Context: an optimization exercise on an open-source flow, tuned for small area, a short achievable clock period and few clock cycles. The choices shown serve that exercise and are no tape-out recipe. Where RTL was checked, it was by simulation tests only, not by an equivalence proof against the original. Some runs may be left out. An edit can pass the tests and still lose a function that they never use. Function not checked in runs 2 to 5, 9 and 10: the RTL went through the layout flow alone.

## design.v

```verilog
module  CONV(
	input		clk,
	input		reset,
	output	reg	busy,	
	input		ready,	
	output	reg [11:0]	iaddr,
	input	signed [19:0] idata,	
	output	 reg cwr,
	output	 reg [11:0]	caddr_wr,
	output	 reg [19:0]	cdata_wr,
	output	 reg	crd,
	output	 reg [11:0]	caddr_rd,
	input	 [19:0]	cdata_rd,
	output reg 	[2:0] 	csel
	);
	reg [11:0] image_addr;
	reg [11:0] L1_image_addr;
	reg [9:0] L1_write_addr;
	wire [11:0] L1_image_addr1;
	wire [11:0] L1_image_addr2;
	wire [11:0] L1_image_addr3;
	wire [11:0] image_addr1;
	wire [11:0] image_addr2;
	wire [11:0] image_addr3;
	wire [11:0] image_addr4;
	wire [11:0] image_addr5;
	wire [11:0] image_addr6;
	wire [11:0] image_addr7;
	wire [11:0] image_addr8;
	reg [2:0] state , next_state;
	reg [3:0] kernel_count;
	reg signed	[19:0] ker;
	reg signed [19:0] cdata_max;
	reg signed [39:0] gray_data;
	reg signed [39:0] L0_conv_data;
	wire signed [39:0] L0_round_data;
	wire signed [19:0] L0_relu_data;
	wire zero_padding;
	parameter  INIT = 3'b000 ;
	parameter  L0_READ = 3'b001 ;
	parameter  RELU = 3'b010 ;
	parameter  L0_WRITE = 3'b011 ;
	parameter  L1_INIT = 3'b100 ;
	parameter  L1_READ = 3'b101 ;
	parameter  L1_WRITE = 3'b110 ;
	parameter  FINISH = 3'b111 ;
always @(posedge clk or posedge reset) begin
	if (reset) begin
		state <= INIT;
	end
	else begin
		state <= next_state;
	end
end
always@(*)begin
    case (state)
        INIT:begin
			if(ready) next_state =  L0_READ;
            else next_state = INIT;
		end 
        L0_READ :begin
			if(kernel_count == 4'd10) next_state = RELU;
			else next_state = L0_READ;
		end 
		RELU :begin
			next_state = L0_WRITE;
		end 
		L0_WRITE: begin
			if(image_addr == 12'd4095) next_state = L1_INIT;
			else next_state = L0_READ;
		end
		L1_INIT: begin
			 next_state = L1_READ;
		end
		L1_READ: begin
			 if(kernel_count ==  4'd6) next_state = L1_WRITE;
			 else next_state = L1_READ;
		end
		L1_WRITE: begin
			 if(L1_write_addr == 10'd1023) next_state = FINISH;
			 else next_state = L1_READ;
		end
		FINISH: begin
			 next_state = FINISH;
		end
        default: begin
			next_state = FINISH;
		end
    endcase
end
always @(*) begin
    case (state)
        INIT: begin
                busy = 0;
				cwr =  0;
				csel = 3'b000;
				crd = 0;
        end 
        L0_READ: begin
                busy = 1;
				cwr =  0;
				csel = 3'b000;
				crd = 0; 
        end
		RELU: begin
				busy = 1;
				cwr =  0;
				csel = 3'b000;
				crd = 0;
		end
		L0_WRITE: begin
				busy = 1;
				cwr =  1;
				csel = 3'b001;
				crd = 0;
		end
		L1_INIT:begin
				busy = 1;
				cwr =  0;
				csel = 3'b000;
				crd = 0;
		end
		L1_READ:begin
				busy = 1;
				cwr =  0;
				csel = 3'b001;
				crd =  1;
		end
		L1_WRITE:begin
				busy = 1;
				cwr =  1;
				csel = 3'b011;
				crd =  0;
		end
        FINISH: begin
                busy = 0;
				cwr =  0;
				csel = 3'b000;
				crd = 0;
        end
        default: begin
                busy = 0;
				cwr =  0;
				csel = 3'b000;
				crd = 0;
		end
    endcase
end
always @(posedge clk) begin
	if(state == INIT) begin
		image_addr <= 12'b0;
	end
	else if(state == L0_WRITE ) begin
		image_addr <= image_addr + 1;
	end
end
assign image_addr1 = image_addr-12'b000001000001;
assign image_addr2 = image_addr1+12'b000000000001;
assign image_addr3 = image_addr2+12'b000000000001;
assign image_addr4 = image_addr-12'b000000000001;
assign image_addr5 = image_addr+12'b000000000001;
assign image_addr6 = image_addr+12'b000000111111;
assign image_addr7 = image_addr6+12'b000000000001;
assign image_addr8 = image_addr7+12'b000000000001;
always @(posedge clk ) begin
	case (kernel_count)
		4'd0: 	iaddr <= image_addr;
		4'd1: 	iaddr <= image_addr1;
		4'd2: 	iaddr <= image_addr2;
		4'd3:	iaddr <= image_addr3;
		4'd4:	iaddr <= image_addr4;
		4'd5:	iaddr <= image_addr5;
		4'd6:	iaddr <= image_addr6;
		4'd7:	iaddr <= image_addr7;
		4'd8:	iaddr <= image_addr8;
		default: begin
		end
	endcase
end
assign zero_padding = 	 ((image_addr[11:6] == 6'b000000) && (kernel_count==4'd2||kernel_count==4'd3||kernel_count==4'd4))
						||((image_addr[11:6] == 6'b111111) && (kernel_count==4'd7||kernel_count==4'd8||kernel_count==4'd9))
						||((image_addr[5:0] == 6'b000000) && (kernel_count==4'd2||kernel_count==4'd5||kernel_count==4'd7))
						||((image_addr[5:0]	== 6'b111111) && (kernel_count==4'd4||kernel_count==4'd6||kernel_count==4'd9));
always@(*) begin
	if(reset) begin
		ker = 20'HF8F71;
	end
	else begin
		case (kernel_count)
			4'd1:	ker = 20'HF8F71;
			4'd2:	ker = 20'H0A89E;
			4'd3:	ker = 20'H092D5;
			4'd4:	ker = 20'H06D43;
			4'd5:	ker = 20'H01004;
			4'd6:	ker = 20'HF6E54;
			4'd7:	ker = 20'HFA6D7;
			4'd8:	ker = 20'HFC834;
			4'd9:	ker = 20'HFAC19;
			default:ker = 20'H00000;
		endcase
	end
end
always @(posedge clk) begin
	if(state == INIT) begin
		gray_data <= 20'sb0;
	end
	else if(state == L0_READ ) begin
		case (kernel_count)
			4'd1: 	gray_data  <= (zero_padding)?20'sb0:idata*ker;
			4'd2: 	gray_data  <= (zero_padding)?20'sb0:idata*ker;
			4'd3:	gray_data  <= (zero_padding)?20'sb0:idata*ker;
			4'd4:	gray_data  <= (zero_padding)?20'sb0:idata*ker;
			4'd5:	gray_data  <= (zero_padding)?20'sb0:idata*ker;
			4'd6:	gray_data  <= (zero_padding)?20'sb0:idata*ker;
			4'd7:	gray_data  <= (zero_padding)?20'sb0:idata*ker;
			4'd8:	gray_data  <= (zero_padding)?20'sb0:idata*ker; 
			4'd9: 	gray_data  <= (zero_padding)?20'sb0:idata*ker;
			default: begin
				gray_data  <= 20'sb0;
			end
		endcase
	end
end
always @(posedge clk) begin
	if(state == INIT || state == RELU || state == L1_WRITE) begin
		kernel_count <= 4'b0;
	end
	else if(state == L0_READ ) begin
		kernel_count <= kernel_count + 1;
	end
	else if (state == L1_READ)begin
		kernel_count <= kernel_count + 1;
	end
end
always@(posedge clk or posedge reset) 
begin
	if(reset) begin
		L0_conv_data <= 0;
    end else if (state == L0_WRITE) begin 
        L0_conv_data <= 0;       
    end else begin 
        L0_conv_data <= L0_conv_data + gray_data;
    end
end
assign L0_round_data = (state == RELU && L0_conv_data[15] ) ? 
						(L0_conv_data+40'h0013110000):(L0_conv_data+40'h0013100000);
assign L0_relu_data =  (L0_round_data>0) ? L0_round_data[35:16] :20'b0; 
always @(posedge clk or posedge reset) begin
	if(reset)begin
		cdata_wr <= 0;
	end
	else begin
		case (state)
			INIT:		cdata_wr <= 0;
			L0_READ:	cdata_wr <= 0;
			RELU:		cdata_wr <= L0_relu_data;
			L0_WRITE:	cdata_wr <= cdata_wr;
			L1_INIT:	cdata_wr <= 0;
			L1_READ:	cdata_wr <= (kernel_count == 4'd6)?cdata_max:0;
			L1_WRITE:	cdata_wr <= 0;
			FINISH: 	cdata_wr <= 0;
			default: 	cdata_wr <= 0;
		endcase
	end
end
always @(posedge clk or posedge reset) begin
	if(reset)begin
		caddr_wr <= 0;
	end
	else begin
		case (state)
			INIT:		caddr_wr <= image_addr;
			L0_READ:	caddr_wr <= image_addr;
			RELU:		caddr_wr <= image_addr;
			L0_WRITE:	caddr_wr <= image_addr;
			L1_INIT:	caddr_wr <= L1_write_addr;
			L1_READ:	caddr_wr <= L1_write_addr;
			L1_WRITE:	caddr_wr <= L1_write_addr;
			FINISH: 	caddr_wr <= 0;
			default: 	begin
			end
		endcase
	end
end
always @(posedge clk or posedge reset) begin
	if (reset) begin
		L1_image_addr <=12'b0; 
	end
	else if(state == L1_WRITE) begin
		if(L1_image_addr[5:0] == 6'b111110)
			L1_image_addr <= L1_image_addr +12'b000001000010;
		else 
			L1_image_addr <= L1_image_addr +12'b000000000010;	
	end
end
assign L1_image_addr1 = L1_image_addr + 12'd1;
assign L1_image_addr2 = L1_image_addr + 12'd64;
assign L1_image_addr3 = L1_image_addr + 12'd65;
always @(posedge clk or posedge reset) begin
	if (reset) begin
		L1_write_addr <= 10'b0;
	end
	else if (state == L1_WRITE)begin
		L1_write_addr <= L1_write_addr +1;
	end
end
always@(posedge clk or posedge reset) begin
	if(reset) begin
		caddr_rd <= 12'b0;
	end
	else if (state == L1_READ)begin
		case (kernel_count)
			4'd1:	caddr_rd  <= L1_image_addr;
			4'd2:	caddr_rd  <= L1_image_addr1;
			4'd3:	caddr_rd  <= L1_image_addr2;
			4'd4:	caddr_rd  <= L1_image_addr3;
			default: caddr_rd <=  12'b0;
		endcase
	end
end
always@(posedge clk or posedge reset)begin
	if(reset) begin
		cdata_max <= 20'b0;
	end
	else if(state == L1_READ)begin
		case (kernel_count)
			4'd0:  	cdata_max  <= 20'b0;
			4'd1:  	cdata_max  <= 20'b0;
			4'd2:	cdata_max  <= (cdata_max >= cdata_rd)?cdata_max:cdata_rd;
			4'd3:	cdata_max  <= (cdata_max >= cdata_rd)?cdata_max:cdata_rd;
			4'd4:	cdata_max  <= (cdata_max >= cdata_rd)?cdata_max:cdata_rd;
			4'd5:	cdata_max  <= (cdata_max >= cdata_rd)?cdata_max:cdata_rd;
			default: begin
			end
		endcase
	end
end
endmodule
```

## run.sh

```bash
#!/bin/bash
# synth_recipe.tcl (not shown) runs the flow's synth.tcl, then flattens the netlist and writes it again
# the make line also repeats each setting of config.mk as NAME=value (left out here)
make -C /OpenROAD-flow-scripts/flow DESIGN_CONFIG=/design/flow/config.mk WORK_HOME=/design/flow/orfs CLKGATE_MAP_FILE= SYNTH_SCRIPT=/design/flow/synth_recipe.tcl finish
```

## config.mk

```make
export PLATFORM = sky130hd
export DESIGN_NAME = CONV
export DESIGN_NICKNAME = CONV
export VERILOG_FILES = /design/flow/design.v
export SDC_FILE = /design/flow/constraint.sdc
export NUM_CORES = 4
export LEC_CHECK = 0
export CAP_MARGIN = 20
export CORE_MARGIN = 2
export CORE_UTILIZATION = 40
export SLEW_MARGIN = 20
```

## constraint.sdc

```tcl
create_clock -name core_clock -period 10.0 [get_ports {clk}]
set_input_delay 2.0000 -clock core_clock [delete_from_list [all_inputs] [get_ports {clk}]]
set_output_delay 2.0000 -clock core_clock [all_outputs]
set_load 0.01 [all_outputs]
```

Run 1, cell outlines without signal wires:
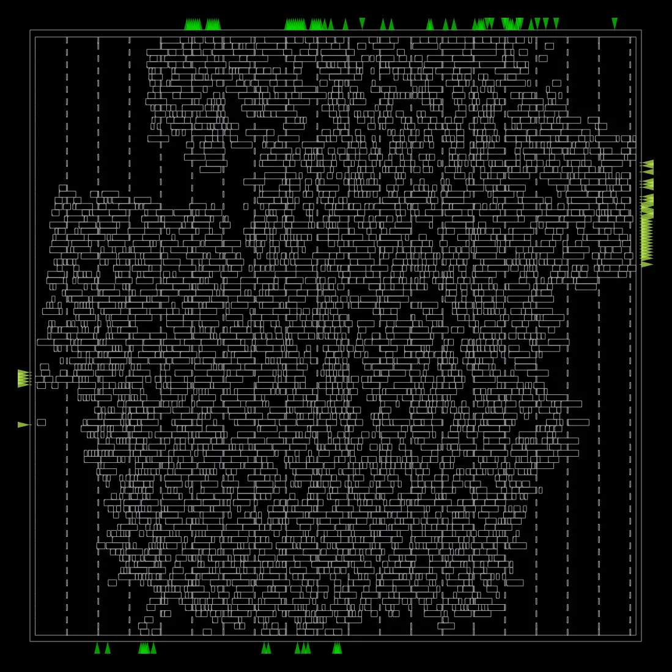
number of flip-flops and latches: 213
Placement Rows: 97
fillcell total: 6939

Run 1, where the registers sit:
(2 px per micron) Other sequential cells in the stronger grey, the rest of the logic in the fainter grey.
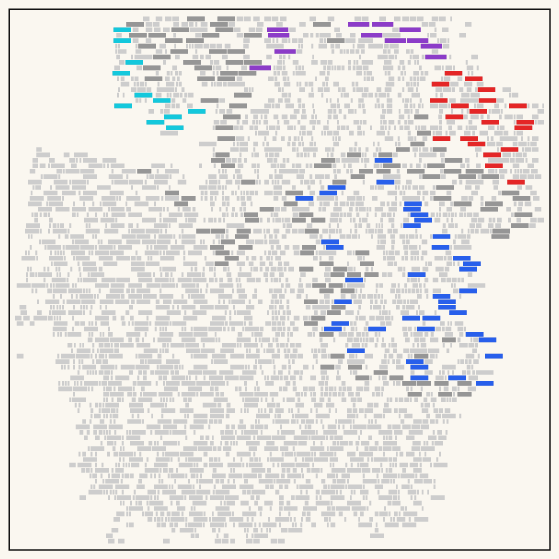
| netlist name | colour | placed flops |
|---|---|---|
| L1_image_addr | cyan | 11 |
| cdata_max | red | 20 |
| L0_conv_data | blue | 40 |
| iaddr | purple | 12 |
Reg area: 0.00502 sq mm
final core occ: 0.451

==> out/qor.yml, run 1 <==
layout:
  layout.nets: 3913
  seqAreaFraction: 0.159
  clk_share: 0.0276
  top_regs: "L0_conv_data (40), gray_data (40)"
  signal_buffers: 189
  stdcell_count: 4225
  most-common-layout-cells: "inv_1, fa_1, nand2_1"
  multi_input_area_share: 0.652
  layout_commonest_cell: "inv_1"
global_route:
  antenna_found_initial: 0
  grt_usage: 0.212
  globalRoute.totalOverflow: 0
  grtUsageMet1: 0.301
  busiest_layer: "met2"
  grt_max_degree: 76
  grt.met3_usage: 0.0248
status:
  status: "finished clean"
die:
  die_w_microns: 270
  top_level_ports: 105
  coreArea_sq_mm: 0.0699
  die-area_sq_mm: 0.0727
yosys:
  netlist_area_sq_mm: 0.0282
  yosys.cell_types.count: 94
  yosysSeqAreaShare: 0.178
  synth_warnings: 1
  synthAdderAreaFrac: 0.380
  yosysTopAreaCellShare: 0.293
  syn_avg_cell_area_sq_um: 8.85
  yosysTopAreaCell: "fa_1"
  synth_compound_gate_area_share: 0.126
  syn_inst: 3191
clocking:
  cts.path.max_buffers: 3
  h-tree-depth: 1
  numCtsBuffers: 26
  cts.sinks: 213
  cts_resized: 0
  root_buffer: "clkbuf_16"
  hold_buffers: 0
placed_design:
  place_ws_ns: 0.312
  gp_congestion: 0.948
  place_inst: 4176
  io_buffers: 103
  placed_cell_area_sq_mm: 0.0306
critical_path:
  critPathMaxFanout: 30
  required_ns: 10.43
  reg2regPathDepth: 23
  endpoint_kind: "register"
  crit_end: "gray_data[38]$_SDFFE_PP0P_"
  crit_type: "in2reg"
  worst_ep_arrival_time_ns: 9.60
  crit_start: "reset"
drt:
  drt_first_iter_violations: 1299
  dr.pass1.iters: 7
sta:
  min_period_ns: 9.17
  fin_worst_skew_ns: 0.0401
  worst_pin_slew_ns: 1.07
  final-hold-violation-count: 0
  worst_slew_margin_rel: 0.283
  finalSetupViolations: 0
min_path:
  whs_endpoint: "gray_data[0]$_SDFFE_PP0P_"
  hold_start: "gray_data[0]$_SDFFE_PP0P_"
Testbench counts for the RTL of run 1, summed over its fixed seeds: cycles 983,072.
Run 1, I/O pins on the die edge:
(2 px per micron) Pins as bars across the die edge, other pins in grey.
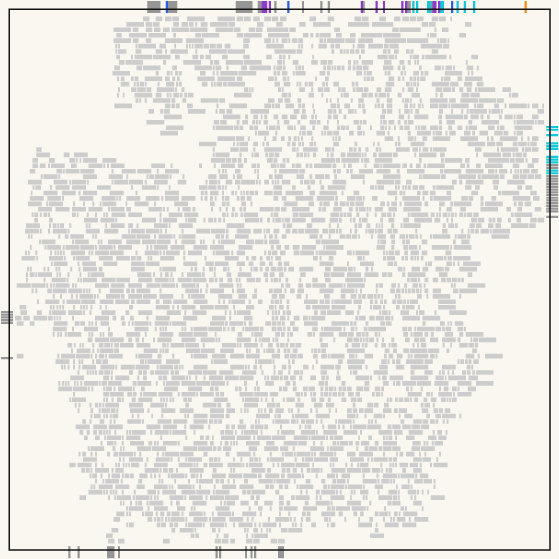
| port | colour | pins | direction | edge |
|---|---|---|---|---|
| csel | blue | 3 | output | top |
| cdata_rd | cyan | 20 | input | 11 right, 9 top |
| iaddr | purple | 12 | output | top |
| clk | orange | 1 | input | top |
all pins by edge: 56 top, 28 right, 15 bottom, 6 left

Run 1, sizing map:
(2 px per micron)
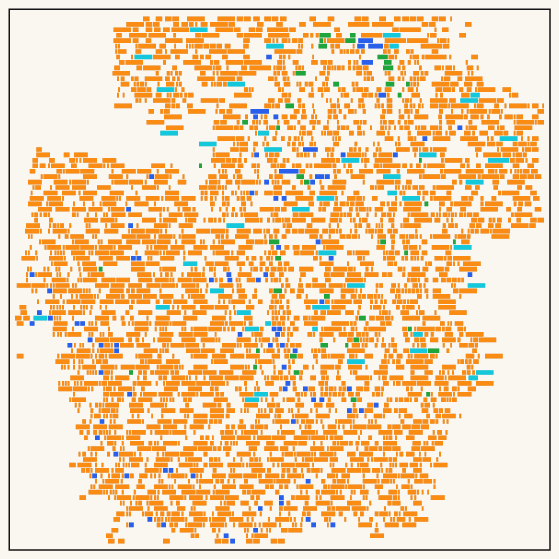

==> run 2: too many edits to list; what changed since run 1 <==
design.v: 338 -> 4398 lines; modules unchanged: 0
  CONV: edited, 338 -> 4390 lines
  FA3: new, 4 lines
  HA2: new, 4 lines
==> module HA2 as of run 2 <==
module HA2(input a, input b, output s, output co);
	assign s = a ^ b;
	assign co = a & b;
endmodule
==> module FA3 as of run 2 <==
module FA3(input a, input b, input c, output s, output co);
	assign s = a ^ b ^ c;
	assign co = (a & b) | (a & c) | (b & c);
endmodule
==> flow/run.sh (new file) <==
#!/bin/bash
# Standard layout, with timing repair asked for extra setup slack so that the
# resizer also works on paths that already meet the 10 ns clock.
set -euo pipefail
bash standard.sh SETUP_SLACK_MARGIN=7.0 finish > flow_standard.log 2>&1
==> standard.sh (new file) <==
#!/bin/bash
# synth_recipe.tcl (not shown) runs the flow's synth.tcl, then flattens the netlist and writes it again
# the make line also repeats each setting of config.mk as NAME=value (left out here)
make -C /OpenROAD-flow-scripts/flow DESIGN_CONFIG=/design/flow/config.mk WORK_HOME=/design/flow/orfs CLKGATE_MAP_FILE= SYNTH_SCRIPT=/design/flow/synth_recipe.tcl "${@:-finish}"
--- a/config.mk
+++ b/config.mk
@@ -6,6 +6,9 @@
 export NUM_CORES = 4
 export LEC_CHECK = 0
-export CAP_MARGIN = 20
+export CAP_MARGIN = 50
 export CORE_MARGIN = 2
-export CORE_UTILIZATION = 40
-export SLEW_MARGIN = 20
+export CORE_UTILIZATION = 65
+export CTS_CLUSTER_DIAMETER = 100
+export CTS_CLUSTER_SIZE = 25
+export SLEW_MARGIN = 75
+export SYNTH_HIERARCHICAL = 1
removed: run.sh
Run 2, sizing map:
(2 px per micron)
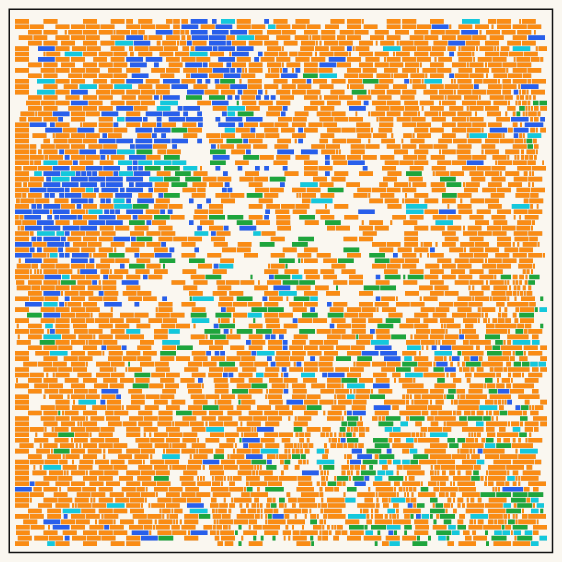
| size | colour | cells | share |
|---|---|---|---|
| drive 2 | green | 239 | 7.1% |
| drive 1 or less | orange | 2614 | 78% |
| drive 6 and up | cyan | 132 | 3.9% |
| drive 3 to 4 | blue | 381 | 11% |
PnR worst setup slack: 6.79 ns
Non-CTS buffers: 348
layout overhead on the synthesized area: 14.8%
post-route cell area: 0.0531 sq mm

Run 2, placement density heat map:
(1.5 px per micron) The die is cut into 27 by 27 equal tiles; dark blue is low, red is high, 0 to 100% covered.
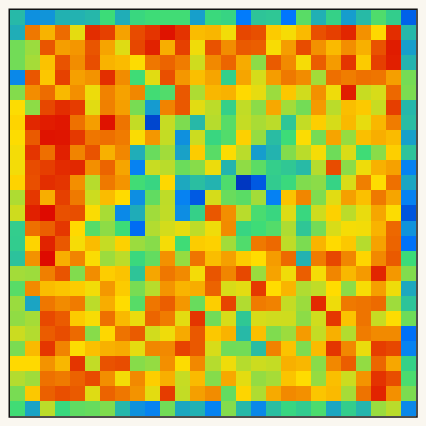
mean over tiles: 71%
tiles over 75% full: 50%
fullest tile: 99%
Core Footprint: 0.0703 sq mm
final core occ: 0.756
initial core utilization: 0.659

==> out/qor.yml, run 2 <==
status:
  status: "finished clean"
layout:
  layout.nets: 4457
  multi_input_area_sq_mm: 0.0246
  flops_and_latches: 1000
  stdcell_count: 4312
  layout_commonest_cell: "fa_1"
  fill_cells: 4065
  most-common-layout-cells: "fa_1, dfxtp_1, inv_1"
  clk_share: 0.0292
  seqAreaFraction: 0.403
  multi_input_area_share: 0.462
  seq_area_sq_mm: 0.0214
clocking:
  root_buffer: "clkbuf_16"
  hold_buffers: 0
  numCtsBuffers: 49
  cts.sinks: 1000
  cts.path.max_buffers: 3
  cts_resized: 432
  h-tree-depth: 2
min_path:
  whs_path_depth: 0
  whs_endpoint: "sr8[11]$_DFF_P_"
  min_path_type: "reg2reg"
  hold_start: "sr7[11]$_DFF_P_"
yosys:
  ys_top_cells_by_area: "fa_1, dfxtp_1, dfrtp_1"
  synth_seq_cells: 1000
  synth_flop_cell: "dfxtp_1"
  netlist_area_sq_mm: 0.0463
  synth.most_common_cell: "fa_1"
  yosysTopAreaCellShare: 0.417
  synthAdderAreaFrac: 0.450
  yosys.cell_types.count: 70
  yosysSeqAreaShare: 0.448
  synth_warnings: 7
  synth_compound_gate_area_share: 0.0249
  syn_inst: 2952
  syn_avg_cell_area_sq_um: 15.7
  yosysTopAreaCell: "fa_1"
global_route:
  busiest_layer: "met2"
  grt_usage: 0.404
  grtUsageMet1: 0.515
  antenna_found_initial: 6
  globalRoute.totalOverflow: 0
  grt_max_degree: 48
  grt.met3_usage: 0.132
sta:
  finalSetupViolations: 0
  slew_viol_final: 0
  fin_worst_skew_ns: 0.0200
  min_period_ns: 3.21
  final-hold-violation-count: 0
placed_design:
  gp_congestion: 1.02
  placed_cell_area_sq_mm: 0.0491
  dp_hpwl_mm: 104
  place_ws_ns: 6.66
  place_inst: 3984
critical_path:
  critPathMaxFanout: 3
  path_buf_inv: 2
  crit_end: "r5_19_3$_DFF_P_"
  crit_type: "reg2reg"
  required_ns: 10.60
  worst_path_most_repeated_cell: "fa_2"
  crit_start: "sr2[17]$_DFF_P_"
  slowest_stage: "fa_1"
  path_cells: "buf_12, fa_1, fa_1, inv_2, fa_2, fa_2, fa_2"
  reg2regPathDepth: 7
  worst_ep_arrival_time_ns: 3.80
  endpoint_kind: "register"
drt:
  wl_per_cell_microns: 33.3
  highest_layer: "met5"
  dr.pass1.iters: 8
  met2WireLength_mm: 65.0
  drt_first_iter_violations: 2635
die:
  top_level_ports: 105
  die-area_sq_mm: 0.0734
  rows: 97
Run 2, supply network:
(1.5 px per micron) Pins as bars on the die edge.
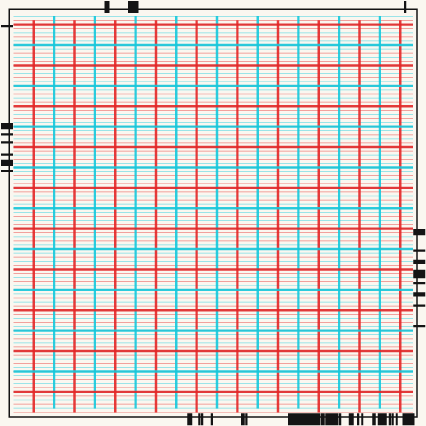
| net | colour |
|---|---|
| VSS | red |
| VDD | cyan |
met4 straps: 19
rows: 97
Die Y: 271 microns
width of the chip: 271 microns

Run 2, I/O pins on the die edge:
(1.5 px per micron) Pins as bars across the die edge, other pins in grey.
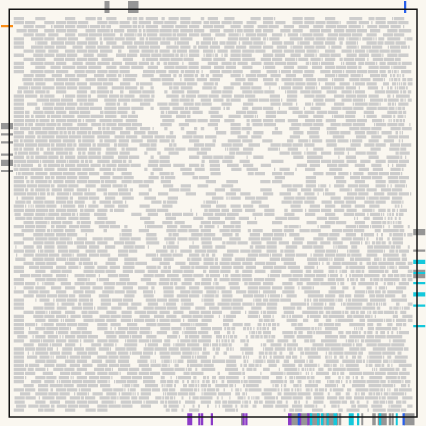
| port | colour | pins | direction | edge |
|---|---|---|---|---|
| cdata_rd | cyan | 20 | input | 12 bottom, 8 right |
| csel | blue | 3 | output | 2 bottom, 1 top |
| iaddr | purple | 12 | output | bottom |
| clk | orange | 1 | input | left |
all pins by edge: 68 bottom, 15 right, 11 left, 11 top
IO buf count: 102

Run 2, cell outlines without signal wires:
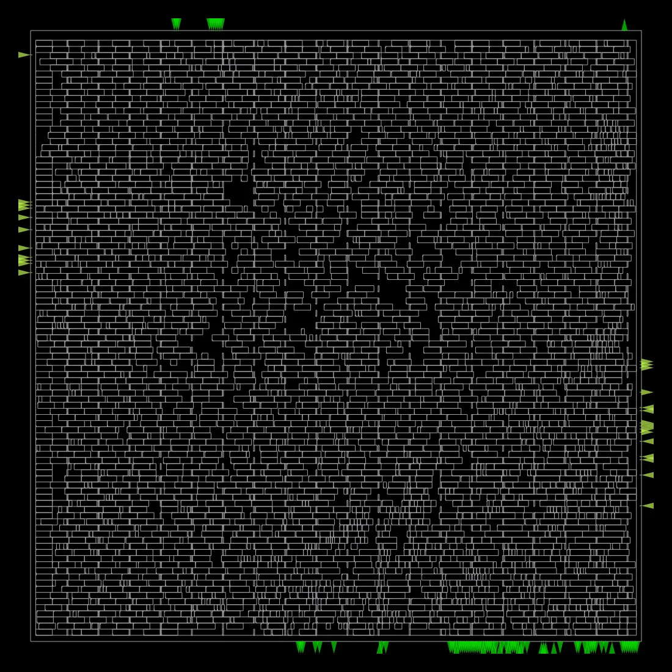

## Run 3: what changed since run 2
==> flow/run.sh (replaced) <==
#!/bin/bash
# Standard layout, with timing repair asked for extra setup slack so that the
# resizer also works on paths that already meet the 10 ns clock.
set -euo pipefail
bash standard.sh SETUP_SLACK_MARGIN=6.8 finish > flow_standard.log 2>&1
Run 3, cell outlines without signal wires:
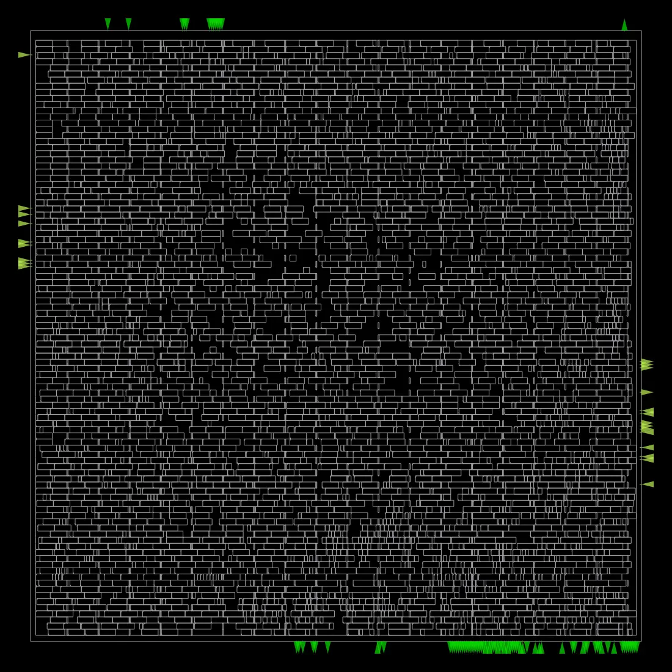
final core occ: 0.742
register fraction of the total cell area: 0.409
fillcell total: 4263

Run 3, sizing map:
(2 px per micron)
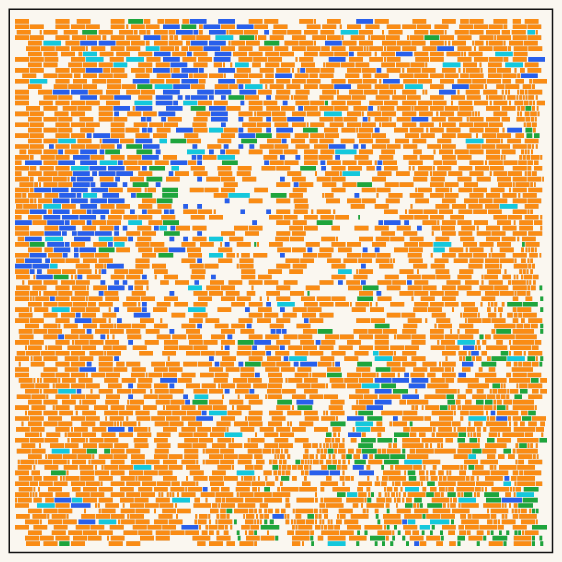
| size | colour | cells | share |
|---|---|---|---|
| drive 2 | green | 193 | 5.8% |
| drive 6 and up | cyan | 81 | 2.4% |
| drive 3 to 4 | blue | 337 | 10% |
| drive 1 or less | orange | 2710 | 82% |

Run 3, placement density heat map:
(1.5 px per micron) The die is cut into 27 by 27 equal tiles; dark blue is low, red is high, 0 to 100% covered.
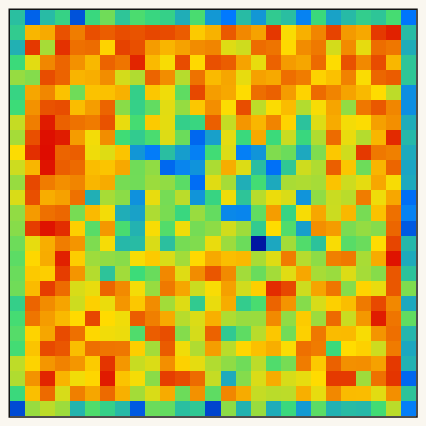
mean over tiles: 69%
fullest tile: 99%
emptiest ninth of the die: middle
tiles over 75% full: 47%

Run 3, supply network:
(1.5 px per micron) Pins as bars on the die edge.
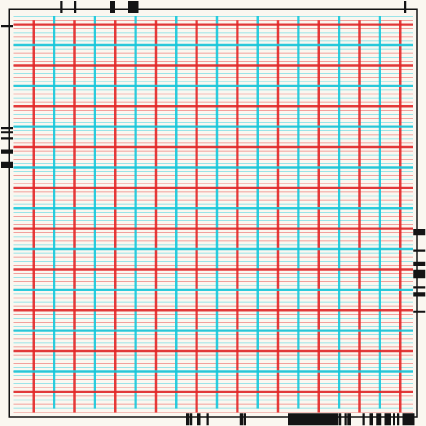
| net | colour |
|---|---|
| VDD | cyan |
| VSS | red |
rows: 97
met5 straps: 19
signal pins: 105

==> out/qor.yml, run 3 <==
sta:
  setup_slack_ns: 6.78
  min_period_ns: 3.22
  whs_ns: 0.327
  finalSetupViolations: 0
  fin_setup_tns_ns: 0
  final-hold-violation-count: 0
  fin_worst_skew_ns: 0.0374
  slew_viol_final: 0
  timing.fmax_mhz: 311
clocking:
  cts_tree: "done"
  hold_buffers: 0
  clock_latency_ns: 0.66
  cts.sinks: 1000
  cts_resized: 328
  cts.path.max_buffers: 3
  h-tree-depth: 2
  numCtsBuffers: 48
  postCtsSetupRepairBufs: 92
  root_buffer: "clkbuf_16"
layout:
  buffer_area_frac: 0.0481
  most-common-layout-cells: "fa_1, dfxtp_1, inv_1"
  layout.nets: 4415
  num-multi-input-gates: 1580
  seq_area_sq_mm: 0.0213
  stdcell_count: 4264
  area_growth_pct: 12.6
  multi_input_area_sq_mm: 0.0243
  clk_share: 0.0282
  design_area_sq_mm: 0.0521
  layout_commonest_cell: "fa_1"
  signal_buffers: 307
  flops_and_latches: 1000
  multi_input_area_share: 0.466
  largest_cell_class: "multi-input gates"
critical_path:
  worst_path_most_repeated_cell: "fa_1"
  path_cells: "fa_1, fa_1, fa_1, fa_1, inv_1, fa_1"
  cp-start-kind: "register"
  slowest_stage: "fa_1"
  worst_ep_arrival_time_ns: 3.76
  path_buf_inv: 1
  crit_start: "sr11[19]$_DFF_P_"
  crit_type: "reg2reg"
  reg2regPathDepth: 6
  endpoint_kind: "register"
  crit_end: "r5_20_3$_DFF_P_"
  max_stage_delay_ns: 0.59
  required_ns: 10.54
  rr_endpoint: "r5_20_3$_DFF_P_"
  crit_cells: 6
  critPathMaxFanout: 5
  crit_family: "adder cells"
global_route:
  globalRoute.totalOverflow: 0
  grtUsageMet1: 0.500
  grt_pass1_vias: 27552
  antenna_found_initial: 3
  grt_pass1_wl_mm: 193
  busiest_layer: "met2"
  grt.met3_usage: 0.115
  grt_usage: 0.384
  grt_max_degree: 48
yosys:
  synth.most_common_cell: "fa_1"
  synth_common_cells: "fa_1, dfxtp_1, inv_1"
  synth_seq_cells: 1000
  yosysTopAreaCellShare: 0.417
  synth_flop_cell: "dfxtp_1"
  synthArstFlopShare: 0.0660
  synthMuxAreaShare: 0.0104
  synth_edf_count: 40
  synth-xor-area-share: 0.0121
  ys_top_cells_by_area: "fa_1, dfxtp_1, dfrtp_1"
  syn_avg_cell_area_sq_um: 15.7
  yosys.cell_types.count: 70
  syn_inst: 2952
  synth_compound_gate_area_share: 0.0249
  yosysTopAreaCell: "fa_1"
  netlist_area_sq_mm: 0.0463
  yosysSeqAreaShare: 0.448
  synthAdderAreaFrac: 0.450
  synth_warnings: 7
  synth_nets: 4082
drt:
  wl_per_cell_microns: 32.0
  dr_wl_met3_mm: 13.8
  highest_layer: "met5"
  via_per_inst: 5.86
  met2WireLength_mm: 62.9
  drt_first_iter_violations: 2557
  met1_length_mm: 50.7
  dr.pass1.iters: 7
  drc_errors: 0
min_path:
  whs_path_depth: 0
  whs_endpoint: "sr8[14]$_DFF_P_"
  hold_start: "sr7[14]$_DFF_P_"
  min_path_type: "reg2reg"
die:
  die_w_microns: 271
  dieHeight_microns: 271
  coreArea_sq_mm: 0.0703
  die-area_sq_mm: 0.0734
  top_level_ports: 105
  rows: 97
  initial_core_util: 0.659
placed_design:
  place_inst: 3993
  gp_congestion: 1.04
  placed_cell_area_sq_mm: 0.0491
  dp_hpwl_mm: 106
  place_ws_ns: 6.56
  io_buffers: 102
flow_run:
  max_cap_violations: 0
status:
  status: "finished clean"
Run 3, I/O pins on the die edge:
(1.5 px per micron) Pins as bars across the die edge, other pins in grey.
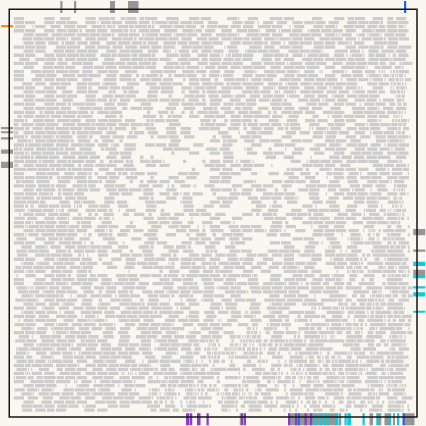

==> run 4: too many edits to list; what changed since run 3 <==
design.v: 4398 -> 3928 lines; modules unchanged: 2
  CONV: edited, 4390 -> 3920 lines
Run 4, I/O pins on the die edge:
(2 px per micron) Pins as bars across the die edge, other pins in grey.
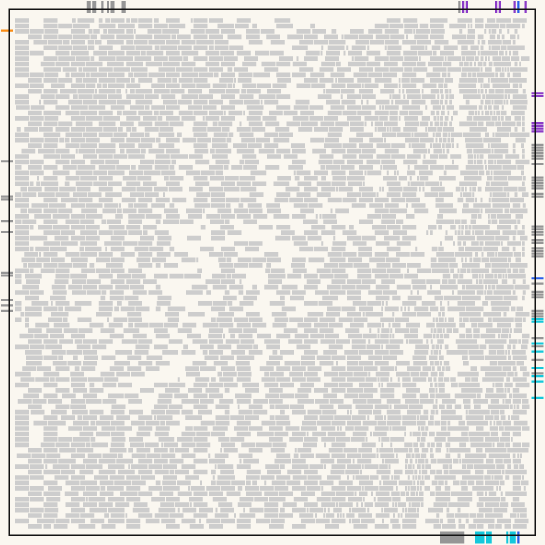
| port | colour | pins | direction | edge |
|---|---|---|---|---|
| iaddr | purple | 12 | output | 6 right, 6 top |
| csel | blue | 3 | output | 1 top, 1 right, 1 bottom |
| clk | orange | 1 | input | left |
| cdata_rd | cyan | 20 | input | 12 bottom, 8 right |
all pins by edge: 50 right, 26 bottom, 18 top, 11 left

Run 4, placement density heat map:
(1.5 px per micron) The die is cut into 26 by 26 equal tiles; dark blue is low, red is high, 0 to 100% covered.
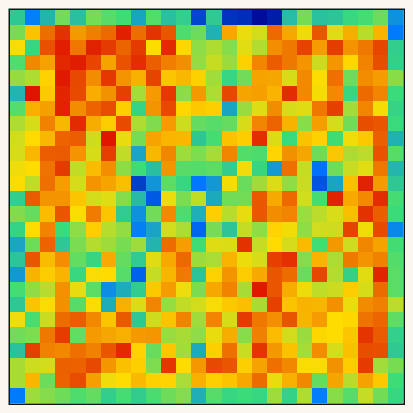
fullest tile: 98%
mean over tiles: 70%
tiles over 75% full: 49%

==> out/qor.yml, run 4 <==
clocking:
  root_buffer: "clkbuf_16"
  postCtsSetupRepairBufs: 80
  cts_tree: "done"
  clkTransAtPathRegs_ns: 0.11
  cts.path.max_buffers: 3
  clock_latency_ns: 0.64
  h-tree-depth: 2
  cts.sinks: 884
  cts_resized: 227
  hold_buffers: 0
  numCtsBuffers: 44
flow_run:
  max_cap_violations: 0
yosys:
  synthArstFlopShare: 0.0747
  syn_inst: 2690
  yosysTopAreaCellShare: 0.447
  synth_common_cells: "fa_1, dfxtp_1, inv_1"
  synth_nets: 3814
  synth_seq_cells: 884
  netlist_area_sq_mm: 0.0434
  synth.most_common_cell: "fa_1"
  ys_top_cells_by_area: "fa_1, dfxtp_1, dfrtp_1"
  synth-xor-area-share: 0.0131
  synthMuxAreaShare: 0.0114
  synth_compound_gate_area_share: 0.0245
  synth_edf_count: 40
  synth_flop_cell: "dfxtp_1"
  synth_simple_gate_area_frac: 0.0233
  synth_top_family_by_area: "adder cells"
  synthAdderAreaFrac: 0.479
  yosysSeqAreaShare: 0.425
  synth_warnings: 7
  yosys.cell_types.count: 63
  yosysTopAreaCell: "fa_1"
  syn_avg_cell_area_sq_um: 16.1
critical_path:
  path_buf_inv: 2
  crit_type: "reg2reg"
  cp-start-kind: "register"
  rr_endpoint: "r5_10_2$_DFF_P_"
  slowest_stage: "fa_1"
  critPathMaxFanout: 6
  crit_family: "adder cells"
  worst_ep_arrival_time_ns: 3.91
  required_ns: 10.57
  r2r-start: "sr12[8]$_DFF_P_"
  endpoint_kind: "register"
  crit_cells: 7
  path_cells: "buf_4, fa_1, fa_1, fa_1, fa_1, inv_2, fa_2"
  worst_path_most_repeated_cell: "fa_1"
  crit_start: "sr12[8]$_DFF_P_"
  reg2regPathDepth: 7
  crit_end: "r5_10_2$_DFF_P_"
  r2r_slack_ns: 6.66
  max_stage_delay_ns: 0.59
placed_design:
  place_ws_ns: 6.51
  gp_congestion: 1.04
  dp_hpwl_mm: 93.4
  place_inst: 3651
  io_buffers: 102
  placed_cell_area_sq_mm: 0.0462
drt:
  wl_per_cell_microns: 31.6
  highest_layer: "met5"
  drt_wl_total_mm: 124
  met2WireLength_mm: 55.4
  vias: 23175
  drt.antenna.violating_nets: 0
  met1_length_mm: 46.9
  via_per_inst: 5.93
  dr_wl_met3_mm: 14.8
  drt_first_iter_violations: 2507
  dr.pass1.iters: 7
  drc_errors: 0
die:
  die_w_microns: 262
  dieHeight_microns: 262
  rows: 94
  initial_core_util: 0.658
  tap_cells: 864
  top_level_ports: 105
  coreArea_sq_mm: 0.0659
  die-area_sq_mm: 0.0688
layout:
  seqAreaFraction: 0.385
  num-multi-input-gates: 1544
  largest_cell_class: "multi-input gates"
  layout_commonest_cell: "fa_1"
  fill_cells: 3905
  flops_and_latches: 884
  final_core_util: 0.751
  layout.nets: 4130
  inverters: 246
  multi_input_area_sq_mm: 0.0243
  clock_buffers: 71
  antenna_cells: 4
  buffer_area_frac: 0.0550
  design_area_sq_mm: 0.0495
  most-common-layout-cells: "fa_1, dfxtp_1, inv_1"
  drive_gt1_frac: 0.210
  clk_share: 0.0275
  stdcell_count: 3909
  seq_area_sq_mm: 0.0191
  area_growth_pct: 14.1
  signal_buffers: 286
  multi_input_area_share: 0.492
global_route:
  grt_pass1_vias: 25867
  antenna_found_initial: 6
  grt_pass1_wl_mm: 177
  grt_usage: 0.368
  busiest_layer: "met2"
  grtUsageMet1: 0.503
  grt_max_degree: 43
  globalRoute.totalOverflow: 0
  grt.met3_usage: 0.118
  grt_use_met2: 0.558
min_path:
  whs_endpoint: "sr7[12]$_DFF_P_"
  min_path_type: "reg2reg"
  whs_path_depth: 0
  hold_start: "sr6[12]$_DFF_P_"
sta:
  whs_ns: 0.316
  rsz0062_at_grt: "true"
  slew_viol_final: 0
  fin_setup_tns_ns: 0
  setup_slack_ns: 6.66
  period_share: 0.334
  fin_worst_skew_ns: 0.0441
  timing.fmax_mhz: 299
  finalSetupViolations: 0
  min_period_ns: 3.34
  final-hold-violation-count: 0
status:
  status: "finished clean"
Run 4, sizing map:
(2 px per micron)
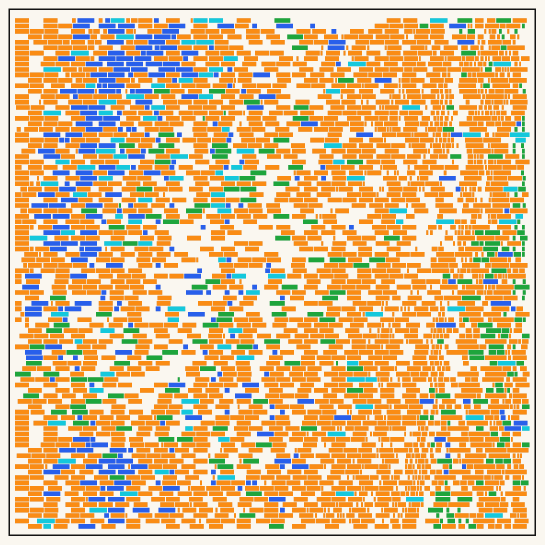
| size | colour | cells | share |
|---|---|---|---|
| drive 2 | green | 241 | 7.9% |
| drive 6 and up | cyan | 103 | 3.4% |
| drive 3 to 4 | blue | 296 | 9.7% |
| drive 1 or less | orange | 2401 | 79% |

Run 4, supply network:
(1.5 px per micron) Pins as bars on the die edge.
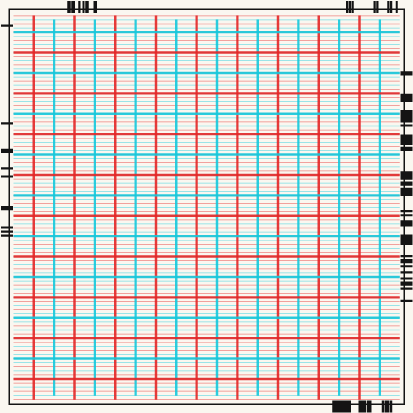
| net | colour |
|---|---|
| VSS | red |
| VDD | cyan |
signal pins: 105
met5 straps: 18

Run 4, cell outlines without signal wires:
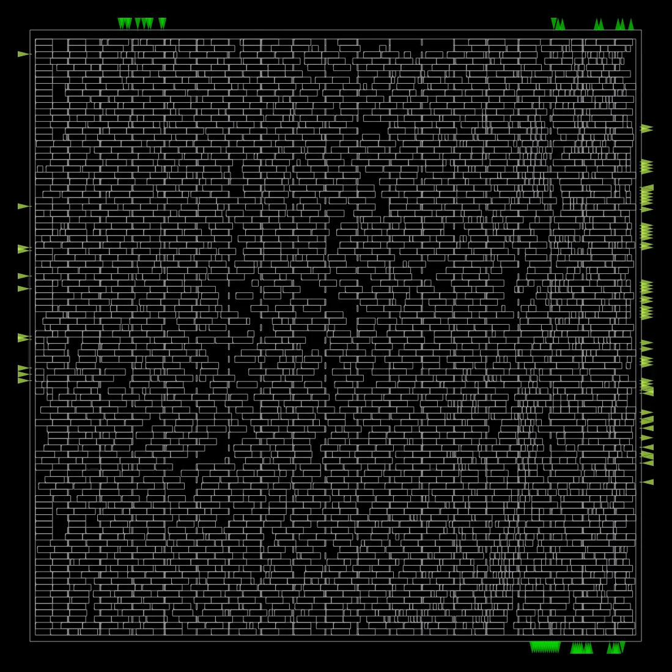

## Run 5: what changed since run 4
==> flow/run.sh (replaced) <==
#!/bin/bash
# Standard layout, with timing repair asked for extra setup slack so that the
# resizer also works on paths that already meet the 10 ns clock.
set -euo pipefail
bash standard.sh SETUP_SLACK_MARGIN=6.5 finish > flow_standard.log 2>&1
Run 5, cell outlines without signal wires:
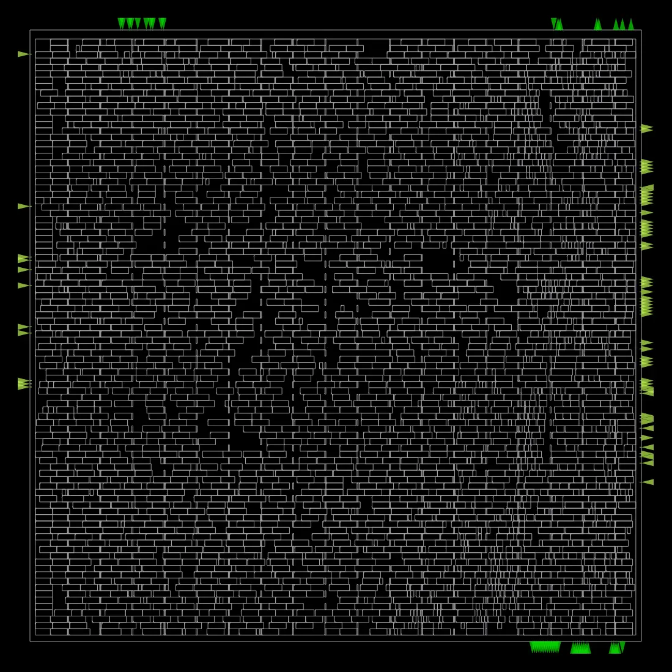
number of flip-flops and latches: 884
Taps Inserted: 864
final core occ: 0.724
Core Footprint: 0.0659 sq mm

Run 5, placement density heat map:
(1.5 px per micron) The die is cut into 26 by 26 equal tiles; dark blue is low, red is high, 0 to 100% covered.
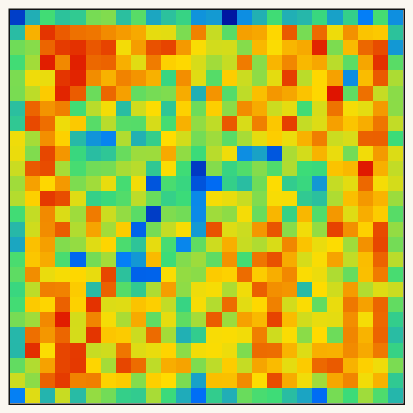
tiles over 75% full: 39%
emptiest ninth of the die: middle
fullest tile: 98%
mean over tiles: 68%
initial core utilization: 0.658

==> out/qor.yml, run 5 <==
layout:
  clk_share: 0.0285
  num-multi-input-gates: 1544
  seq_area_sq_mm: 0.0190
  antenna_cells: 2
  largest_cell_class: "multi-input gates"
  inverters: 246
  most-common-layout-cells: "fa_1, dfxtp_1, inv_1"
clocking:
  cts.sinks: 884
  postCtsSetupRepairBufs: 0
  cts.path.max_buffers: 3
  root_buffer: "clkbuf_16"
  cts_resized: 37
  cts_tree: "done"
yosys:
  yosysTopAreaCellShare: 0.447
  synth_simple_gate_area_frac: 0.0233
  yosys.cell_types.count: 63
  synth_nets: 3814
  synth_edf_count: 40
  syn_inst: 2690
  synth_common_cells: "fa_1, dfxtp_1, inv_1"
  synthAdderAreaFrac: 0.479
  syn_avg_cell_area_sq_um: 16.1
  synth_top_family_by_area: "adder cells"
  synth_flop_cell: "dfxtp_1"
  synth_compound_gate_area_share: 0.0245
  ys_top_cells_by_area: "fa_1, dfxtp_1, dfrtp_1"
  netlist_area_sq_mm: 0.0434
critical_path:
  crit_type: "reg2out"
  r2r_slack_ns: 6.54
  rr_endpoint: "r5_10_2$_DFF_P_"
  crit_cells: 1
  critPathMaxFanout: 1
  worst_ep_arrival_time_ns: 1.46
  crit_family: "buffers and inverters"
sta:
  slew_viol_final: 0
  finalSetupViolations: 0
  period_share: 0.346
  fin_worst_skew_ns: 0.0352
  final-hold-violation-count: 0
  timing.fmax_mhz: 289
placed_design:
  io_buffers: 102
  gp_congestion: 1.05
  placed_cell_area_sq_mm: 0.0462
  dp_hpwl_mm: 93.2
  place_ws_ns: 6.62
min_path:
  min_path_type: "reg2reg"
  whs_endpoint: "sr20[15]$_DFF_P_"
  hold_start: "sr19[15]$_DFF_P_"
drt:
  drc_errors: 0
  dr_wl_met3_mm: 15.2
  highest_layer: "met5"
  via_per_inst: 5.98
  met2WireLength_mm: 54.1
  wl_per_cell_microns: 31.9
  drt_first_iter_violations: 2262
  drt_wl_total_mm: 119
  drt.antenna.violating_nets: 0
global_route:
  grtUsageMet1: 0.487
  grt_pass1_wl_mm: 173
  busiest_layer: "met2"
flow_run:
  max_cap_violations: 0
status:
  status: "finished clean"
Run 5, sizing map:
(2 px per micron)
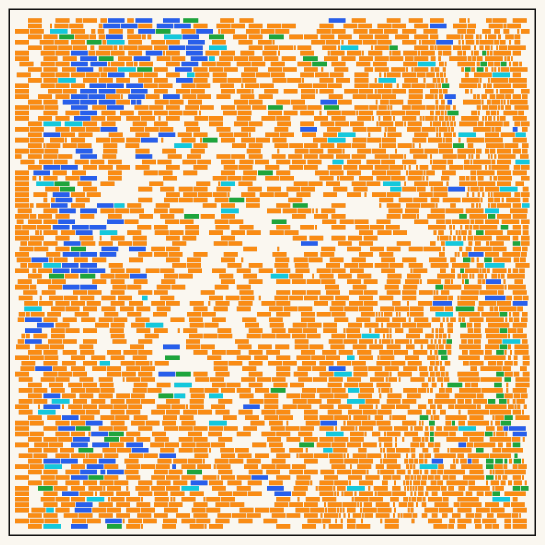
| size | colour | cells | share |
|---|---|---|---|
| drive 3 to 4 | blue | 145 | 5.0% |
| drive 2 | green | 91 | 3.2% |
| drive 6 and up | cyan | 63 | 2.2% |
| drive 1 or less | orange | 2577 | 90% |
PnR worst setup slack: 6.54 ns
layout overhead on the synthesized area: 9.94%
post-route cell area: 0.0477 sq mm

Run 5, supply network:
(1.5 px per micron) Pins as bars on the die edge.
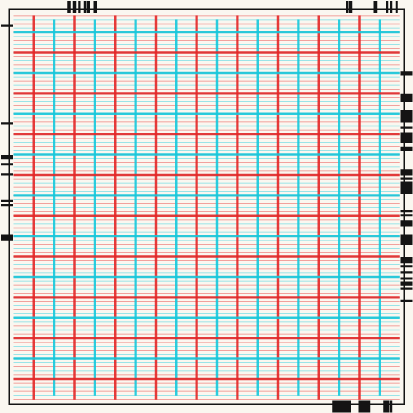
| net | colour |
|---|---|
| VDD | cyan |
| VSS | red |
met1 rails: 95
met5 straps: 18
met4 straps: 18
signal pins: 105
Die Y: 262 microns
width of the chip: 262 microns

Run 5, I/O pins on the die edge:
(2 px per micron) Pins as bars across the die edge, other pins in grey.
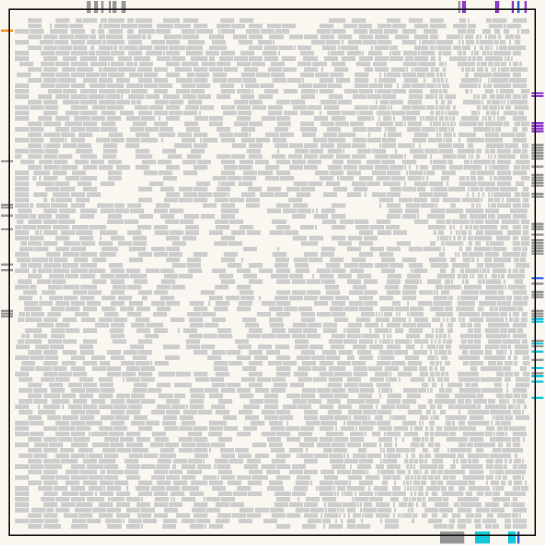

## Run 6: what changed since run 5
--- a/design.v
+++ b/design.v
@@ -3875,6 +3875,7 @@
 reg  [19:0] hold;        
 reg         hold_v;
 reg  [9:0]  wc;          
+reg         endw;        
 wire [19:0] mx    = (rf || rq > acc) ? rq : acc;
 wire        res_v = rv & rl;
 wire        wr1   = ~l0go & (hold_v | res_v);
@@ -3888,7 +3889,7 @@
 	if (reset) begin
 		oc <= 12'd0; l0done <= 1'b0; rc <= 12'd0; rdone <= 1'b0;
 		rv1 <= 1'b0; rl1 <= 1'b0; rf1 <= 1'b0; rv <= 1'b0; rl <= 1'b0; rf <= 1'b0;
-		hold_v <= 1'b0; wc <= 10'd0;
+		hold_v <= 1'b0; wc <= 10'd0; endw <= 1'b0;
 		cwr <= 1'b0; crd <= 1'b0; busy <= 1'b0;
 	end else begin
 		if (l0go) oc <= oc + 12'd1;
@@ -3903,7 +3904,8 @@
 		cwr <= l0go | wr1;
 		crd <= rd1;
 		if (!run && ready && !fin) busy <= 1'b1;
-		if (cwr && csel[1] && wc == 10'd0 && rdone) busy <= 1'b0;
+		endw <= wr1 && wc == 10'h3ff;
+		if (endw) busy <= 1'b0;
 	end
 end
 always @(posedge clk) begin
==> flow/run.sh (replaced) <==
#!/bin/bash
# The standard layout (standard.sh, unchanged synthesis and steps),
# with the timing repair asked for extra setup slack (SETUP_SLACK_MARGIN) so
# that the resizer also speeds up paths that already meet the 10 ns clock.
# The clock period and constraints are the design's. make's output goes to
# flow_standard.log; each ORFS step also logs under orfs/logs/.
set -euo pipefail
bash standard.sh SETUP_SLACK_MARGIN=6.8 finish > flow_standard.log 2>&1
--- a/config.mk
+++ b/config.mk
@@ -5,6 +5,7 @@
 export SDC_FILE = /design/flow/constraint.sdc
 export NUM_CORES = 4
 export LEC_CHECK = 0
+export ABC_AREA = 1
 export CAP_MARGIN = 50
 export CORE_MARGIN = 2
 export CORE_UTILIZATION = 65
Run 6, I/O pins on the die edge:
(2 px per micron) Pins as bars across the die edge, other pins in grey.
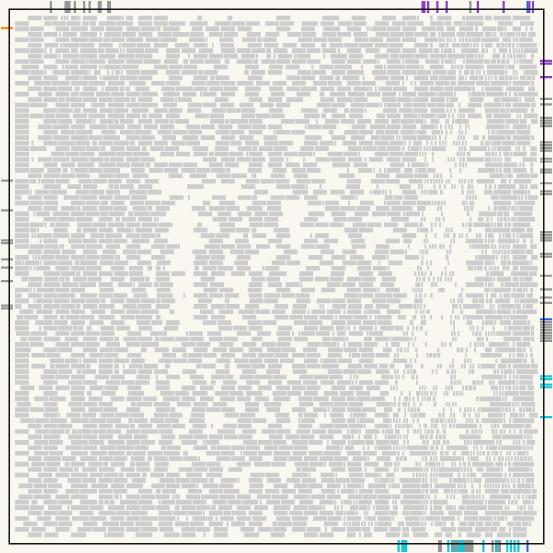
| port | colour | pins | direction | edge |
|---|---|---|---|---|
| csel | blue | 3 | output | 1 bottom, 1 right, 1 top |
| clk | orange | 1 | input | left |
| iaddr | purple | 12 | output | 9 top, 3 right |
| cdata_rd | cyan | 20 | input | 15 bottom, 5 right |
width of the chip: 266 microns
Die Y: 266 microns

Run 6, supply network:
(1.5 px per micron) Pins as bars on the die edge.
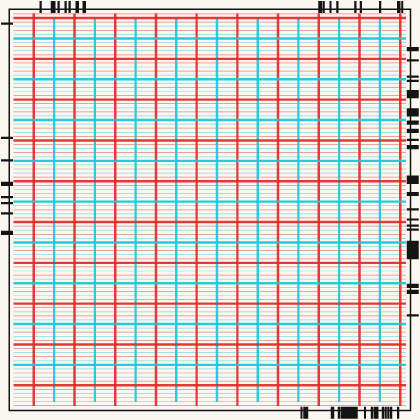
| net | colour |
|---|---|
| VSS | red |
| VDD | cyan |
signal pins: 105
met5 straps: 19
rows: 96
met4 straps: 19
Core Footprint: 0.0683 sq mm

==> out/qor.yml, run 6 <==
status:
  status: "finished clean"
layout:
  fill_cells: 4091
  clk_share: 0.0272
  drive_gt1_frac: 0.164
  layout_commonest_cell: "fa_1"
  num-multi-input-gates: 1935
  seqAreaFraction: 0.374
  area_growth_pct: 13.6
  inverters: 404
  signal_buffers: 275
  multi_input_area_sq_mm: 0.0250
  design_area_sq_mm: 0.0509
  layout.nets: 4668
  multi_input_area_share: 0.491
  seq_area_sq_mm: 0.0190
  flops_and_latches: 885
  clock_buffers: 69
  antenna_cells: 3
  largest_cell_class: "multi-input gates"
  buffer_area_frac: 0.0560
  most-common-layout-cells: "fa_1, dfxtp_1, inv_1"
critical_path:
  required_ns: 10.49
  slowest_stage: "fa_1"
  endpoint_kind: "register"
  crit_family: "adder cells"
  worst_ep_arrival_time_ns: 3.82
  r2r-start: "sr11[1]$_DFF_P_"
  critPathMaxFanout: 6
  r2r_slack_ns: 6.67
  max_stage_delay_ns: 0.54
  crit_type: "reg2reg"
  crit_end: "r5_16_4$_DFF_P_"
  reg2regPathDepth: 6
  path_cells: "fa_1, fa_1, inv_1, fa_1, fa_1, fa_1"
  crit_cells: 6
  cp-start-kind: "register"
  rr_endpoint: "r5_16_4$_DFF_P_"
  path_buf_inv: 1
  crit_start: "sr11[1]$_DFF_P_"
  worst_path_most_repeated_cell: "fa_1"
placed_design:
  io_buffers: 102
  placed_cell_area_sq_mm: 0.0475
  place_ws_ns: 6.63
  place_inst: 4216
  dp_hpwl_mm: 101
  gp_congestion: 1.02
sta:
  timing.fmax_mhz: 301
  finalSetupViolations: 0
  fin_setup_tns_ns: 0
  whs_ns: 0.320
  period_share: 0.333
  final-hold-violation-count: 0
  setup_slack_ns: 6.67
  min_period_ns: 3.33
  rsz0062_at_grt: "true"
min_path:
  hold_start: "sr19[16]$_DFF_P_"
  whs_path_depth: 0
  min_path_type: "reg2reg"
  whs_endpoint: "sr20[16]$_DFF_P_"
yosys:
  synth_flop_cell: "dfxtp_1"
  syn_avg_cell_area_sq_um: 13.8
  netlist_area_sq_mm: 0.0448
  ys_top_cells_by_area: "fa_1, dfxtp_1, dfrtp_1"
  synthMuxAreaShare: 0
  synth_seq_cells: 885
  yosys.cell_types.count: 42
  synth_edf_count: 40
  synth_compound_gate_area_share: 0.0125
  synth_warnings: 7
  synth-xor-area-share: 0.00841
  synth_common_cells: "fa_1, dfxtp_1, inv_1"
  synthAdderAreaFrac: 0.464
  yosysSeqAreaShare: 0.412
  synthArstFlopShare: 0.0757
  syn_inst: 3248
  yosysTopAreaCellShare: 0.433
  yosysTopAreaCell: "fa_1"
  synth_nets: 4371
global_route:
  grtUsageMet1: 0.496
  grt.met3_usage: 0.132
  antenna_found_initial: 9
  globalRoute.totalOverflow: 0
  grt_usage: 0.392
  grt_pass1_wl_mm: 192
  grt_use_met2: 0.617
  grt_pass1_vias: 28587
  grt_max_degree: 55
drt:
  drt.antenna.violating_nets: 0
  dr.pass1.iters: 6
  highest_layer: "met5"
  drt_first_iter_violations: 2857
  via_per_inst: 5.84
  dr_wl_met3_mm: 16.0
  met1_length_mm: 48.1
  met2WireLength_mm: 63.1
  wl_per_cell_microns: 30.4
  drt_wl_total_mm: 136
  vias: 26087
  drc_errors: 0
clocking:
  root_buffer: "clkbuf_16"
  h-tree-depth: 2
  clkTransAtPathRegs_ns: 0.10
  cts_tree: "done"
  numCtsBuffers: 44
  cts.sinks: 885
  cts.path.max_buffers: 3
  postCtsSetupRepairBufs: 68
  cts_resized: 201
  hold_buffers: 0
  clock_latency_ns: 0.65
die:
  top_level_ports: 105
  die-area_sq_mm: 0.0710
Testbench counts for the RTL of run 6, summed over its fixed seeds: cycles 83,824.
Run 6, placement density heat map:
(1.5 px per micron) The die is cut into 27 by 27 equal tiles; dark blue is low, red is high, 0 to 100% covered.
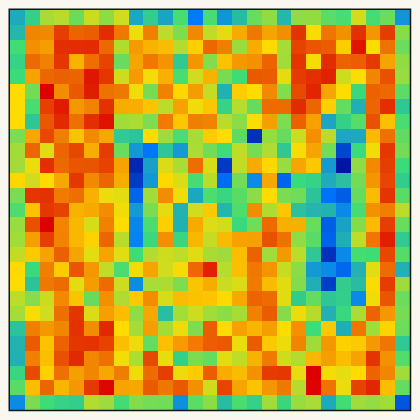
tiles over 75% full: 49%
mean over tiles: 70%
emptiest ninth of the die: right middle
fullest tile: 100%
initial core utilization: 0.655
final core occ: 0.744

Run 6, cell outlines without signal wires:
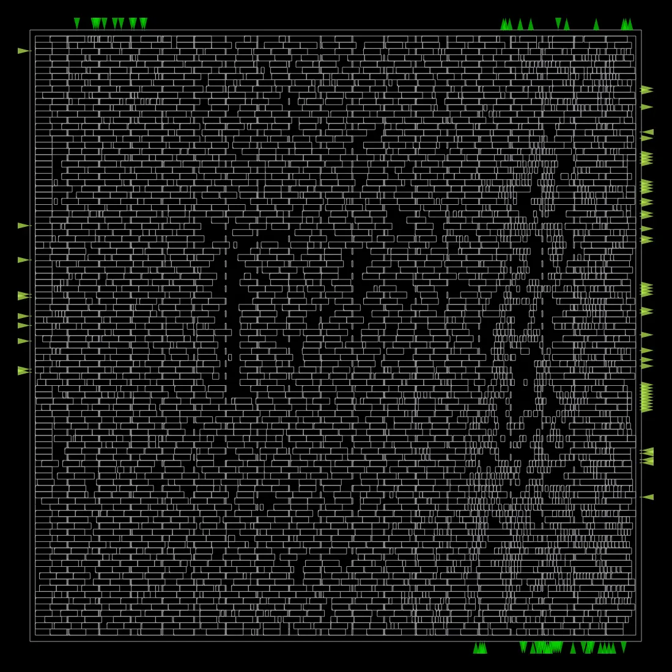
Taps Inserted: 882
fin cells: 4464
Placement Rows: 96

Run 6, sizing map:
(2 px per micron)
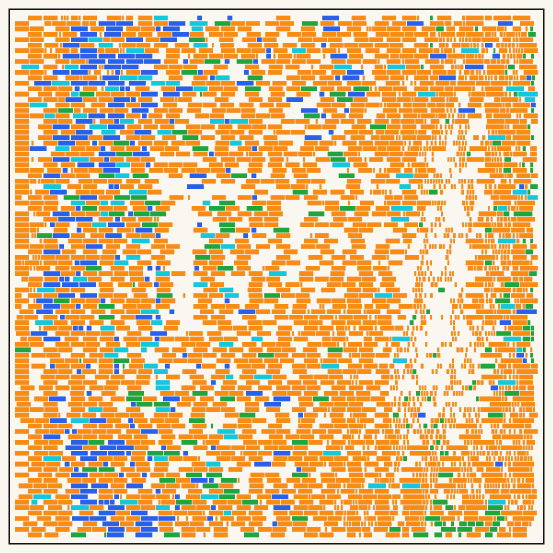

## Run 7: what changed since run 6
--- a/config.mk
+++ b/config.mk
@@ -5,7 +5,6 @@
 export SDC_FILE = /design/flow/constraint.sdc
 export NUM_CORES = 4
 export LEC_CHECK = 0
-export ABC_AREA = 1
 export CAP_MARGIN = 50
 export CORE_MARGIN = 2
 export CORE_UTILIZATION = 65
Run 7, sizing map:
(2 px per micron)
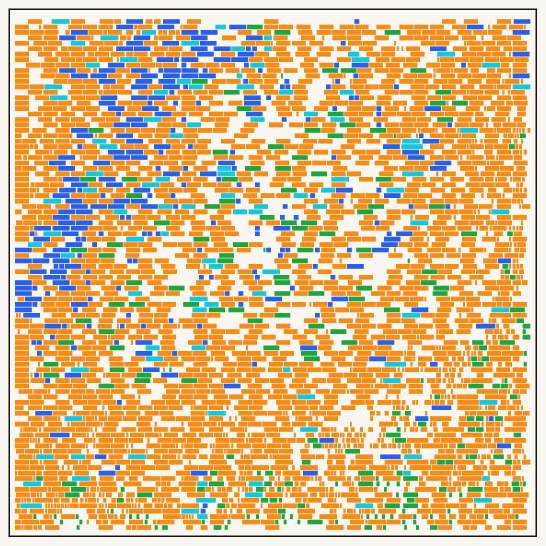
| size | colour | cells | share |
|---|---|---|---|
| drive 1 or less | orange | 2426 | 79% |
| drive 6 and up | cyan | 103 | 3.4% |
| drive 3 to 4 | blue | 301 | 9.8% |
| drive 2 | green | 233 | 7.6% |

Run 7, I/O pins on the die edge:
(2 px per micron) Pins as bars across the die edge, other pins in grey.
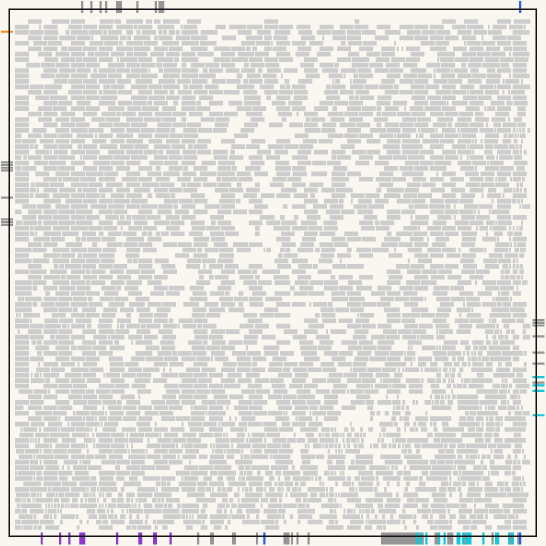
| port | colour | pins | direction | edge |
|---|---|---|---|---|
| clk | orange | 1 | input | left |
| iaddr | purple | 12 | output | bottom |
| cdata_rd | cyan | 20 | input | 16 bottom, 4 right |
| csel | blue | 3 | output | 2 bottom, 1 top |
all pins by edge: 72 bottom, 13 top, 11 right, 9 left

Run 7, placement density heat map:
(1.5 px per micron) The die is cut into 26 by 26 equal tiles; dark blue is low, red is high, 0 to 100% covered.
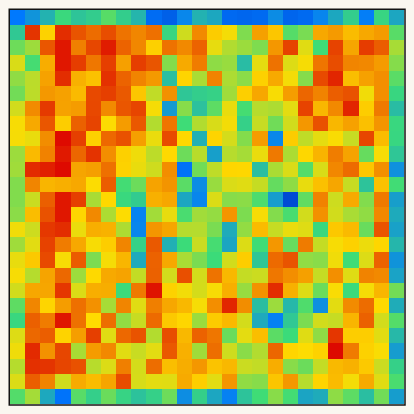
tiles over 75% full: 48%
fullest tile: 99%
mean over tiles: 70%
Core Footprint: 0.0660 sq mm
final core occ: 0.753

Run 7, supply network:
(1.5 px per micron) Pins as bars on the die edge.
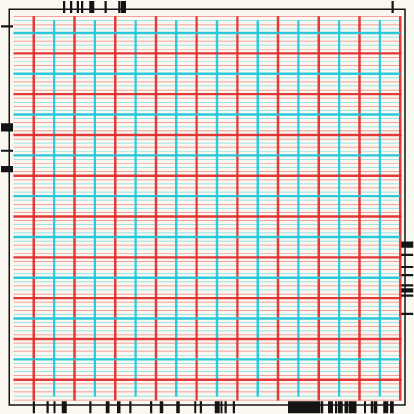
| net | colour |
|---|---|
| VDD | cyan |
| VSS | red |
rows: 94
met4 straps: 19
met1 rails: 95
met5 straps: 18
signal pins: 105

==> out/qor.yml, run 7 <==
drt:
  vias: 23576
  via_per_inst: 6.00
  drt_wl_total_mm: 128
  dr_wl_met3_mm: 14.4
  met2WireLength_mm: 58.7
  drt_first_iter_violations: 2548
  dr.pass1.iters: 7
  drt.antenna.violating_nets: 0
  wl_per_cell_microns: 32.4
  drc_errors: 0
clocking:
  cts.sinks: 885
  cts.path.max_buffers: 3
  clkTransAtPathRegs_ns: 0.11
  cts_tree: "done"
  postCtsSetupRepairBufs: 101
  numCtsBuffers: 46
  root_buffer: "clkbuf_16"
  hold_buffers: 0
layout:
  largest_cell_class: "multi-input gates"
  layout.nets: 4148
  inverters: 244
  fill_cells: 3839
  layout_commonest_cell: "fa_1"
  seq_area_sq_mm: 0.0191
  design_area_sq_mm: 0.0497
  most-common-layout-cells: "fa_1, dfxtp_1, inv_1"
  clk_share: 0.0302
  multi_input_area_share: 0.492
  multi_input_area_sq_mm: 0.0244
  num-multi-input-gates: 1560
  signal_buffers: 288
  area_growth_pct: 14.1
yosys:
  syn_inst: 2715
  synthAdderAreaFrac: 0.477
  synth_simple_gate_area_frac: 0.0243
  syn_avg_cell_area_sq_um: 16.0
  synth_compound_gate_area_share: 0.0249
  synth_flop_cell: "dfxtp_1"
  synth_seq_cells: 885
  synth_top_family_by_area: "adder cells"
  synthMuxAreaShare: 0.0131
  netlist_area_sq_mm: 0.0435
  yosysTopAreaCell: "fa_1"
  synthArstFlopShare: 0.0757
  synth.most_common_cell: "fa_1"
  yosysSeqAreaShare: 0.424
  synth_nets: 3838
  synth_warnings: 7
  synth-xor-area-share: 0.0125
  synth_edf_count: 40
  ys_top_cells_by_area: "fa_1, dfxtp_1, dfrtp_1"
  yosys.cell_types.count: 66
status:
  status: "finished clean"
critical_path:
  path_buf_inv: 1
  cp-start-kind: "register"
  r2r-start: "sr12[17]$_DFF_P_"
  max_stage_delay_ns: 0.61
  rr_endpoint: "r5_33_1$_DFF_P_"
  crit_cells: 6
  critPathMaxFanout: 9
  worst_path_most_repeated_cell: "fa_1"
  crit_type: "reg2reg"
  worst_ep_arrival_time_ns: 3.89
  crit_family: "adder cells"
  reg2regPathDepth: 6
  r2r_slack_ns: 6.63
  required_ns: 10.52
  path_cells: "fa_1, fa_1, fa_1, fa_1, inv_1, fa_1"
  crit_end: "r5_33_1$_DFF_P_"
sta:
  period_share: 0.337
  rsz0062_at_grt: "true"
  timing.fmax_mhz: 297
  fin_worst_skew_ns: 0.0507
  whs_ns: 0.316
  final-hold-violation-count: 0
  fin_setup_tns_ns: 0
  setup_slack_ns: 6.63
  finalSetupViolations: 0
placed_design:
  place_inst: 3671
  gp_congestion: 1.05
  placed_cell_area_sq_mm: 0.0463
  place_ws_ns: 6.56
  io_buffers: 102
  dp_hpwl_mm: 95.8
global_route:
  grt_pass1_vias: 26237
  grt_use_met2: 0.575
  antenna_found_initial: 5
  grt_pass1_wl_mm: 181
  grtUsageMet1: 0.511
  globalRoute.totalOverflow: 0
  grt_max_degree: 43
die:
  tap_cells: 864
  rows: 94
  top_level_ports: 105
  initial_core_util: 0.660
min_path:
  hold_start: "sr18[11]$_DFF_P_"
flow_run:
  max_cap_violations: 0
Run 7, cell outlines without signal wires:
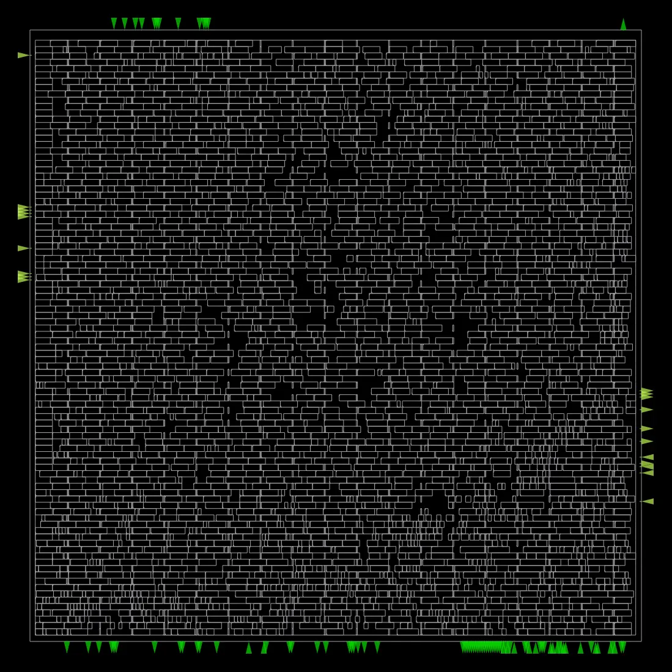

## Run 8: what changed since run 7
--- a/flow/run.sh
+++ b/flow/run.sh
@@ -5,4 +5,4 @@
 # The clock period and constraints are the design's. make's output goes to
 # flow_standard.log; each ORFS step also logs under orfs/logs/.
 set -euo pipefail
-bash standard.sh SETUP_SLACK_MARGIN=6.8 finish > flow_standard.log 2>&1
+bash standard.sh SETUP_SLACK_MARGIN=6.7 finish > flow_standard.log 2>&1
--- a/config.mk
+++ b/config.mk
@@ -5,10 +5,10 @@
 export SDC_FILE = /design/flow/constraint.sdc
 export NUM_CORES = 4
 export LEC_CHECK = 0
-export CAP_MARGIN = 50
+export CAP_MARGIN = 20
 export CORE_MARGIN = 2
 export CORE_UTILIZATION = 65
 export CTS_CLUSTER_DIAMETER = 100
 export CTS_CLUSTER_SIZE = 25
-export SLEW_MARGIN = 75
+export SLEW_MARGIN = 40
 export SYNTH_HIERARCHICAL = 1
Run 8, cell outlines without signal wires:
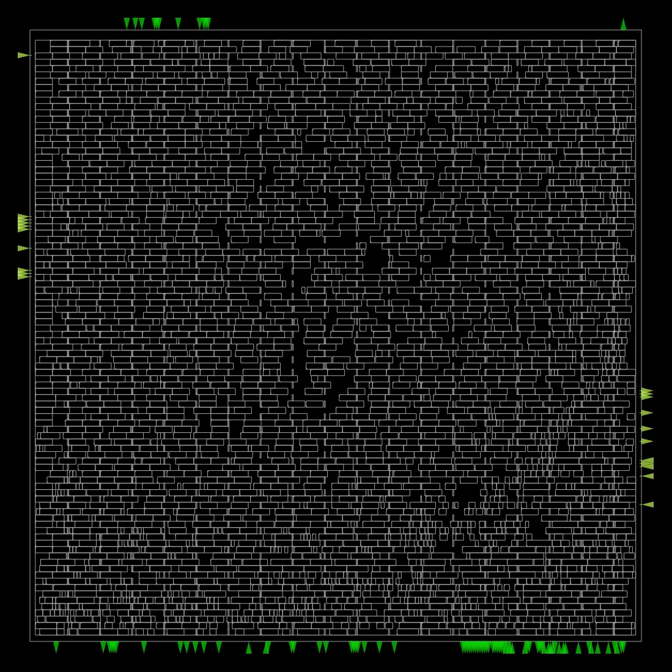
Placement Rows: 94
number of flip-flops and latches: 885
final core occ: 0.734

Run 8, sizing map:
(2 px per micron)
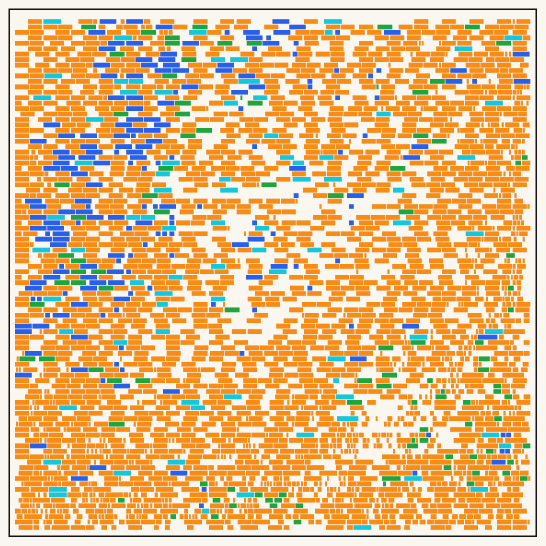
| size | colour | cells | share |
|---|---|---|---|
| drive 1 or less | orange | 2574 | 87% |
| drive 2 | green | 103 | 3.5% |
| drive 3 to 4 | blue | 197 | 6.7% |
| drive 6 and up | cyan | 81 | 2.7% |

==> out/qor.yml, run 8 <==
status:
  status: "finished clean"
drt:
  highest_layer: "met5"
  drt_wl_total_mm: 126
  met2WireLength_mm: 58.4
  met1_length_mm: 48.0
  via_per_inst: 6.05
  wl_per_cell_microns: 33.0
  dr_wl_met3_mm: 13.6
  drt.antenna.violating_nets: 0
global_route:
  grt_pass1_vias: 25865
  busiest_layer: "met2"
  grt_pass1_wl_mm: 180
  grtUsageMet1: 0.512
  grt_usage: 0.375
  grt_use_met2: 0.572
yosys:
  synth.most_common_cell: "fa_1"
  synthArstFlopShare: 0.0757
  synth_flop_cell: "dfxtp_1"
  yosysTopAreaCellShare: 0.445
  syn_avg_cell_area_sq_um: 16.0
  yosysSeqAreaShare: 0.424
  synth-xor-area-share: 0.0125
  synth_nets: 3838
  synth_warnings: 7
  syn_inst: 2715
  yosysTopAreaCell: "fa_1"
  yosys.cell_types.count: 66
  synth_edf_count: 40
  synth_top_family_by_area: "adder cells"
  synth_simple_gate_area_frac: 0.0243
  netlist_area_sq_mm: 0.0435
  ys_top_cells_by_area: "fa_1, dfxtp_1, dfrtp_1"
  synth_common_cells: "fa_1, dfxtp_1, inv_1"
clocking:
  cts.sinks: 885
  cts.path.max_buffers: 3
  cts_tree: "done"
  h-tree-depth: 2
  hold_buffers: 0
  clkTransAtPathRegs_ns: 0.11
  postCtsSetupRepairBufs: 20
  numCtsBuffers: 44
  root_buffer: "clkbuf_16"
layout:
  multi_input_area_share: 0.498
  clk_share: 0.0283
  clock_buffers: 54
  inverters: 244
  layout_commonest_cell: "fa_1"
  largest_cell_class: "multi-input gates"
  drive_gt1_frac: 0.129
  multi_input_area_sq_mm: 0.0241
  antenna_cells: 2
  most-common-layout-cells: "fa_1, dfxtp_1, inv_1"
  num-multi-input-gates: 1560
  stdcell_count: 3821
  fill_cells: 4024
die:
  tap_cells: 864
  die-area_sq_mm: 0.0691
  die_w_microns: 263
sta:
  finalSetupViolations: 0
  setup_slack_ns: 6.66
  worst_pin_slew_ns: 0.914
  slew_viol_final: 0
  worst_slew_margin_rel: 0.384
  whs_ns: 0.316
  timing.fmax_mhz: 300
  min_period_ns: 3.34
  rsz0062_at_grt: "true"
critical_path:
  r2r_slack_ns: 6.66
  endpoint_kind: "register"
  path_cells: "fa_1, fa_1, fa_1, inv_1, fa_1, fa_1"
  reg2regPathDepth: 6
  crit_type: "reg2reg"
  crit_start: "sr0[12]$_SDFF_PP0_"
  crit_cells: 6
  required_ns: 10.49
  critPathMaxFanout: 7
  worst_ep_arrival_time_ns: 3.83
  slowest_stage: "fa_1"
  worst_path_most_repeated_cell: "fa_1"
min_path:
  min_path_type: "reg2reg"
  whs_path_depth: 0
flow_run:
  max_cap_violations: 0
placed_design:
  placed_cell_area_sq_mm: 0.0456
  gp_congestion: 1.07
Run 8, supply network:
(1.5 px per micron) Pins as bars on the die edge.
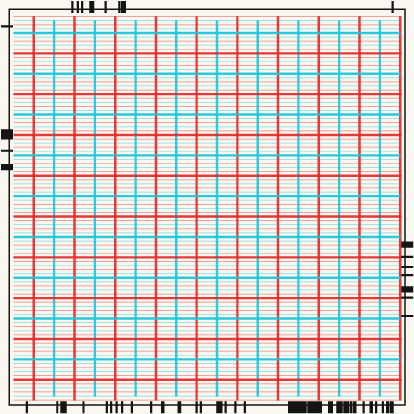
| net | colour |
|---|---|
| VSS | red |
| VDD | cyan |
met1 rails: 95
met5 straps: 18

Run 8, placement density heat map:
(1.5 px per micron) The die is cut into 26 by 26 equal tiles; dark blue is low, red is high, 0 to 100% covered.
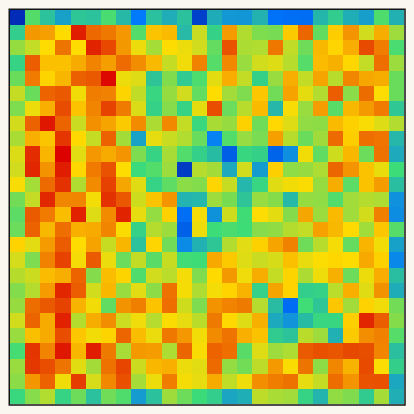
tiles over 75% full: 41%
fullest tile: 100%
mean over tiles: 69%
initial core utilization: 0.660

Run 8, I/O pins on the die edge:
(2 px per micron) Pins as bars across the die edge, other pins in grey.
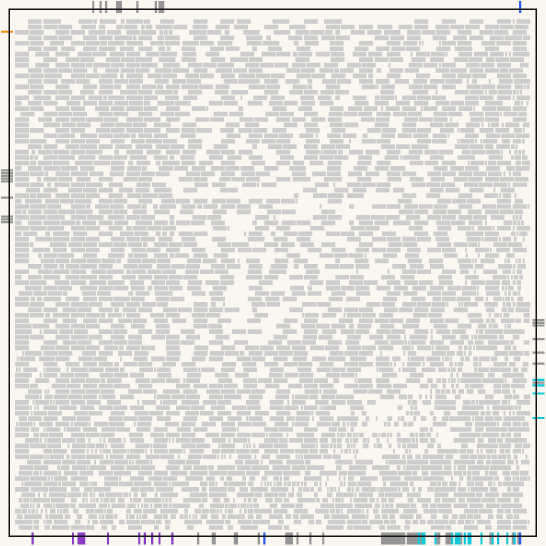

## Run 9: what changed since run 8
--- a/design.v
+++ b/design.v
@@ -2388,35 +2388,8 @@
 wire t2138;
 wire t2139;
 wire t2140;
-reg r9_0_0;
-reg r9_1_0;
-reg r9_1_1;
-reg r9_2_0;
-reg r9_3_0;
-reg r9_3_1;
-reg r9_4_0;
-reg r9_5_0;
-reg r9_5_1;
-reg r9_6_0;
-reg r9_6_1;
-reg r9_7_0;
-reg r9_7_1;
-reg r9_8_0;
-reg r9_8_1;
-reg r9_9_0;
-reg r9_9_1;
-reg r9_10_0;
-reg r9_10_1;
-reg r9_11_0;
-reg r9_11_1;
-reg r9_12_0;
-reg r9_12_1;
-reg r9_13_0;
-reg r9_13_1;
-reg r9_14_0;
-reg r9_14_1;
-reg r9_15_0;
-reg r9_15_1;
+wire [16:0] lows;
+reg lowc;
 reg r9_16_0;
 reg r9_16_1;
 reg r9_17_0;
@@ -3786,35 +3759,8 @@
 assign t2138 = ~t2049;
 assign t2139 = t2050 ^ t2138;
 assign t2140 = t2050 | t2138;
-always @(posedge clk) r9_0_0 <= r5_0_0;
-always @(posedge clk) r9_1_0 <= r5_1_0;
-always @(posedge clk) r9_1_1 <= r5_1_1;
-always @(posedge clk) r9_2_0 <= t2053;
-always @(posedge clk) r9_3_0 <= r5_3_0;
-always @(posedge clk) r9_3_1 <= t2054;
-always @(posedge clk) r9_4_0 <= t2056;
-always @(posedge clk) r9_5_0 <= t2058;
-always @(posedge clk) r9_5_1 <= t2057;
-always @(posedge clk) r9_6_0 <= t2061;
-always @(posedge clk) r9_6_1 <= t2059;
-always @(posedge clk) r9_7_0 <= t2064;
-always @(posedge clk) r9_7_1 <= t2062;
-always @(posedge clk) r9_8_0 <= t2066;
-always @(posedge clk) r9_8_1 <= t2065;
-always @(posedge clk) r9_9_0 <= t2069;
-always @(posedge clk) r9_9_1 <= t2067;
-always @(posedge clk) r9_10_0 <= t2072;
-always @(posedge clk) r9_10_1 <= t2070;
-always @(posedge clk) r9_11_0 <= t2075;
-always @(posedge clk) r9_11_1 <= t2073;
-always @(posedge clk) r9_12_0 <= t2078;
-always @(posedge clk) r9_12_1 <= t2076;
-always @(posedge clk) r9_13_0 <= t2080;
-always @(posedge clk) r9_13_1 <= t2079;
-always @(posedge clk) r9_14_0 <= t2083;
-always @(posedge clk) r9_14_1 <= t2081;
-always @(posedge clk) r9_15_0 <= t2086;
-always @(posedge clk) r9_15_1 <= t2084;
+assign lows = {1'b0, t2086, ~t2083, ~t2080, ~t2078, t2075, t2072, t2069, ~t2066, t2064, t2061, t2058, ~t2056, r5_3_0, ~t2053, r5_1_0, ~r5_0_0} + {1'b0, ~t2084, ~t2081, t2079, t2076, t2073, t2070, t2067, t2065, t2062, t2059, ~t2057, 1'b0, t2054, 1'b0, ~r5_1_1, 1'b0};
+always @(posedge clk) lowc <= lows[16];
 always @(posedge clk) r9_16_0 <= t2089;
 always @(posedge clk) r9_16_1 <= t2087;
 always @(posedge clk) r9_17_0 <= t2091;
@@ -3859,10 +3805,10 @@
 always @(posedge clk) r9_36_1 <= t2137;
 always @(posedge clk) r9_37_0 <= t2051;
 always @(posedge clk) r9_37_1 <= t2140;
-wire [37:0] fa = {r9_37_0, r9_36_0, r9_35_0, r9_34_0, ~r9_33_0, ~r9_32_0, r9_31_0, r9_30_0, ~r9_29_0, ~r9_28_0, ~r9_27_0, r9_26_0, r9_25_0, r9_24_0, r9_23_0, r9_22_0, ~r9_21_0, r9_20_0, r9_19_0, r9_18_0, ~r9_17_0, r9_16_0, r9_15_0, ~r9_14_0, ~r9_13_0, ~r9_12_0, r9_11_0, r9_10_0, r9_9_0, ~r9_8_0, r9_7_0, r9_6_0, r9_5_0, ~r9_4_0, r9_3_0, ~r9_2_0, r9_1_0, ~r9_0_0};
-wire [37:0] fb = {~r9_37_1, ~r9_36_1, ~r9_35_1, ~r9_34_1, ~r9_33_1, r9_32_1, r9_31_1, r9_30_1, r9_29_1, ~r9_28_1, r9_27_1, r9_26_1, r9_25_1, r9_24_1, r9_23_1, ~r9_22_1, r9_21_1, r9_20_1, r9_19_1, r9_18_1, r9_17_1, r9_16_1, ~r9_15_1, ~r9_14_1, r9_13_1, r9_12_1, r9_11_1, r9_10_1, r9_9_1, r9_8_1, r9_7_1, r9_6_1, ~r9_5_1, 1'b0, r9_3_1, 1'b0, ~r9_1_1, 1'b0};
-wire [37:0] tsum = fa + fb;
-wire [19:0] l0v = tsum[37] ? 20'd0 : tsum[35:16];
+wire [37:0] fa = {r9_37_0, r9_36_0, r9_35_0, r9_34_0, ~r9_33_0, ~r9_32_0, r9_31_0, r9_30_0, ~r9_29_0, ~r9_28_0, ~r9_27_0, r9_26_0, r9_25_0, r9_24_0, r9_23_0, r9_22_0, ~r9_21_0, r9_20_0, r9_19_0, r9_18_0, ~r9_17_0, r9_16_0, 1'b0, 1'b0, 1'b0, 1'b0, 1'b0, 1'b0, 1'b0, 1'b0, 1'b0, 1'b0, 1'b0, 1'b0, 1'b0, 1'b0, 1'b0, 1'b0};
+wire [37:0] fb = {~r9_37_1, ~r9_36_1, ~r9_35_1, ~r9_34_1, ~r9_33_1, r9_32_1, r9_31_1, r9_30_1, r9_29_1, ~r9_28_1, r9_27_1, r9_26_1, r9_25_1, r9_24_1, r9_23_1, ~r9_22_1, r9_21_1, r9_20_1, r9_19_1, r9_18_1, r9_17_1, r9_16_1, 1'b0, 1'b0, 1'b0, 1'b0, 1'b0, 1'b0, 1'b0, 1'b0, 1'b0, 1'b0, 1'b0, 1'b0, 1'b0, 1'b0, 1'b0, 1'b0};
+wire [21:0] tsum = fa[37:16] + fb[37:16] + {21'd0, lowc};
+wire [19:0] l0v = tsum[21] ? 20'd0 : tsum[19:0];
 wire        l0go = vp[2];
 reg  [11:0] oc;          
 reg         l0done;      
Run 9, I/O pins on the die edge:
(2 px per micron) Pins as bars across the die edge, other pins in grey.
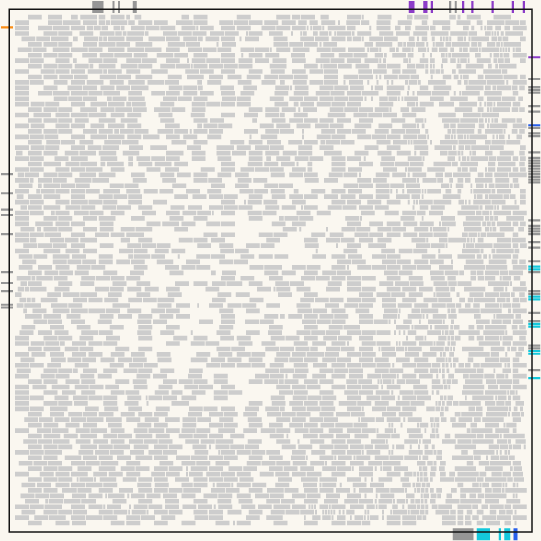
| port | colour | pins | direction | edge |
|---|---|---|---|---|
| iaddr | purple | 12 | output | 11 top, 1 right |
| clk | orange | 1 | input | left |
| csel | blue | 3 | output | 2 bottom, 1 right |
| cdata_rd | cyan | 20 | input | 11 bottom, 9 right |

Run 9, cell outlines without signal wires:
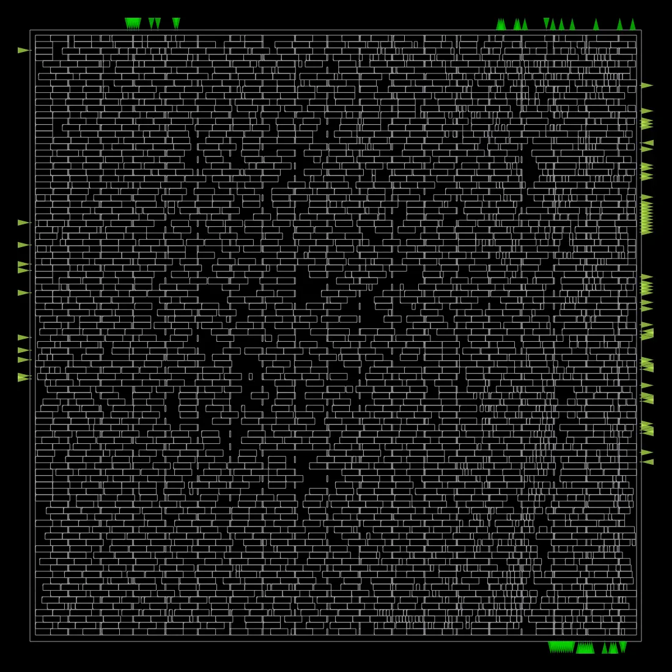
register fraction of the total cell area: 0.394
Taps Inserted: 864

Run 9, sizing map:
(2 px per micron)
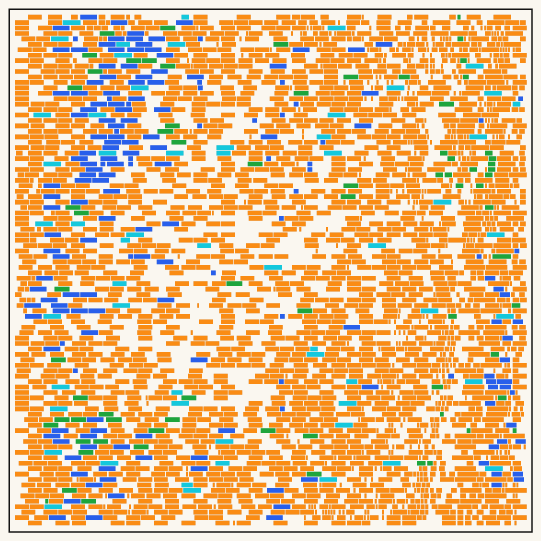
| size | colour | cells | share |
|---|---|---|---|
| drive 1 or less | orange | 2497 | 89% |
| drive 2 | green | 72 | 2.6% |
| drive 6 and up | cyan | 57 | 2.0% |
| drive 3 to 4 | blue | 177 | 6.3% |
Non-CTS buffers: 138
PnR worst setup slack: 6.65 ns
layout overhead on the synthesized area: 9.29%

Run 9, placement density heat map:
(1.5 px per micron) The die is cut into 26 by 26 equal tiles; dark blue is low, red is high, 0 to 100% covered.
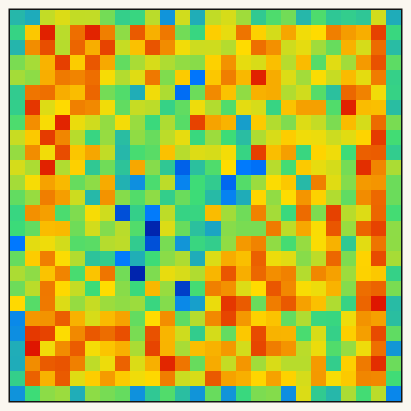
tiles over 75% full: 38%
mean over tiles: 67%
emptiest ninth of the die: middle
fullest tile: 98%

==> out/qor.yml, run 9 <==
status:
  status: "finished clean"
critical_path:
  crit_family: "adder cells"
  worst_ep_arrival_time_ns: 3.85
  endpoint_kind: "register"
  max_stage_delay_ns: 0.70
  required_ns: 10.50
  r2r_slack_ns: 6.65
  crit_start: "sr2[14]$_DFF_P_"
  cp-start-kind: "register"
  r2r-start: "sr2[14]$_DFF_P_"
  slowest_stage: "fa_1"
  reg2regPathDepth: 6
  path_cells: "fa_1, fa_1, fa_1, inv_1, fa_1, fa_1"
  critPathMaxFanout: 8
  crit_end: "r5_15_5$_DFF_P_"
  path_buf_inv: 1
  crit_type: "reg2reg"
  rr_endpoint: "r5_15_5$_DFF_P_"
  crit_cells: 6
  worst_path_most_repeated_cell: "fa_1"
global_route:
  grt_use_met2: 0.536
  grt.met3_usage: 0.139
  grt_usage: 0.361
  busiest_layer: "met2"
  grt_max_degree: 68
  globalRoute.totalOverflow: 0
  grt_pass1_vias: 24262
  antenna_found_initial: 4
  grtUsageMet1: 0.495
  grt_pass1_wl_mm: 167
die:
  die-area_sq_mm: 0.0679
  dieHeight_microns: 261
  top_level_ports: 105
  coreArea_sq_mm: 0.0655
  initial_core_util: 0.653
  rows: 94
  die_w_microns: 261
clocking:
  cts_tree: "done"
  h-tree-depth: 2
  cts_resized: 239
  hold_buffers: 0
  clock_latency_ns: 0.64
  root_buffer: "clkbuf_16"
  numCtsBuffers: 43
  cts.sinks: 858
  cts.path.max_buffers: 3
  postCtsSetupRepairBufs: 1
  clkTransAtPathRegs_ns: 0.11
min_path:
  min_path_type: "reg2reg"
  whs_path_depth: 0
  hold_start: "sr9[12]$_DFF_P_"
  whs_endpoint: "sr10[12]$_DFF_P_"
drt:
  dr.pass1.iters: 7
  drt_wl_total_mm: 117
  drt.antenna.violating_nets: 0
  drc_errors: 0
  dr_wl_met3_mm: 14.7
  highest_layer: "met4"
  met1_length_mm: 45.3
  met2WireLength_mm: 52.3
  vias: 21603
  drt_first_iter_violations: 2202
  via_per_inst: 5.89
  wl_per_cell_microns: 31.8
layout:
  multi_input_area_share: 0.510
  buffer_area_frac: 0.0269
  design_area_sq_mm: 0.0468
  final_core_util: 0.714
  layout.nets: 3907
  antenna_cells: 0
  layout_commonest_cell: "fa_1"
  clk_share: 0.0274
  seq_area_sq_mm: 0.0184
  num-multi-input-gates: 1504
  multi_input_area_sq_mm: 0.0238
  inverters: 239
  largest_cell_class: "multi-input gates"
  clock_buffers: 54
  drive_gt1_frac: 0.109
  most-common-layout-cells: "fa_1, dfxtp_1, inv_1"
  stdcell_count: 3667
  flops_and_latches: 858
  fill_cells: 4115
placed_design:
  gp_congestion: 1.04
  place_ws_ns: 6.23
  placed_cell_area_sq_mm: 0.0448
  dp_hpwl_mm: 91.7
  io_buffers: 102
  place_inst: 3571
yosys:
  synth_warnings: 7
  synth.most_common_cell: "fa_1"
  synth_seq_cells: 858
  synth_edf_count: 40
  synthArstFlopShare: 0.0781
  syn_avg_cell_area_sq_um: 16.3
  synth_compound_gate_area_share: 0.0197
  ys_top_cells_by_area: "fa_1, dfxtp_1, dfrtp_1"
  yosysTopAreaCellShare: 0.454
  yosysSeqAreaShare: 0.419
  yosysTopAreaCell: "fa_1"
  synthAdderAreaFrac: 0.486
  netlist_area_sq_mm: 0.0428
  syn_inst: 2626
  synth_nets: 3749
  synth_simple_gate_area_frac: 0.0222
  synth_common_cells: "fa_1, dfxtp_1, inv_1"
  synth_top_family_by_area: "adder cells"
  yosys.cell_types.count: 66
  synth-xor-area-share: 0.0135
  synthMuxAreaShare: 0.0149
  synth_flop_cell: "dfxtp_1"
flow_run:
  max_cap_violations: 0
sta:
  min_period_ns: 3.35
  fin_worst_skew_ns: 0.0420
  worst_slew_margin_rel: 0.446
  whs_ns: 0.305
  worst_pin_slew_ns: 0.830
  period_share: 0.335
  finalSetupViolations: 0
  rsz0062_at_grt: "true"
  final-hold-violation-count: 0
  fin_setup_tns_ns: 0
  slew_viol_final: 0
  timing.fmax_mhz: 299
## Run 10: what changed since run 9
--- a/config.mk
+++ b/config.mk
@@ -10,5 +10,5 @@
 export CORE_UTILIZATION = 65
 export CTS_CLUSTER_DIAMETER = 100
 export CTS_CLUSTER_SIZE = 25
-export SLEW_MARGIN = 40
+export SLEW_MARGIN = 20
 export SYNTH_HIERARCHICAL = 1
Run 10, placement density heat map:
(1.5 px per micron) The die is cut into 26 by 26 equal tiles; dark blue is low, red is high, 0 to 100% covered.
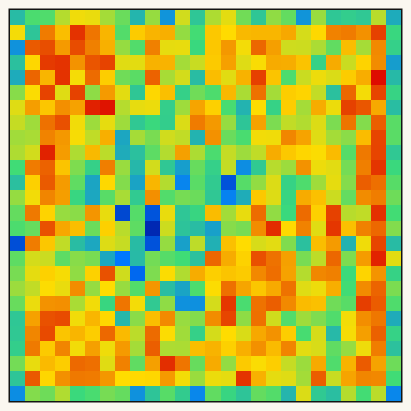
tiles over 75% full: 40%
mean over tiles: 68%
fullest tile: 99%

Run 10, sizing map:
(2 px per micron)
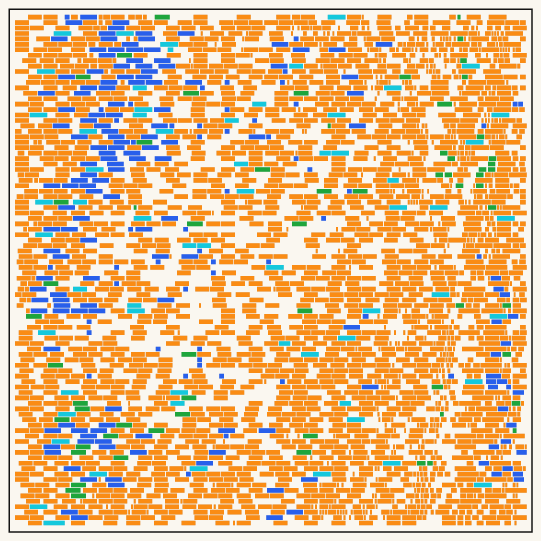
| size | colour | cells | share |
|---|---|---|---|
| drive 1 or less | orange | 2495 | 88% |
| drive 3 to 4 | blue | 207 | 7.3% |
| drive 6 and up | cyan | 61 | 2.2% |
| drive 2 | green | 63 | 2.2% |

Run 10, I/O pins on the die edge:
(2 px per micron) Pins as bars across the die edge, other pins in grey.
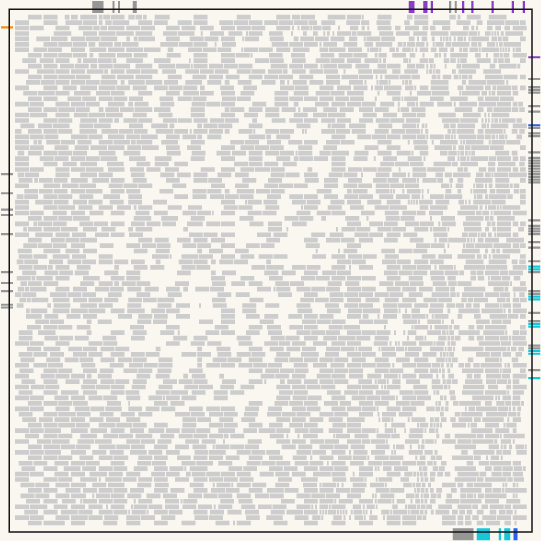
| port | colour | pins | direction | edge |
|---|---|---|---|---|
| cdata_rd | cyan | 20 | input | 11 bottom, 9 right |
| clk | orange | 1 | input | left |
| csel | blue | 3 | output | 2 bottom, 1 right |
| iaddr | purple | 12 | output | 11 top, 1 right |
all pins by edge: 47 right, 24 bottom, 23 top, 11 left
Die Y: 261 microns
width of the chip: 261 microns

Run 10, supply network:
(1.5 px per micron) Pins as bars on the die edge.
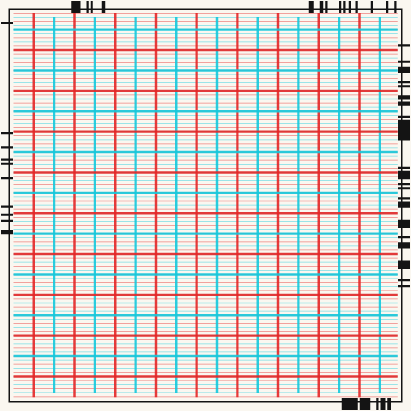
| net | colour |
|---|---|
| VDD | cyan |
| VSS | red |
signal pins: 105
met1 rails: 95

==> out/qor.yml, run 10 <==
layout:
  fill_cells: 4125
  signal_buffers: 160
  buffer_area_frac: 0.0317
  drive_gt1_frac: 0.117
  flops_and_latches: 858
  largest_cell_class: "multi-input gates"
  seq_area_sq_mm: 0.0184
  design_area_sq_mm: 0.0471
  stdcell_count: 3690
  antenna_cells: 0
  multi_input_area_share: 0.507
  layout.nets: 3929
  inverters: 239
  multi_input_area_sq_mm: 0.0238
  clk_share: 0.0276
die:
  die-area_sq_mm: 0.0679
sta:
  period_share: 0.330
  timing.fmax_mhz: 303
  setup_slack_ns: 6.70
  worst_slew_margin_rel: 0.402
  slew_viol_final: 0
  whs_ns: 0.310
  fin_worst_skew_ns: 0.0453
  min_period_ns: 3.30
yosys:
  synth_nets: 3749
  synth_simple_gate_area_frac: 0.0222
  synth_compound_gate_area_share: 0.0197
  synth-xor-area-share: 0.0135
  synth.most_common_cell: "fa_1"
critical_path:
  crit_type: "reg2reg"
  endpoint_kind: "register"
  path_buf_inv: 1
  slowest_stage: "fa_1"
  required_ns: 10.50
  cp-start-kind: "register"
  worst_path_most_repeated_cell: "fa_1"
  path_cells: "fa_1, fa_1, fa_1, inv_1, fa_1, fa_1"
  critPathMaxFanout: 6
  rr_endpoint: "r5_22_5$_DFF_P_"
placed_design:
  io_buffers: 102
  place_ws_ns: 6.11
  gp_congestion: 1.04
clocking:
  postCtsSetupRepairBufs: 8
  root_buffer: "clkbuf_16"
  cts.path.max_buffers: 3
  cts_resized: 296
  clock_latency_ns: 0.64
  hold_buffers: 0
  h-tree-depth: 2
global_route:
  busiest_layer: "met2"
  grt_max_degree: 68
  grt.met3_usage: 0.131
  grt_pass1_vias: 24297
  grt_usage: 0.363
  grt_use_met2: 0.546
  globalRoute.totalOverflow: 0
  antenna_found_initial: 8
  grtUsageMet1: 0.502
drt:
  drc_errors: 0
  met1_length_mm: 45.5
  dr_wl_met3_mm: 14.5
  drt_wl_total_mm: 117
  highest_layer: "met5"
  met2WireLength_mm: 52.8
min_path:
  whs_path_depth: 0
flow_run:
  max_cap_violations: 0
status:
  status: "finished clean"
Run 10, cell outlines without signal wires:
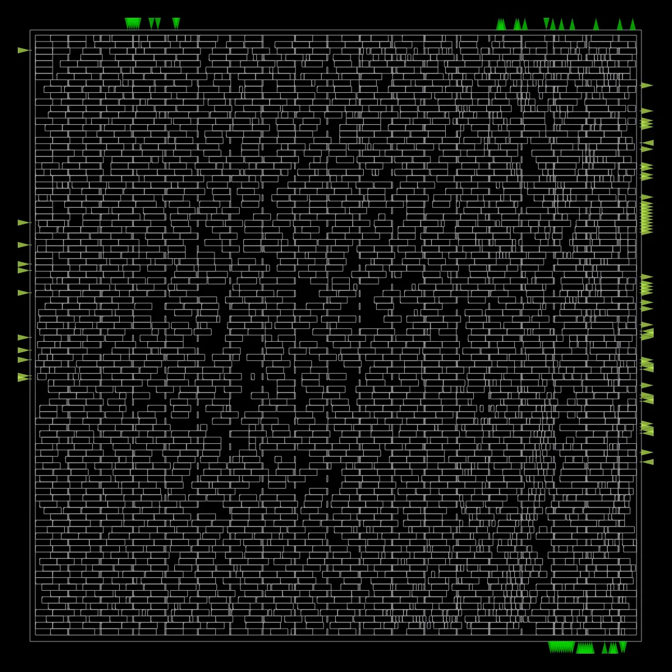

## Run 11: what changed since run 10
--- a/design.v
+++ b/design.v
@@ -3828,7 +3828,7 @@
 wire        rd1   = (l0go & (|oc[11:4])) | (l0done & ~rdone & ~wr1);
 always @(posedge clk) begin
 	rq <= cdata_rd;
-	if (rv) acc <= mx;
+	acc <= mx;
 	if (!hold_v || wr1) hold <= mx;
 end
 always @(posedge clk or posedge reset) begin
@@ -3840,7 +3840,7 @@
 	end else begin
 		if (l0go) oc <= oc + 12'd1;
 		if (l0go && oc == 12'hfff) l0done <= 1'b1;
-		rv1 <= rd1; rl1 <= rc[1:0] == 2'd3; rf1 <= rc[1:0] == 2'd0;
+		rv1 <= rd1; rl1 <= rd1 && rc[1:0] == 2'd3; rf1 <= rd1 && rc[1:0] == 2'd0;
 		rv <= rv1; rl <= rl1; rf <= rf1;
 		if (rd1) rc <= rc + 12'd1;
 		if (rd1 && rc == 12'hfff) rdone <= 1'b1;
--- a/config.mk
+++ b/config.mk
@@ -7,7 +7,7 @@
 export LEC_CHECK = 0
 export CAP_MARGIN = 20
 export CORE_MARGIN = 2
-export CORE_UTILIZATION = 65
+export CORE_UTILIZATION = 62
 export CTS_CLUSTER_DIAMETER = 100
 export CTS_CLUSTER_SIZE = 25
 export SLEW_MARGIN = 20
Run 11, cell outlines without signal wires:
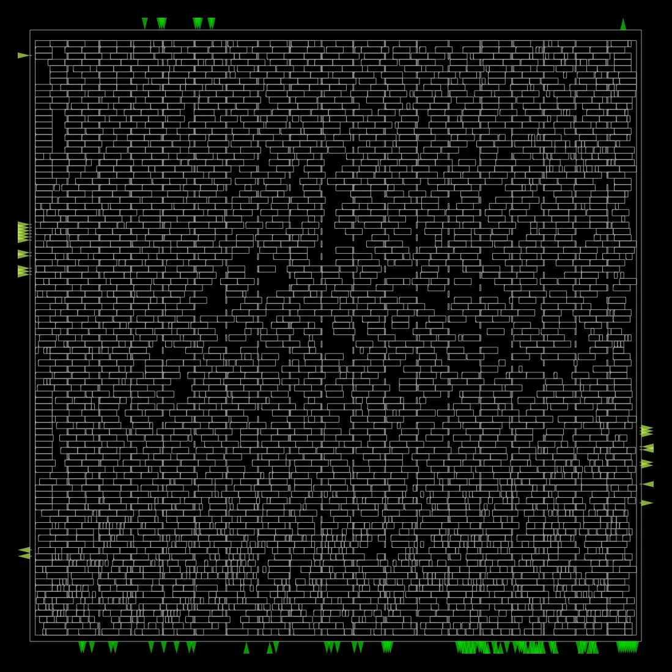
fin cells: 3753
register fraction of the total cell area: 0.386
Core Footprint: 0.0675 sq mm
fillcell total: 4389

Run 11, placement density heat map:
(1.5 px per micron) The die is cut into 27 by 27 equal tiles; dark blue is low, red is high, 0 to 100% covered.
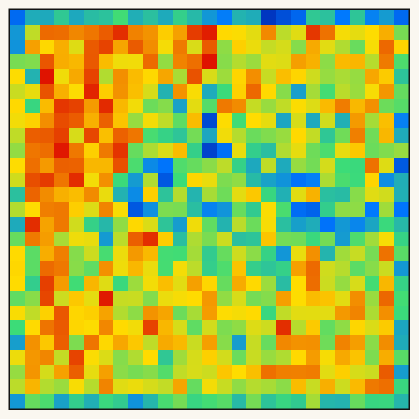
fullest tile: 98%
mean over tiles: 65%
tiles over 75% full: 35%
initial core utilization: 0.629
final core occ: 0.701

==> out/qor.yml, run 11 <==
status:
  status: "finished clean"
critical_path:
  critPathMaxFanout: 8
  required_ns: 10.55
  endpoint_kind: "register"
  path_buf_inv: 1
  crit_type: "reg2reg"
  rr_endpoint: "r5_21_6$_DFF_P_"
  crit_start: "sr2[9]$_DFF_P_"
  path_cells: "fa_1, fa_1, fa_2, inv_1, fa_1, fa_1"
  reg2regPathDepth: 6
  cp-start-kind: "register"
  r2r_slack_ns: 6.71
  crit_end: "r5_21_6$_DFF_P_"
  crit_cells: 6
  r2r-start: "sr2[9]$_DFF_P_"
  worst_path_most_repeated_cell: "fa_1"
  crit_family: "adder cells"
  max_stage_delay_ns: 0.60
  worst_ep_arrival_time_ns: 3.84
  slowest_stage: "fa_2"
yosys:
  ys_top_cells_by_area: "fa_1, dfxtp_1, dfrtp_1"
  synthMuxAreaShare: 0.00943
  synth_common_cells: "fa_1, dfxtp_1, inv_1"
  syn_avg_cell_area_sq_um: 16.1
  synthArstFlopShare: 0.0781
  synthAdderAreaFrac: 0.490
  synth_top_family_by_area: "adder cells"
  synth_warnings: 7
  synth_edf_count: 20
  synth_flop_cell: "dfxtp_1"
  netlist_area_sq_mm: 0.0425
  yosysSeqAreaShare: 0.417
  synth.most_common_cell: "fa_1"
  synth_nets: 3765
  synth-xor-area-share: 0.0132
  synth_seq_cells: 858
  syn_inst: 2642
  synth_compound_gate_area_share: 0.0222
  yosysTopAreaCell: "fa_1"
  yosysTopAreaCellShare: 0.457
  synth_simple_gate_area_frac: 0.0247
  yosys.cell_types.count: 57
sta:
  rsz0062_at_grt: "true"
  whs_ns: 0.325
  fin_setup_tns_ns: 0
  final-hold-violation-count: 0
  timing.fmax_mhz: 304
  worst_slew_margin_rel: 0.250
  slew_viol_final: 0
  period_share: 0.329
  worst_pin_slew_ns: 1.12
  finalSetupViolations: 0
  setup_slack_ns: 6.71
  fin_worst_skew_ns: 0.0592
  min_period_ns: 3.29
layout:
  layout.nets: 3983
  signal_buffers: 195
  multi_input_area_sq_mm: 0.0238
  inverters: 240
  most-common-layout-cells: "fa_1, dfxtp_1, inv_1"
  clock_buffers: 53
  drive_gt1_frac: 0.128
  antenna_cells: 0
  layout_commonest_cell: "fa_1"
  num-multi-input-gates: 1521
  design_area_sq_mm: 0.0473
  clk_share: 0.0294
  area_growth_pct: 11.4
  multi_input_area_share: 0.504
  flops_and_latches: 858
  buffer_area_frac: 0.0387
  seq_area_sq_mm: 0.0182
  largest_cell_class: "multi-input gates"
drt:
  drc_errors: 0
  highest_layer: "met4"
  vias: 22334
  drt_wl_total_mm: 122
  drt.antenna.violating_nets: 0
  dr_wl_met3_mm: 11.8
  drt_first_iter_violations: 2361
  met2WireLength_mm: 56.7
  met1_length_mm: 46.5
  dr.pass1.iters: 7
  via_per_inst: 5.95
  wl_per_cell_microns: 32.6
global_route:
  grt_pass1_vias: 25044
  grt.met3_usage: 0.0894
  busiest_layer: "met2"
  grt_usage: 0.365
  grt_max_degree: 68
  grt_use_met2: 0.556
  globalRoute.totalOverflow: 0
  grtUsageMet1: 0.495
  antenna_found_initial: 6
  grt_pass1_wl_mm: 176
min_path:
  hold_start: "sr19[0]$_DFF_P_"
  whs_path_depth: 0
  min_path_type: "reg2reg"
  whs_endpoint: "sr20[0]$_DFF_P_"
placed_design:
  io_buffers: 102
  place_inst: 3597
  dp_hpwl_mm: 93.9
  placed_cell_area_sq_mm: 0.0445
  place_ws_ns: 6.09
  gp_congestion: 1.07
clocking:
  clkTransAtPathRegs_ns: 0.10
  numCtsBuffers: 44
  cts.sinks: 858
  clock_latency_ns: 0.66
  h-tree-depth: 2
  hold_buffers: 0
  postCtsSetupRepairBufs: 0
  cts_tree: "done"
  cts_resized: 304
  root_buffer: "clkbuf_16"
  cts.path.max_buffers: 3
die:
  die-area_sq_mm: 0.0706
  top_level_ports: 105
  rows: 95
  tap_cells: 873
  dieHeight_microns: 266
  die_w_microns: 266
flow_run:
  max_cap_violations: 0
Testbench counts for the RTL of run 11, summed over its fixed seeds: cycles 83,824.
Run 11, I/O pins on the die edge:
(2 px per micron) Pins as bars across the die edge, other pins in grey.
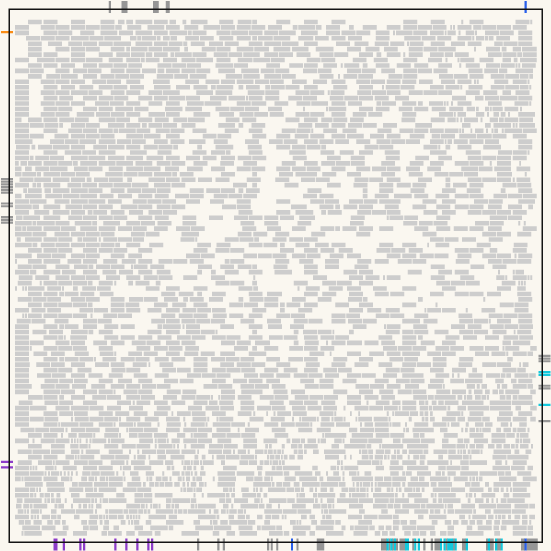
| port | colour | pins | direction | edge |
|---|---|---|---|---|
| clk | orange | 1 | input | left |
| csel | blue | 3 | output | 2 bottom, 1 top |
| cdata_rd | cyan | 20 | input | 17 bottom, 3 right |
| iaddr | purple | 12 | output | 10 bottom, 2 left |

Run 11, supply network:
(1.5 px per micron) Pins as bars on the die edge.
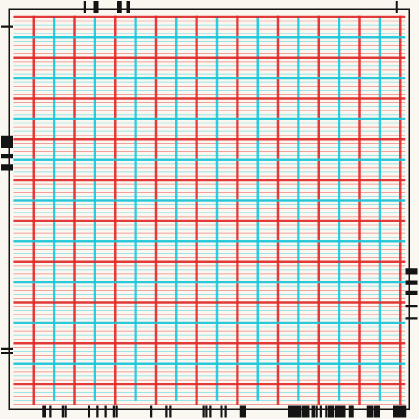
| net | colour |
|---|---|
| VSS | red |
| VDD | cyan |
met1 rails: 96
met5 straps: 19

Run 11, sizing map:
(2 px per micron)
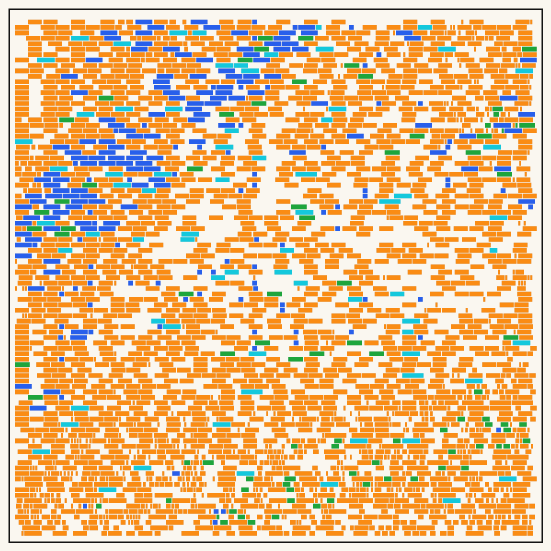

## Run 12: what changed since run 11
--- a/flow/run.sh
+++ b/flow/run.sh
@@ -5,4 +5,4 @@
 # The clock period and constraints are the design's. make's output goes to
 # flow_standard.log; each ORFS step also logs under orfs/logs/.
 set -euo pipefail
-bash standard.sh SETUP_SLACK_MARGIN=6.7 finish > flow_standard.log 2>&1
+bash standard.sh SETUP_SLACK_MARGIN=6.55 finish > flow_standard.log 2>&1
Run 12, sizing map:
(2 px per micron)
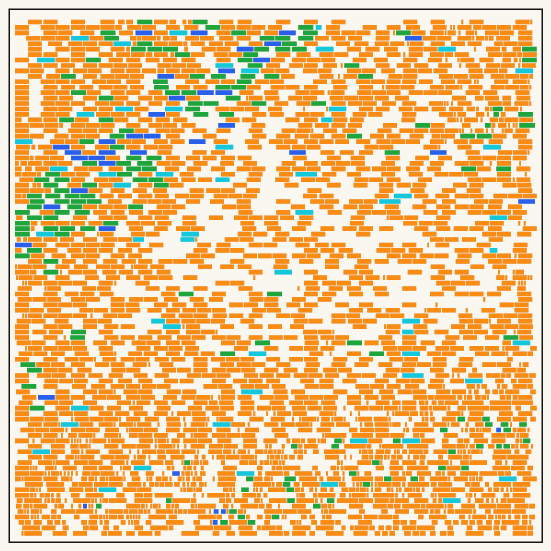
| size | colour | cells | share |
|---|---|---|---|
| drive 3 to 4 | blue | 39 | 1.4% |
| drive 2 | green | 166 | 5.9% |
| drive 1 or less | orange | 2529 | 91% |
| drive 6 and up | cyan | 56 | 2.0% |
PnR worst setup slack: 6.57 ns
Non-CTS buffers: 105

Run 12, placement density heat map:
(1.5 px per micron) The die is cut into 27 by 27 equal tiles; dark blue is low, red is high, 0 to 100% covered.
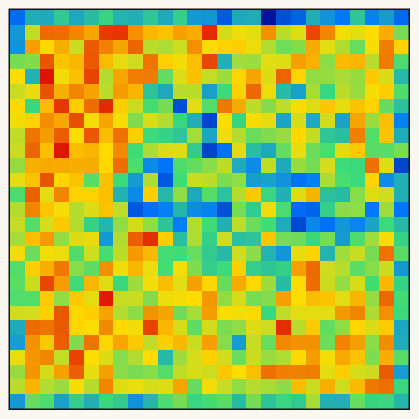
mean over tiles: 64%
fullest tile: 98%
tiles over 75% full: 32%

Run 12, I/O pins on the die edge:
(2 px per micron) Pins as bars across the die edge, other pins in grey.
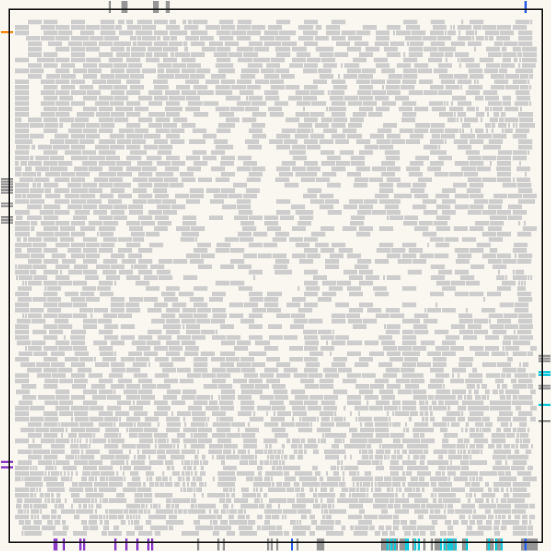
| port | colour | pins | direction | edge |
|---|---|---|---|---|
| clk | orange | 1 | input | left |
| iaddr | purple | 12 | output | 10 bottom, 2 left |
| csel | blue | 3 | output | 2 bottom, 1 top |
| cdata_rd | cyan | 20 | input | 17 bottom, 3 right |

Run 12, cell outlines without signal wires:
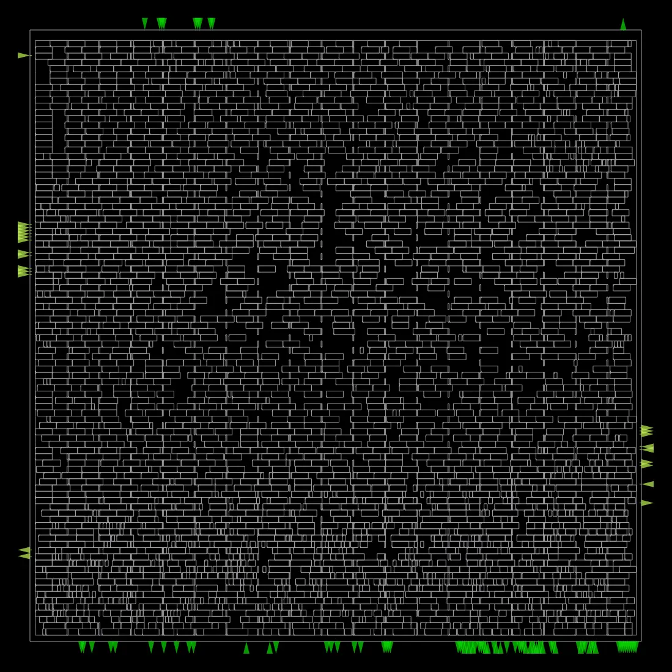
Taps Inserted: 873
number of flip-flops and latches: 858
register fraction of the total cell area: 0.390

==> out/qor.yml, run 12 <==
yosys:
  synth_compound_gate_area_share: 0.0222
  synth_flop_cell: "dfxtp_1"
  ys_top_cells_by_area: "fa_1, dfxtp_1, dfrtp_1"
  synth_warnings: 7
  syn_avg_cell_area_sq_um: 16.1
  synthAdderAreaFrac: 0.490
  synth_nets: 3765
  synth_top_family_by_area: "adder cells"
  synth-xor-area-share: 0.0132
  synthArstFlopShare: 0.0781
  synth_simple_gate_area_frac: 0.0247
  synth.most_common_cell: "fa_1"
  synth_seq_cells: 858
  yosysSeqAreaShare: 0.417
  synthMuxAreaShare: 0.00943
  syn_inst: 2642
  synth_edf_count: 20
  yosysTopAreaCellShare: 0.457
  yosysTopAreaCell: "fa_1"
  yosys.cell_types.count: 57
  netlist_area_sq_mm: 0.0425
  synth_common_cells: "fa_1, dfxtp_1, inv_1"
layout:
  fill_cells: 4522
  multi_input_area_sq_mm: 0.0238
  largest_cell_class: "multi-input gates"
  layout.nets: 3893
  area_growth_pct: 8.61
  most-common-layout-cells: "fa_1, dfxtp_1, inv_1"
  design_area_sq_mm: 0.0461
  clk_share: 0.0301
  buffer_area_frac: 0.0210
  final_core_util: 0.683
  seq_area_sq_mm: 0.0180
  antenna_cells: 1
  stdcell_count: 3664
  drive_gt1_frac: 0.0935
  num-multi-input-gates: 1521
  multi_input_area_share: 0.516
  clock_buffers: 53
  inverters: 240
  layout_commonest_cell: "fa_1"
die:
  initial_core_util: 0.629
  rows: 95
  top_level_ports: 105
  dieHeight_microns: 266
  die-area_sq_mm: 0.0706
  coreArea_sq_mm: 0.0675
  die_w_microns: 266
critical_path:
  path_cells: "fa_1, fa_1, fa_1, fa_1, fa_1"
  r2r_slack_ns: 6.57
  worst_path_most_repeated_cell: "fa_1"
  slowest_stage: "dfxtp_2"
  required_ns: 10.49
  reg2regPathDepth: 5
  crit_start: "sr12[0]$_DFF_P_"
  crit_end: "r5_15_5$_DFF_P_"
  crit_cells: 5
  cp-start-kind: "register"
  endpoint_kind: "register"
  r2r-start: "sr12[0]$_DFF_P_"
  critPathMaxFanout: 9
  max_stage_delay_ns: 0.70
  rr_endpoint: "r5_15_5$_DFF_P_"
  worst_ep_arrival_time_ns: 3.92
  path_buf_inv: 0
  crit_type: "reg2reg"
  crit_family: "adder cells"
flow_run:
  max_cap_violations: 0
sta:
  timing.fmax_mhz: 292
  period_share: 0.343
  fin_worst_skew_ns: 0.0625
  min_period_ns: 3.43
  rsz0062_at_grt: "true"
  whs_ns: 0.324
  fin_setup_tns_ns: 0
  slew_viol_final: 0
  final-hold-violation-count: 0
  finalSetupViolations: 0
  worst_pin_slew_ns: 1.11
  worst_slew_margin_rel: 0.256
global_route:
  busiest_layer: "met2"
  grt_use_met2: 0.554
  grt_pass1_wl_mm: 176
  grt_usage: 0.363
  grtUsageMet1: 0.491
  grt_pass1_vias: 24995
  grt_max_degree: 68
  antenna_found_initial: 3
  grt.met3_usage: 0.0901
  globalRoute.totalOverflow: 0
clocking:
  cts_tree: "done"
  postCtsSetupRepairBufs: 0
  clkTransAtPathRegs_ns: 0.09
  cts.path.max_buffers: 3
  hold_buffers: 0
  cts.sinks: 858
  cts_resized: 214
  numCtsBuffers: 44
  root_buffer: "clkbuf_16"
  clock_latency_ns: 0.67
  h-tree-depth: 2
min_path:
  hold_start: "sr19[0]$_DFF_P_"
  whs_path_depth: 0
  min_path_type: "reg2reg"
  whs_endpoint: "sr20[0]$_DFF_P_"
drt:
  vias: 21778
  via_per_inst: 5.94
  drc_errors: 0
  dr.pass1.iters: 5
  drt.antenna.violating_nets: 0
  drt_first_iter_violations: 2152
  drt_wl_total_mm: 121
  highest_layer: "met4"
  dr_wl_met3_mm: 11.3
  wl_per_cell_microns: 33.1
  met1_length_mm: 46.3
  met2WireLength_mm: 55.7
placed_design:
  gp_congestion: 1.07
  place_ws_ns: 6.09
  placed_cell_area_sq_mm: 0.0445
  dp_hpwl_mm: 93.9
  place_inst: 3597
  io_buffers: 102
status:
  status: "finished clean"

-- re-timing with driven ports --
No port has a modelled driver above. Below, the same layouts with a new extraction and two added sets of constraints. Step 1, drivers: a clkbuf_16 drives clk and a buf_2 each remaining input, both assumed. Step 2, shift: input delay + t, output delay - t, t = (earliest + latest rising clock arrival at the registers) / 2. This alone moves slack from input paths to output paths. Slacks: ideal / step 1 / step 2; pairs: ideal / step 1.
run	t (ns)	slack for setup (ns)	worst setup path at the end	worst slew at a driven data input, ns
run 1	0.602	0.826 / 0.860 / 0.258	input to register	0.05
run 2	0.720	6.794 / 6.747 / 6.794	register to register	0.10
run 3	0.714	6.780 / 6.733 / 6.780	register to register	0.08
run 4	0.692	6.658 / 6.658 / 6.658	register to register	0.05
run 5	0.692	6.541 / 6.471 / 6.545	register to register	0.05
run 6	0.692	6.673 / 6.673 / 6.673	register to register	0.06
run 7	0.714	6.630 / 6.630 / 6.630	register to register	0.05
run 8	0.693	6.662 / 6.662 / 6.662	register to register	0.07
run 9	0.682	6.651 / 6.651 / 6.651	register to register	0.04
run 10	0.686	6.703 / 6.686 / 6.703	register to register	0.05
run 11	0.700	6.708 / 6.660 / 6.708	register to register	0.06
run 12	0.699	6.571 / 6.571 / 6.571	register to register	0.05
After both steps setup and hold are still met in every run listed. The setup slack of run 1, which loses most, moves by +0.034 ns with the drivers and by -0.568 ns with both steps.
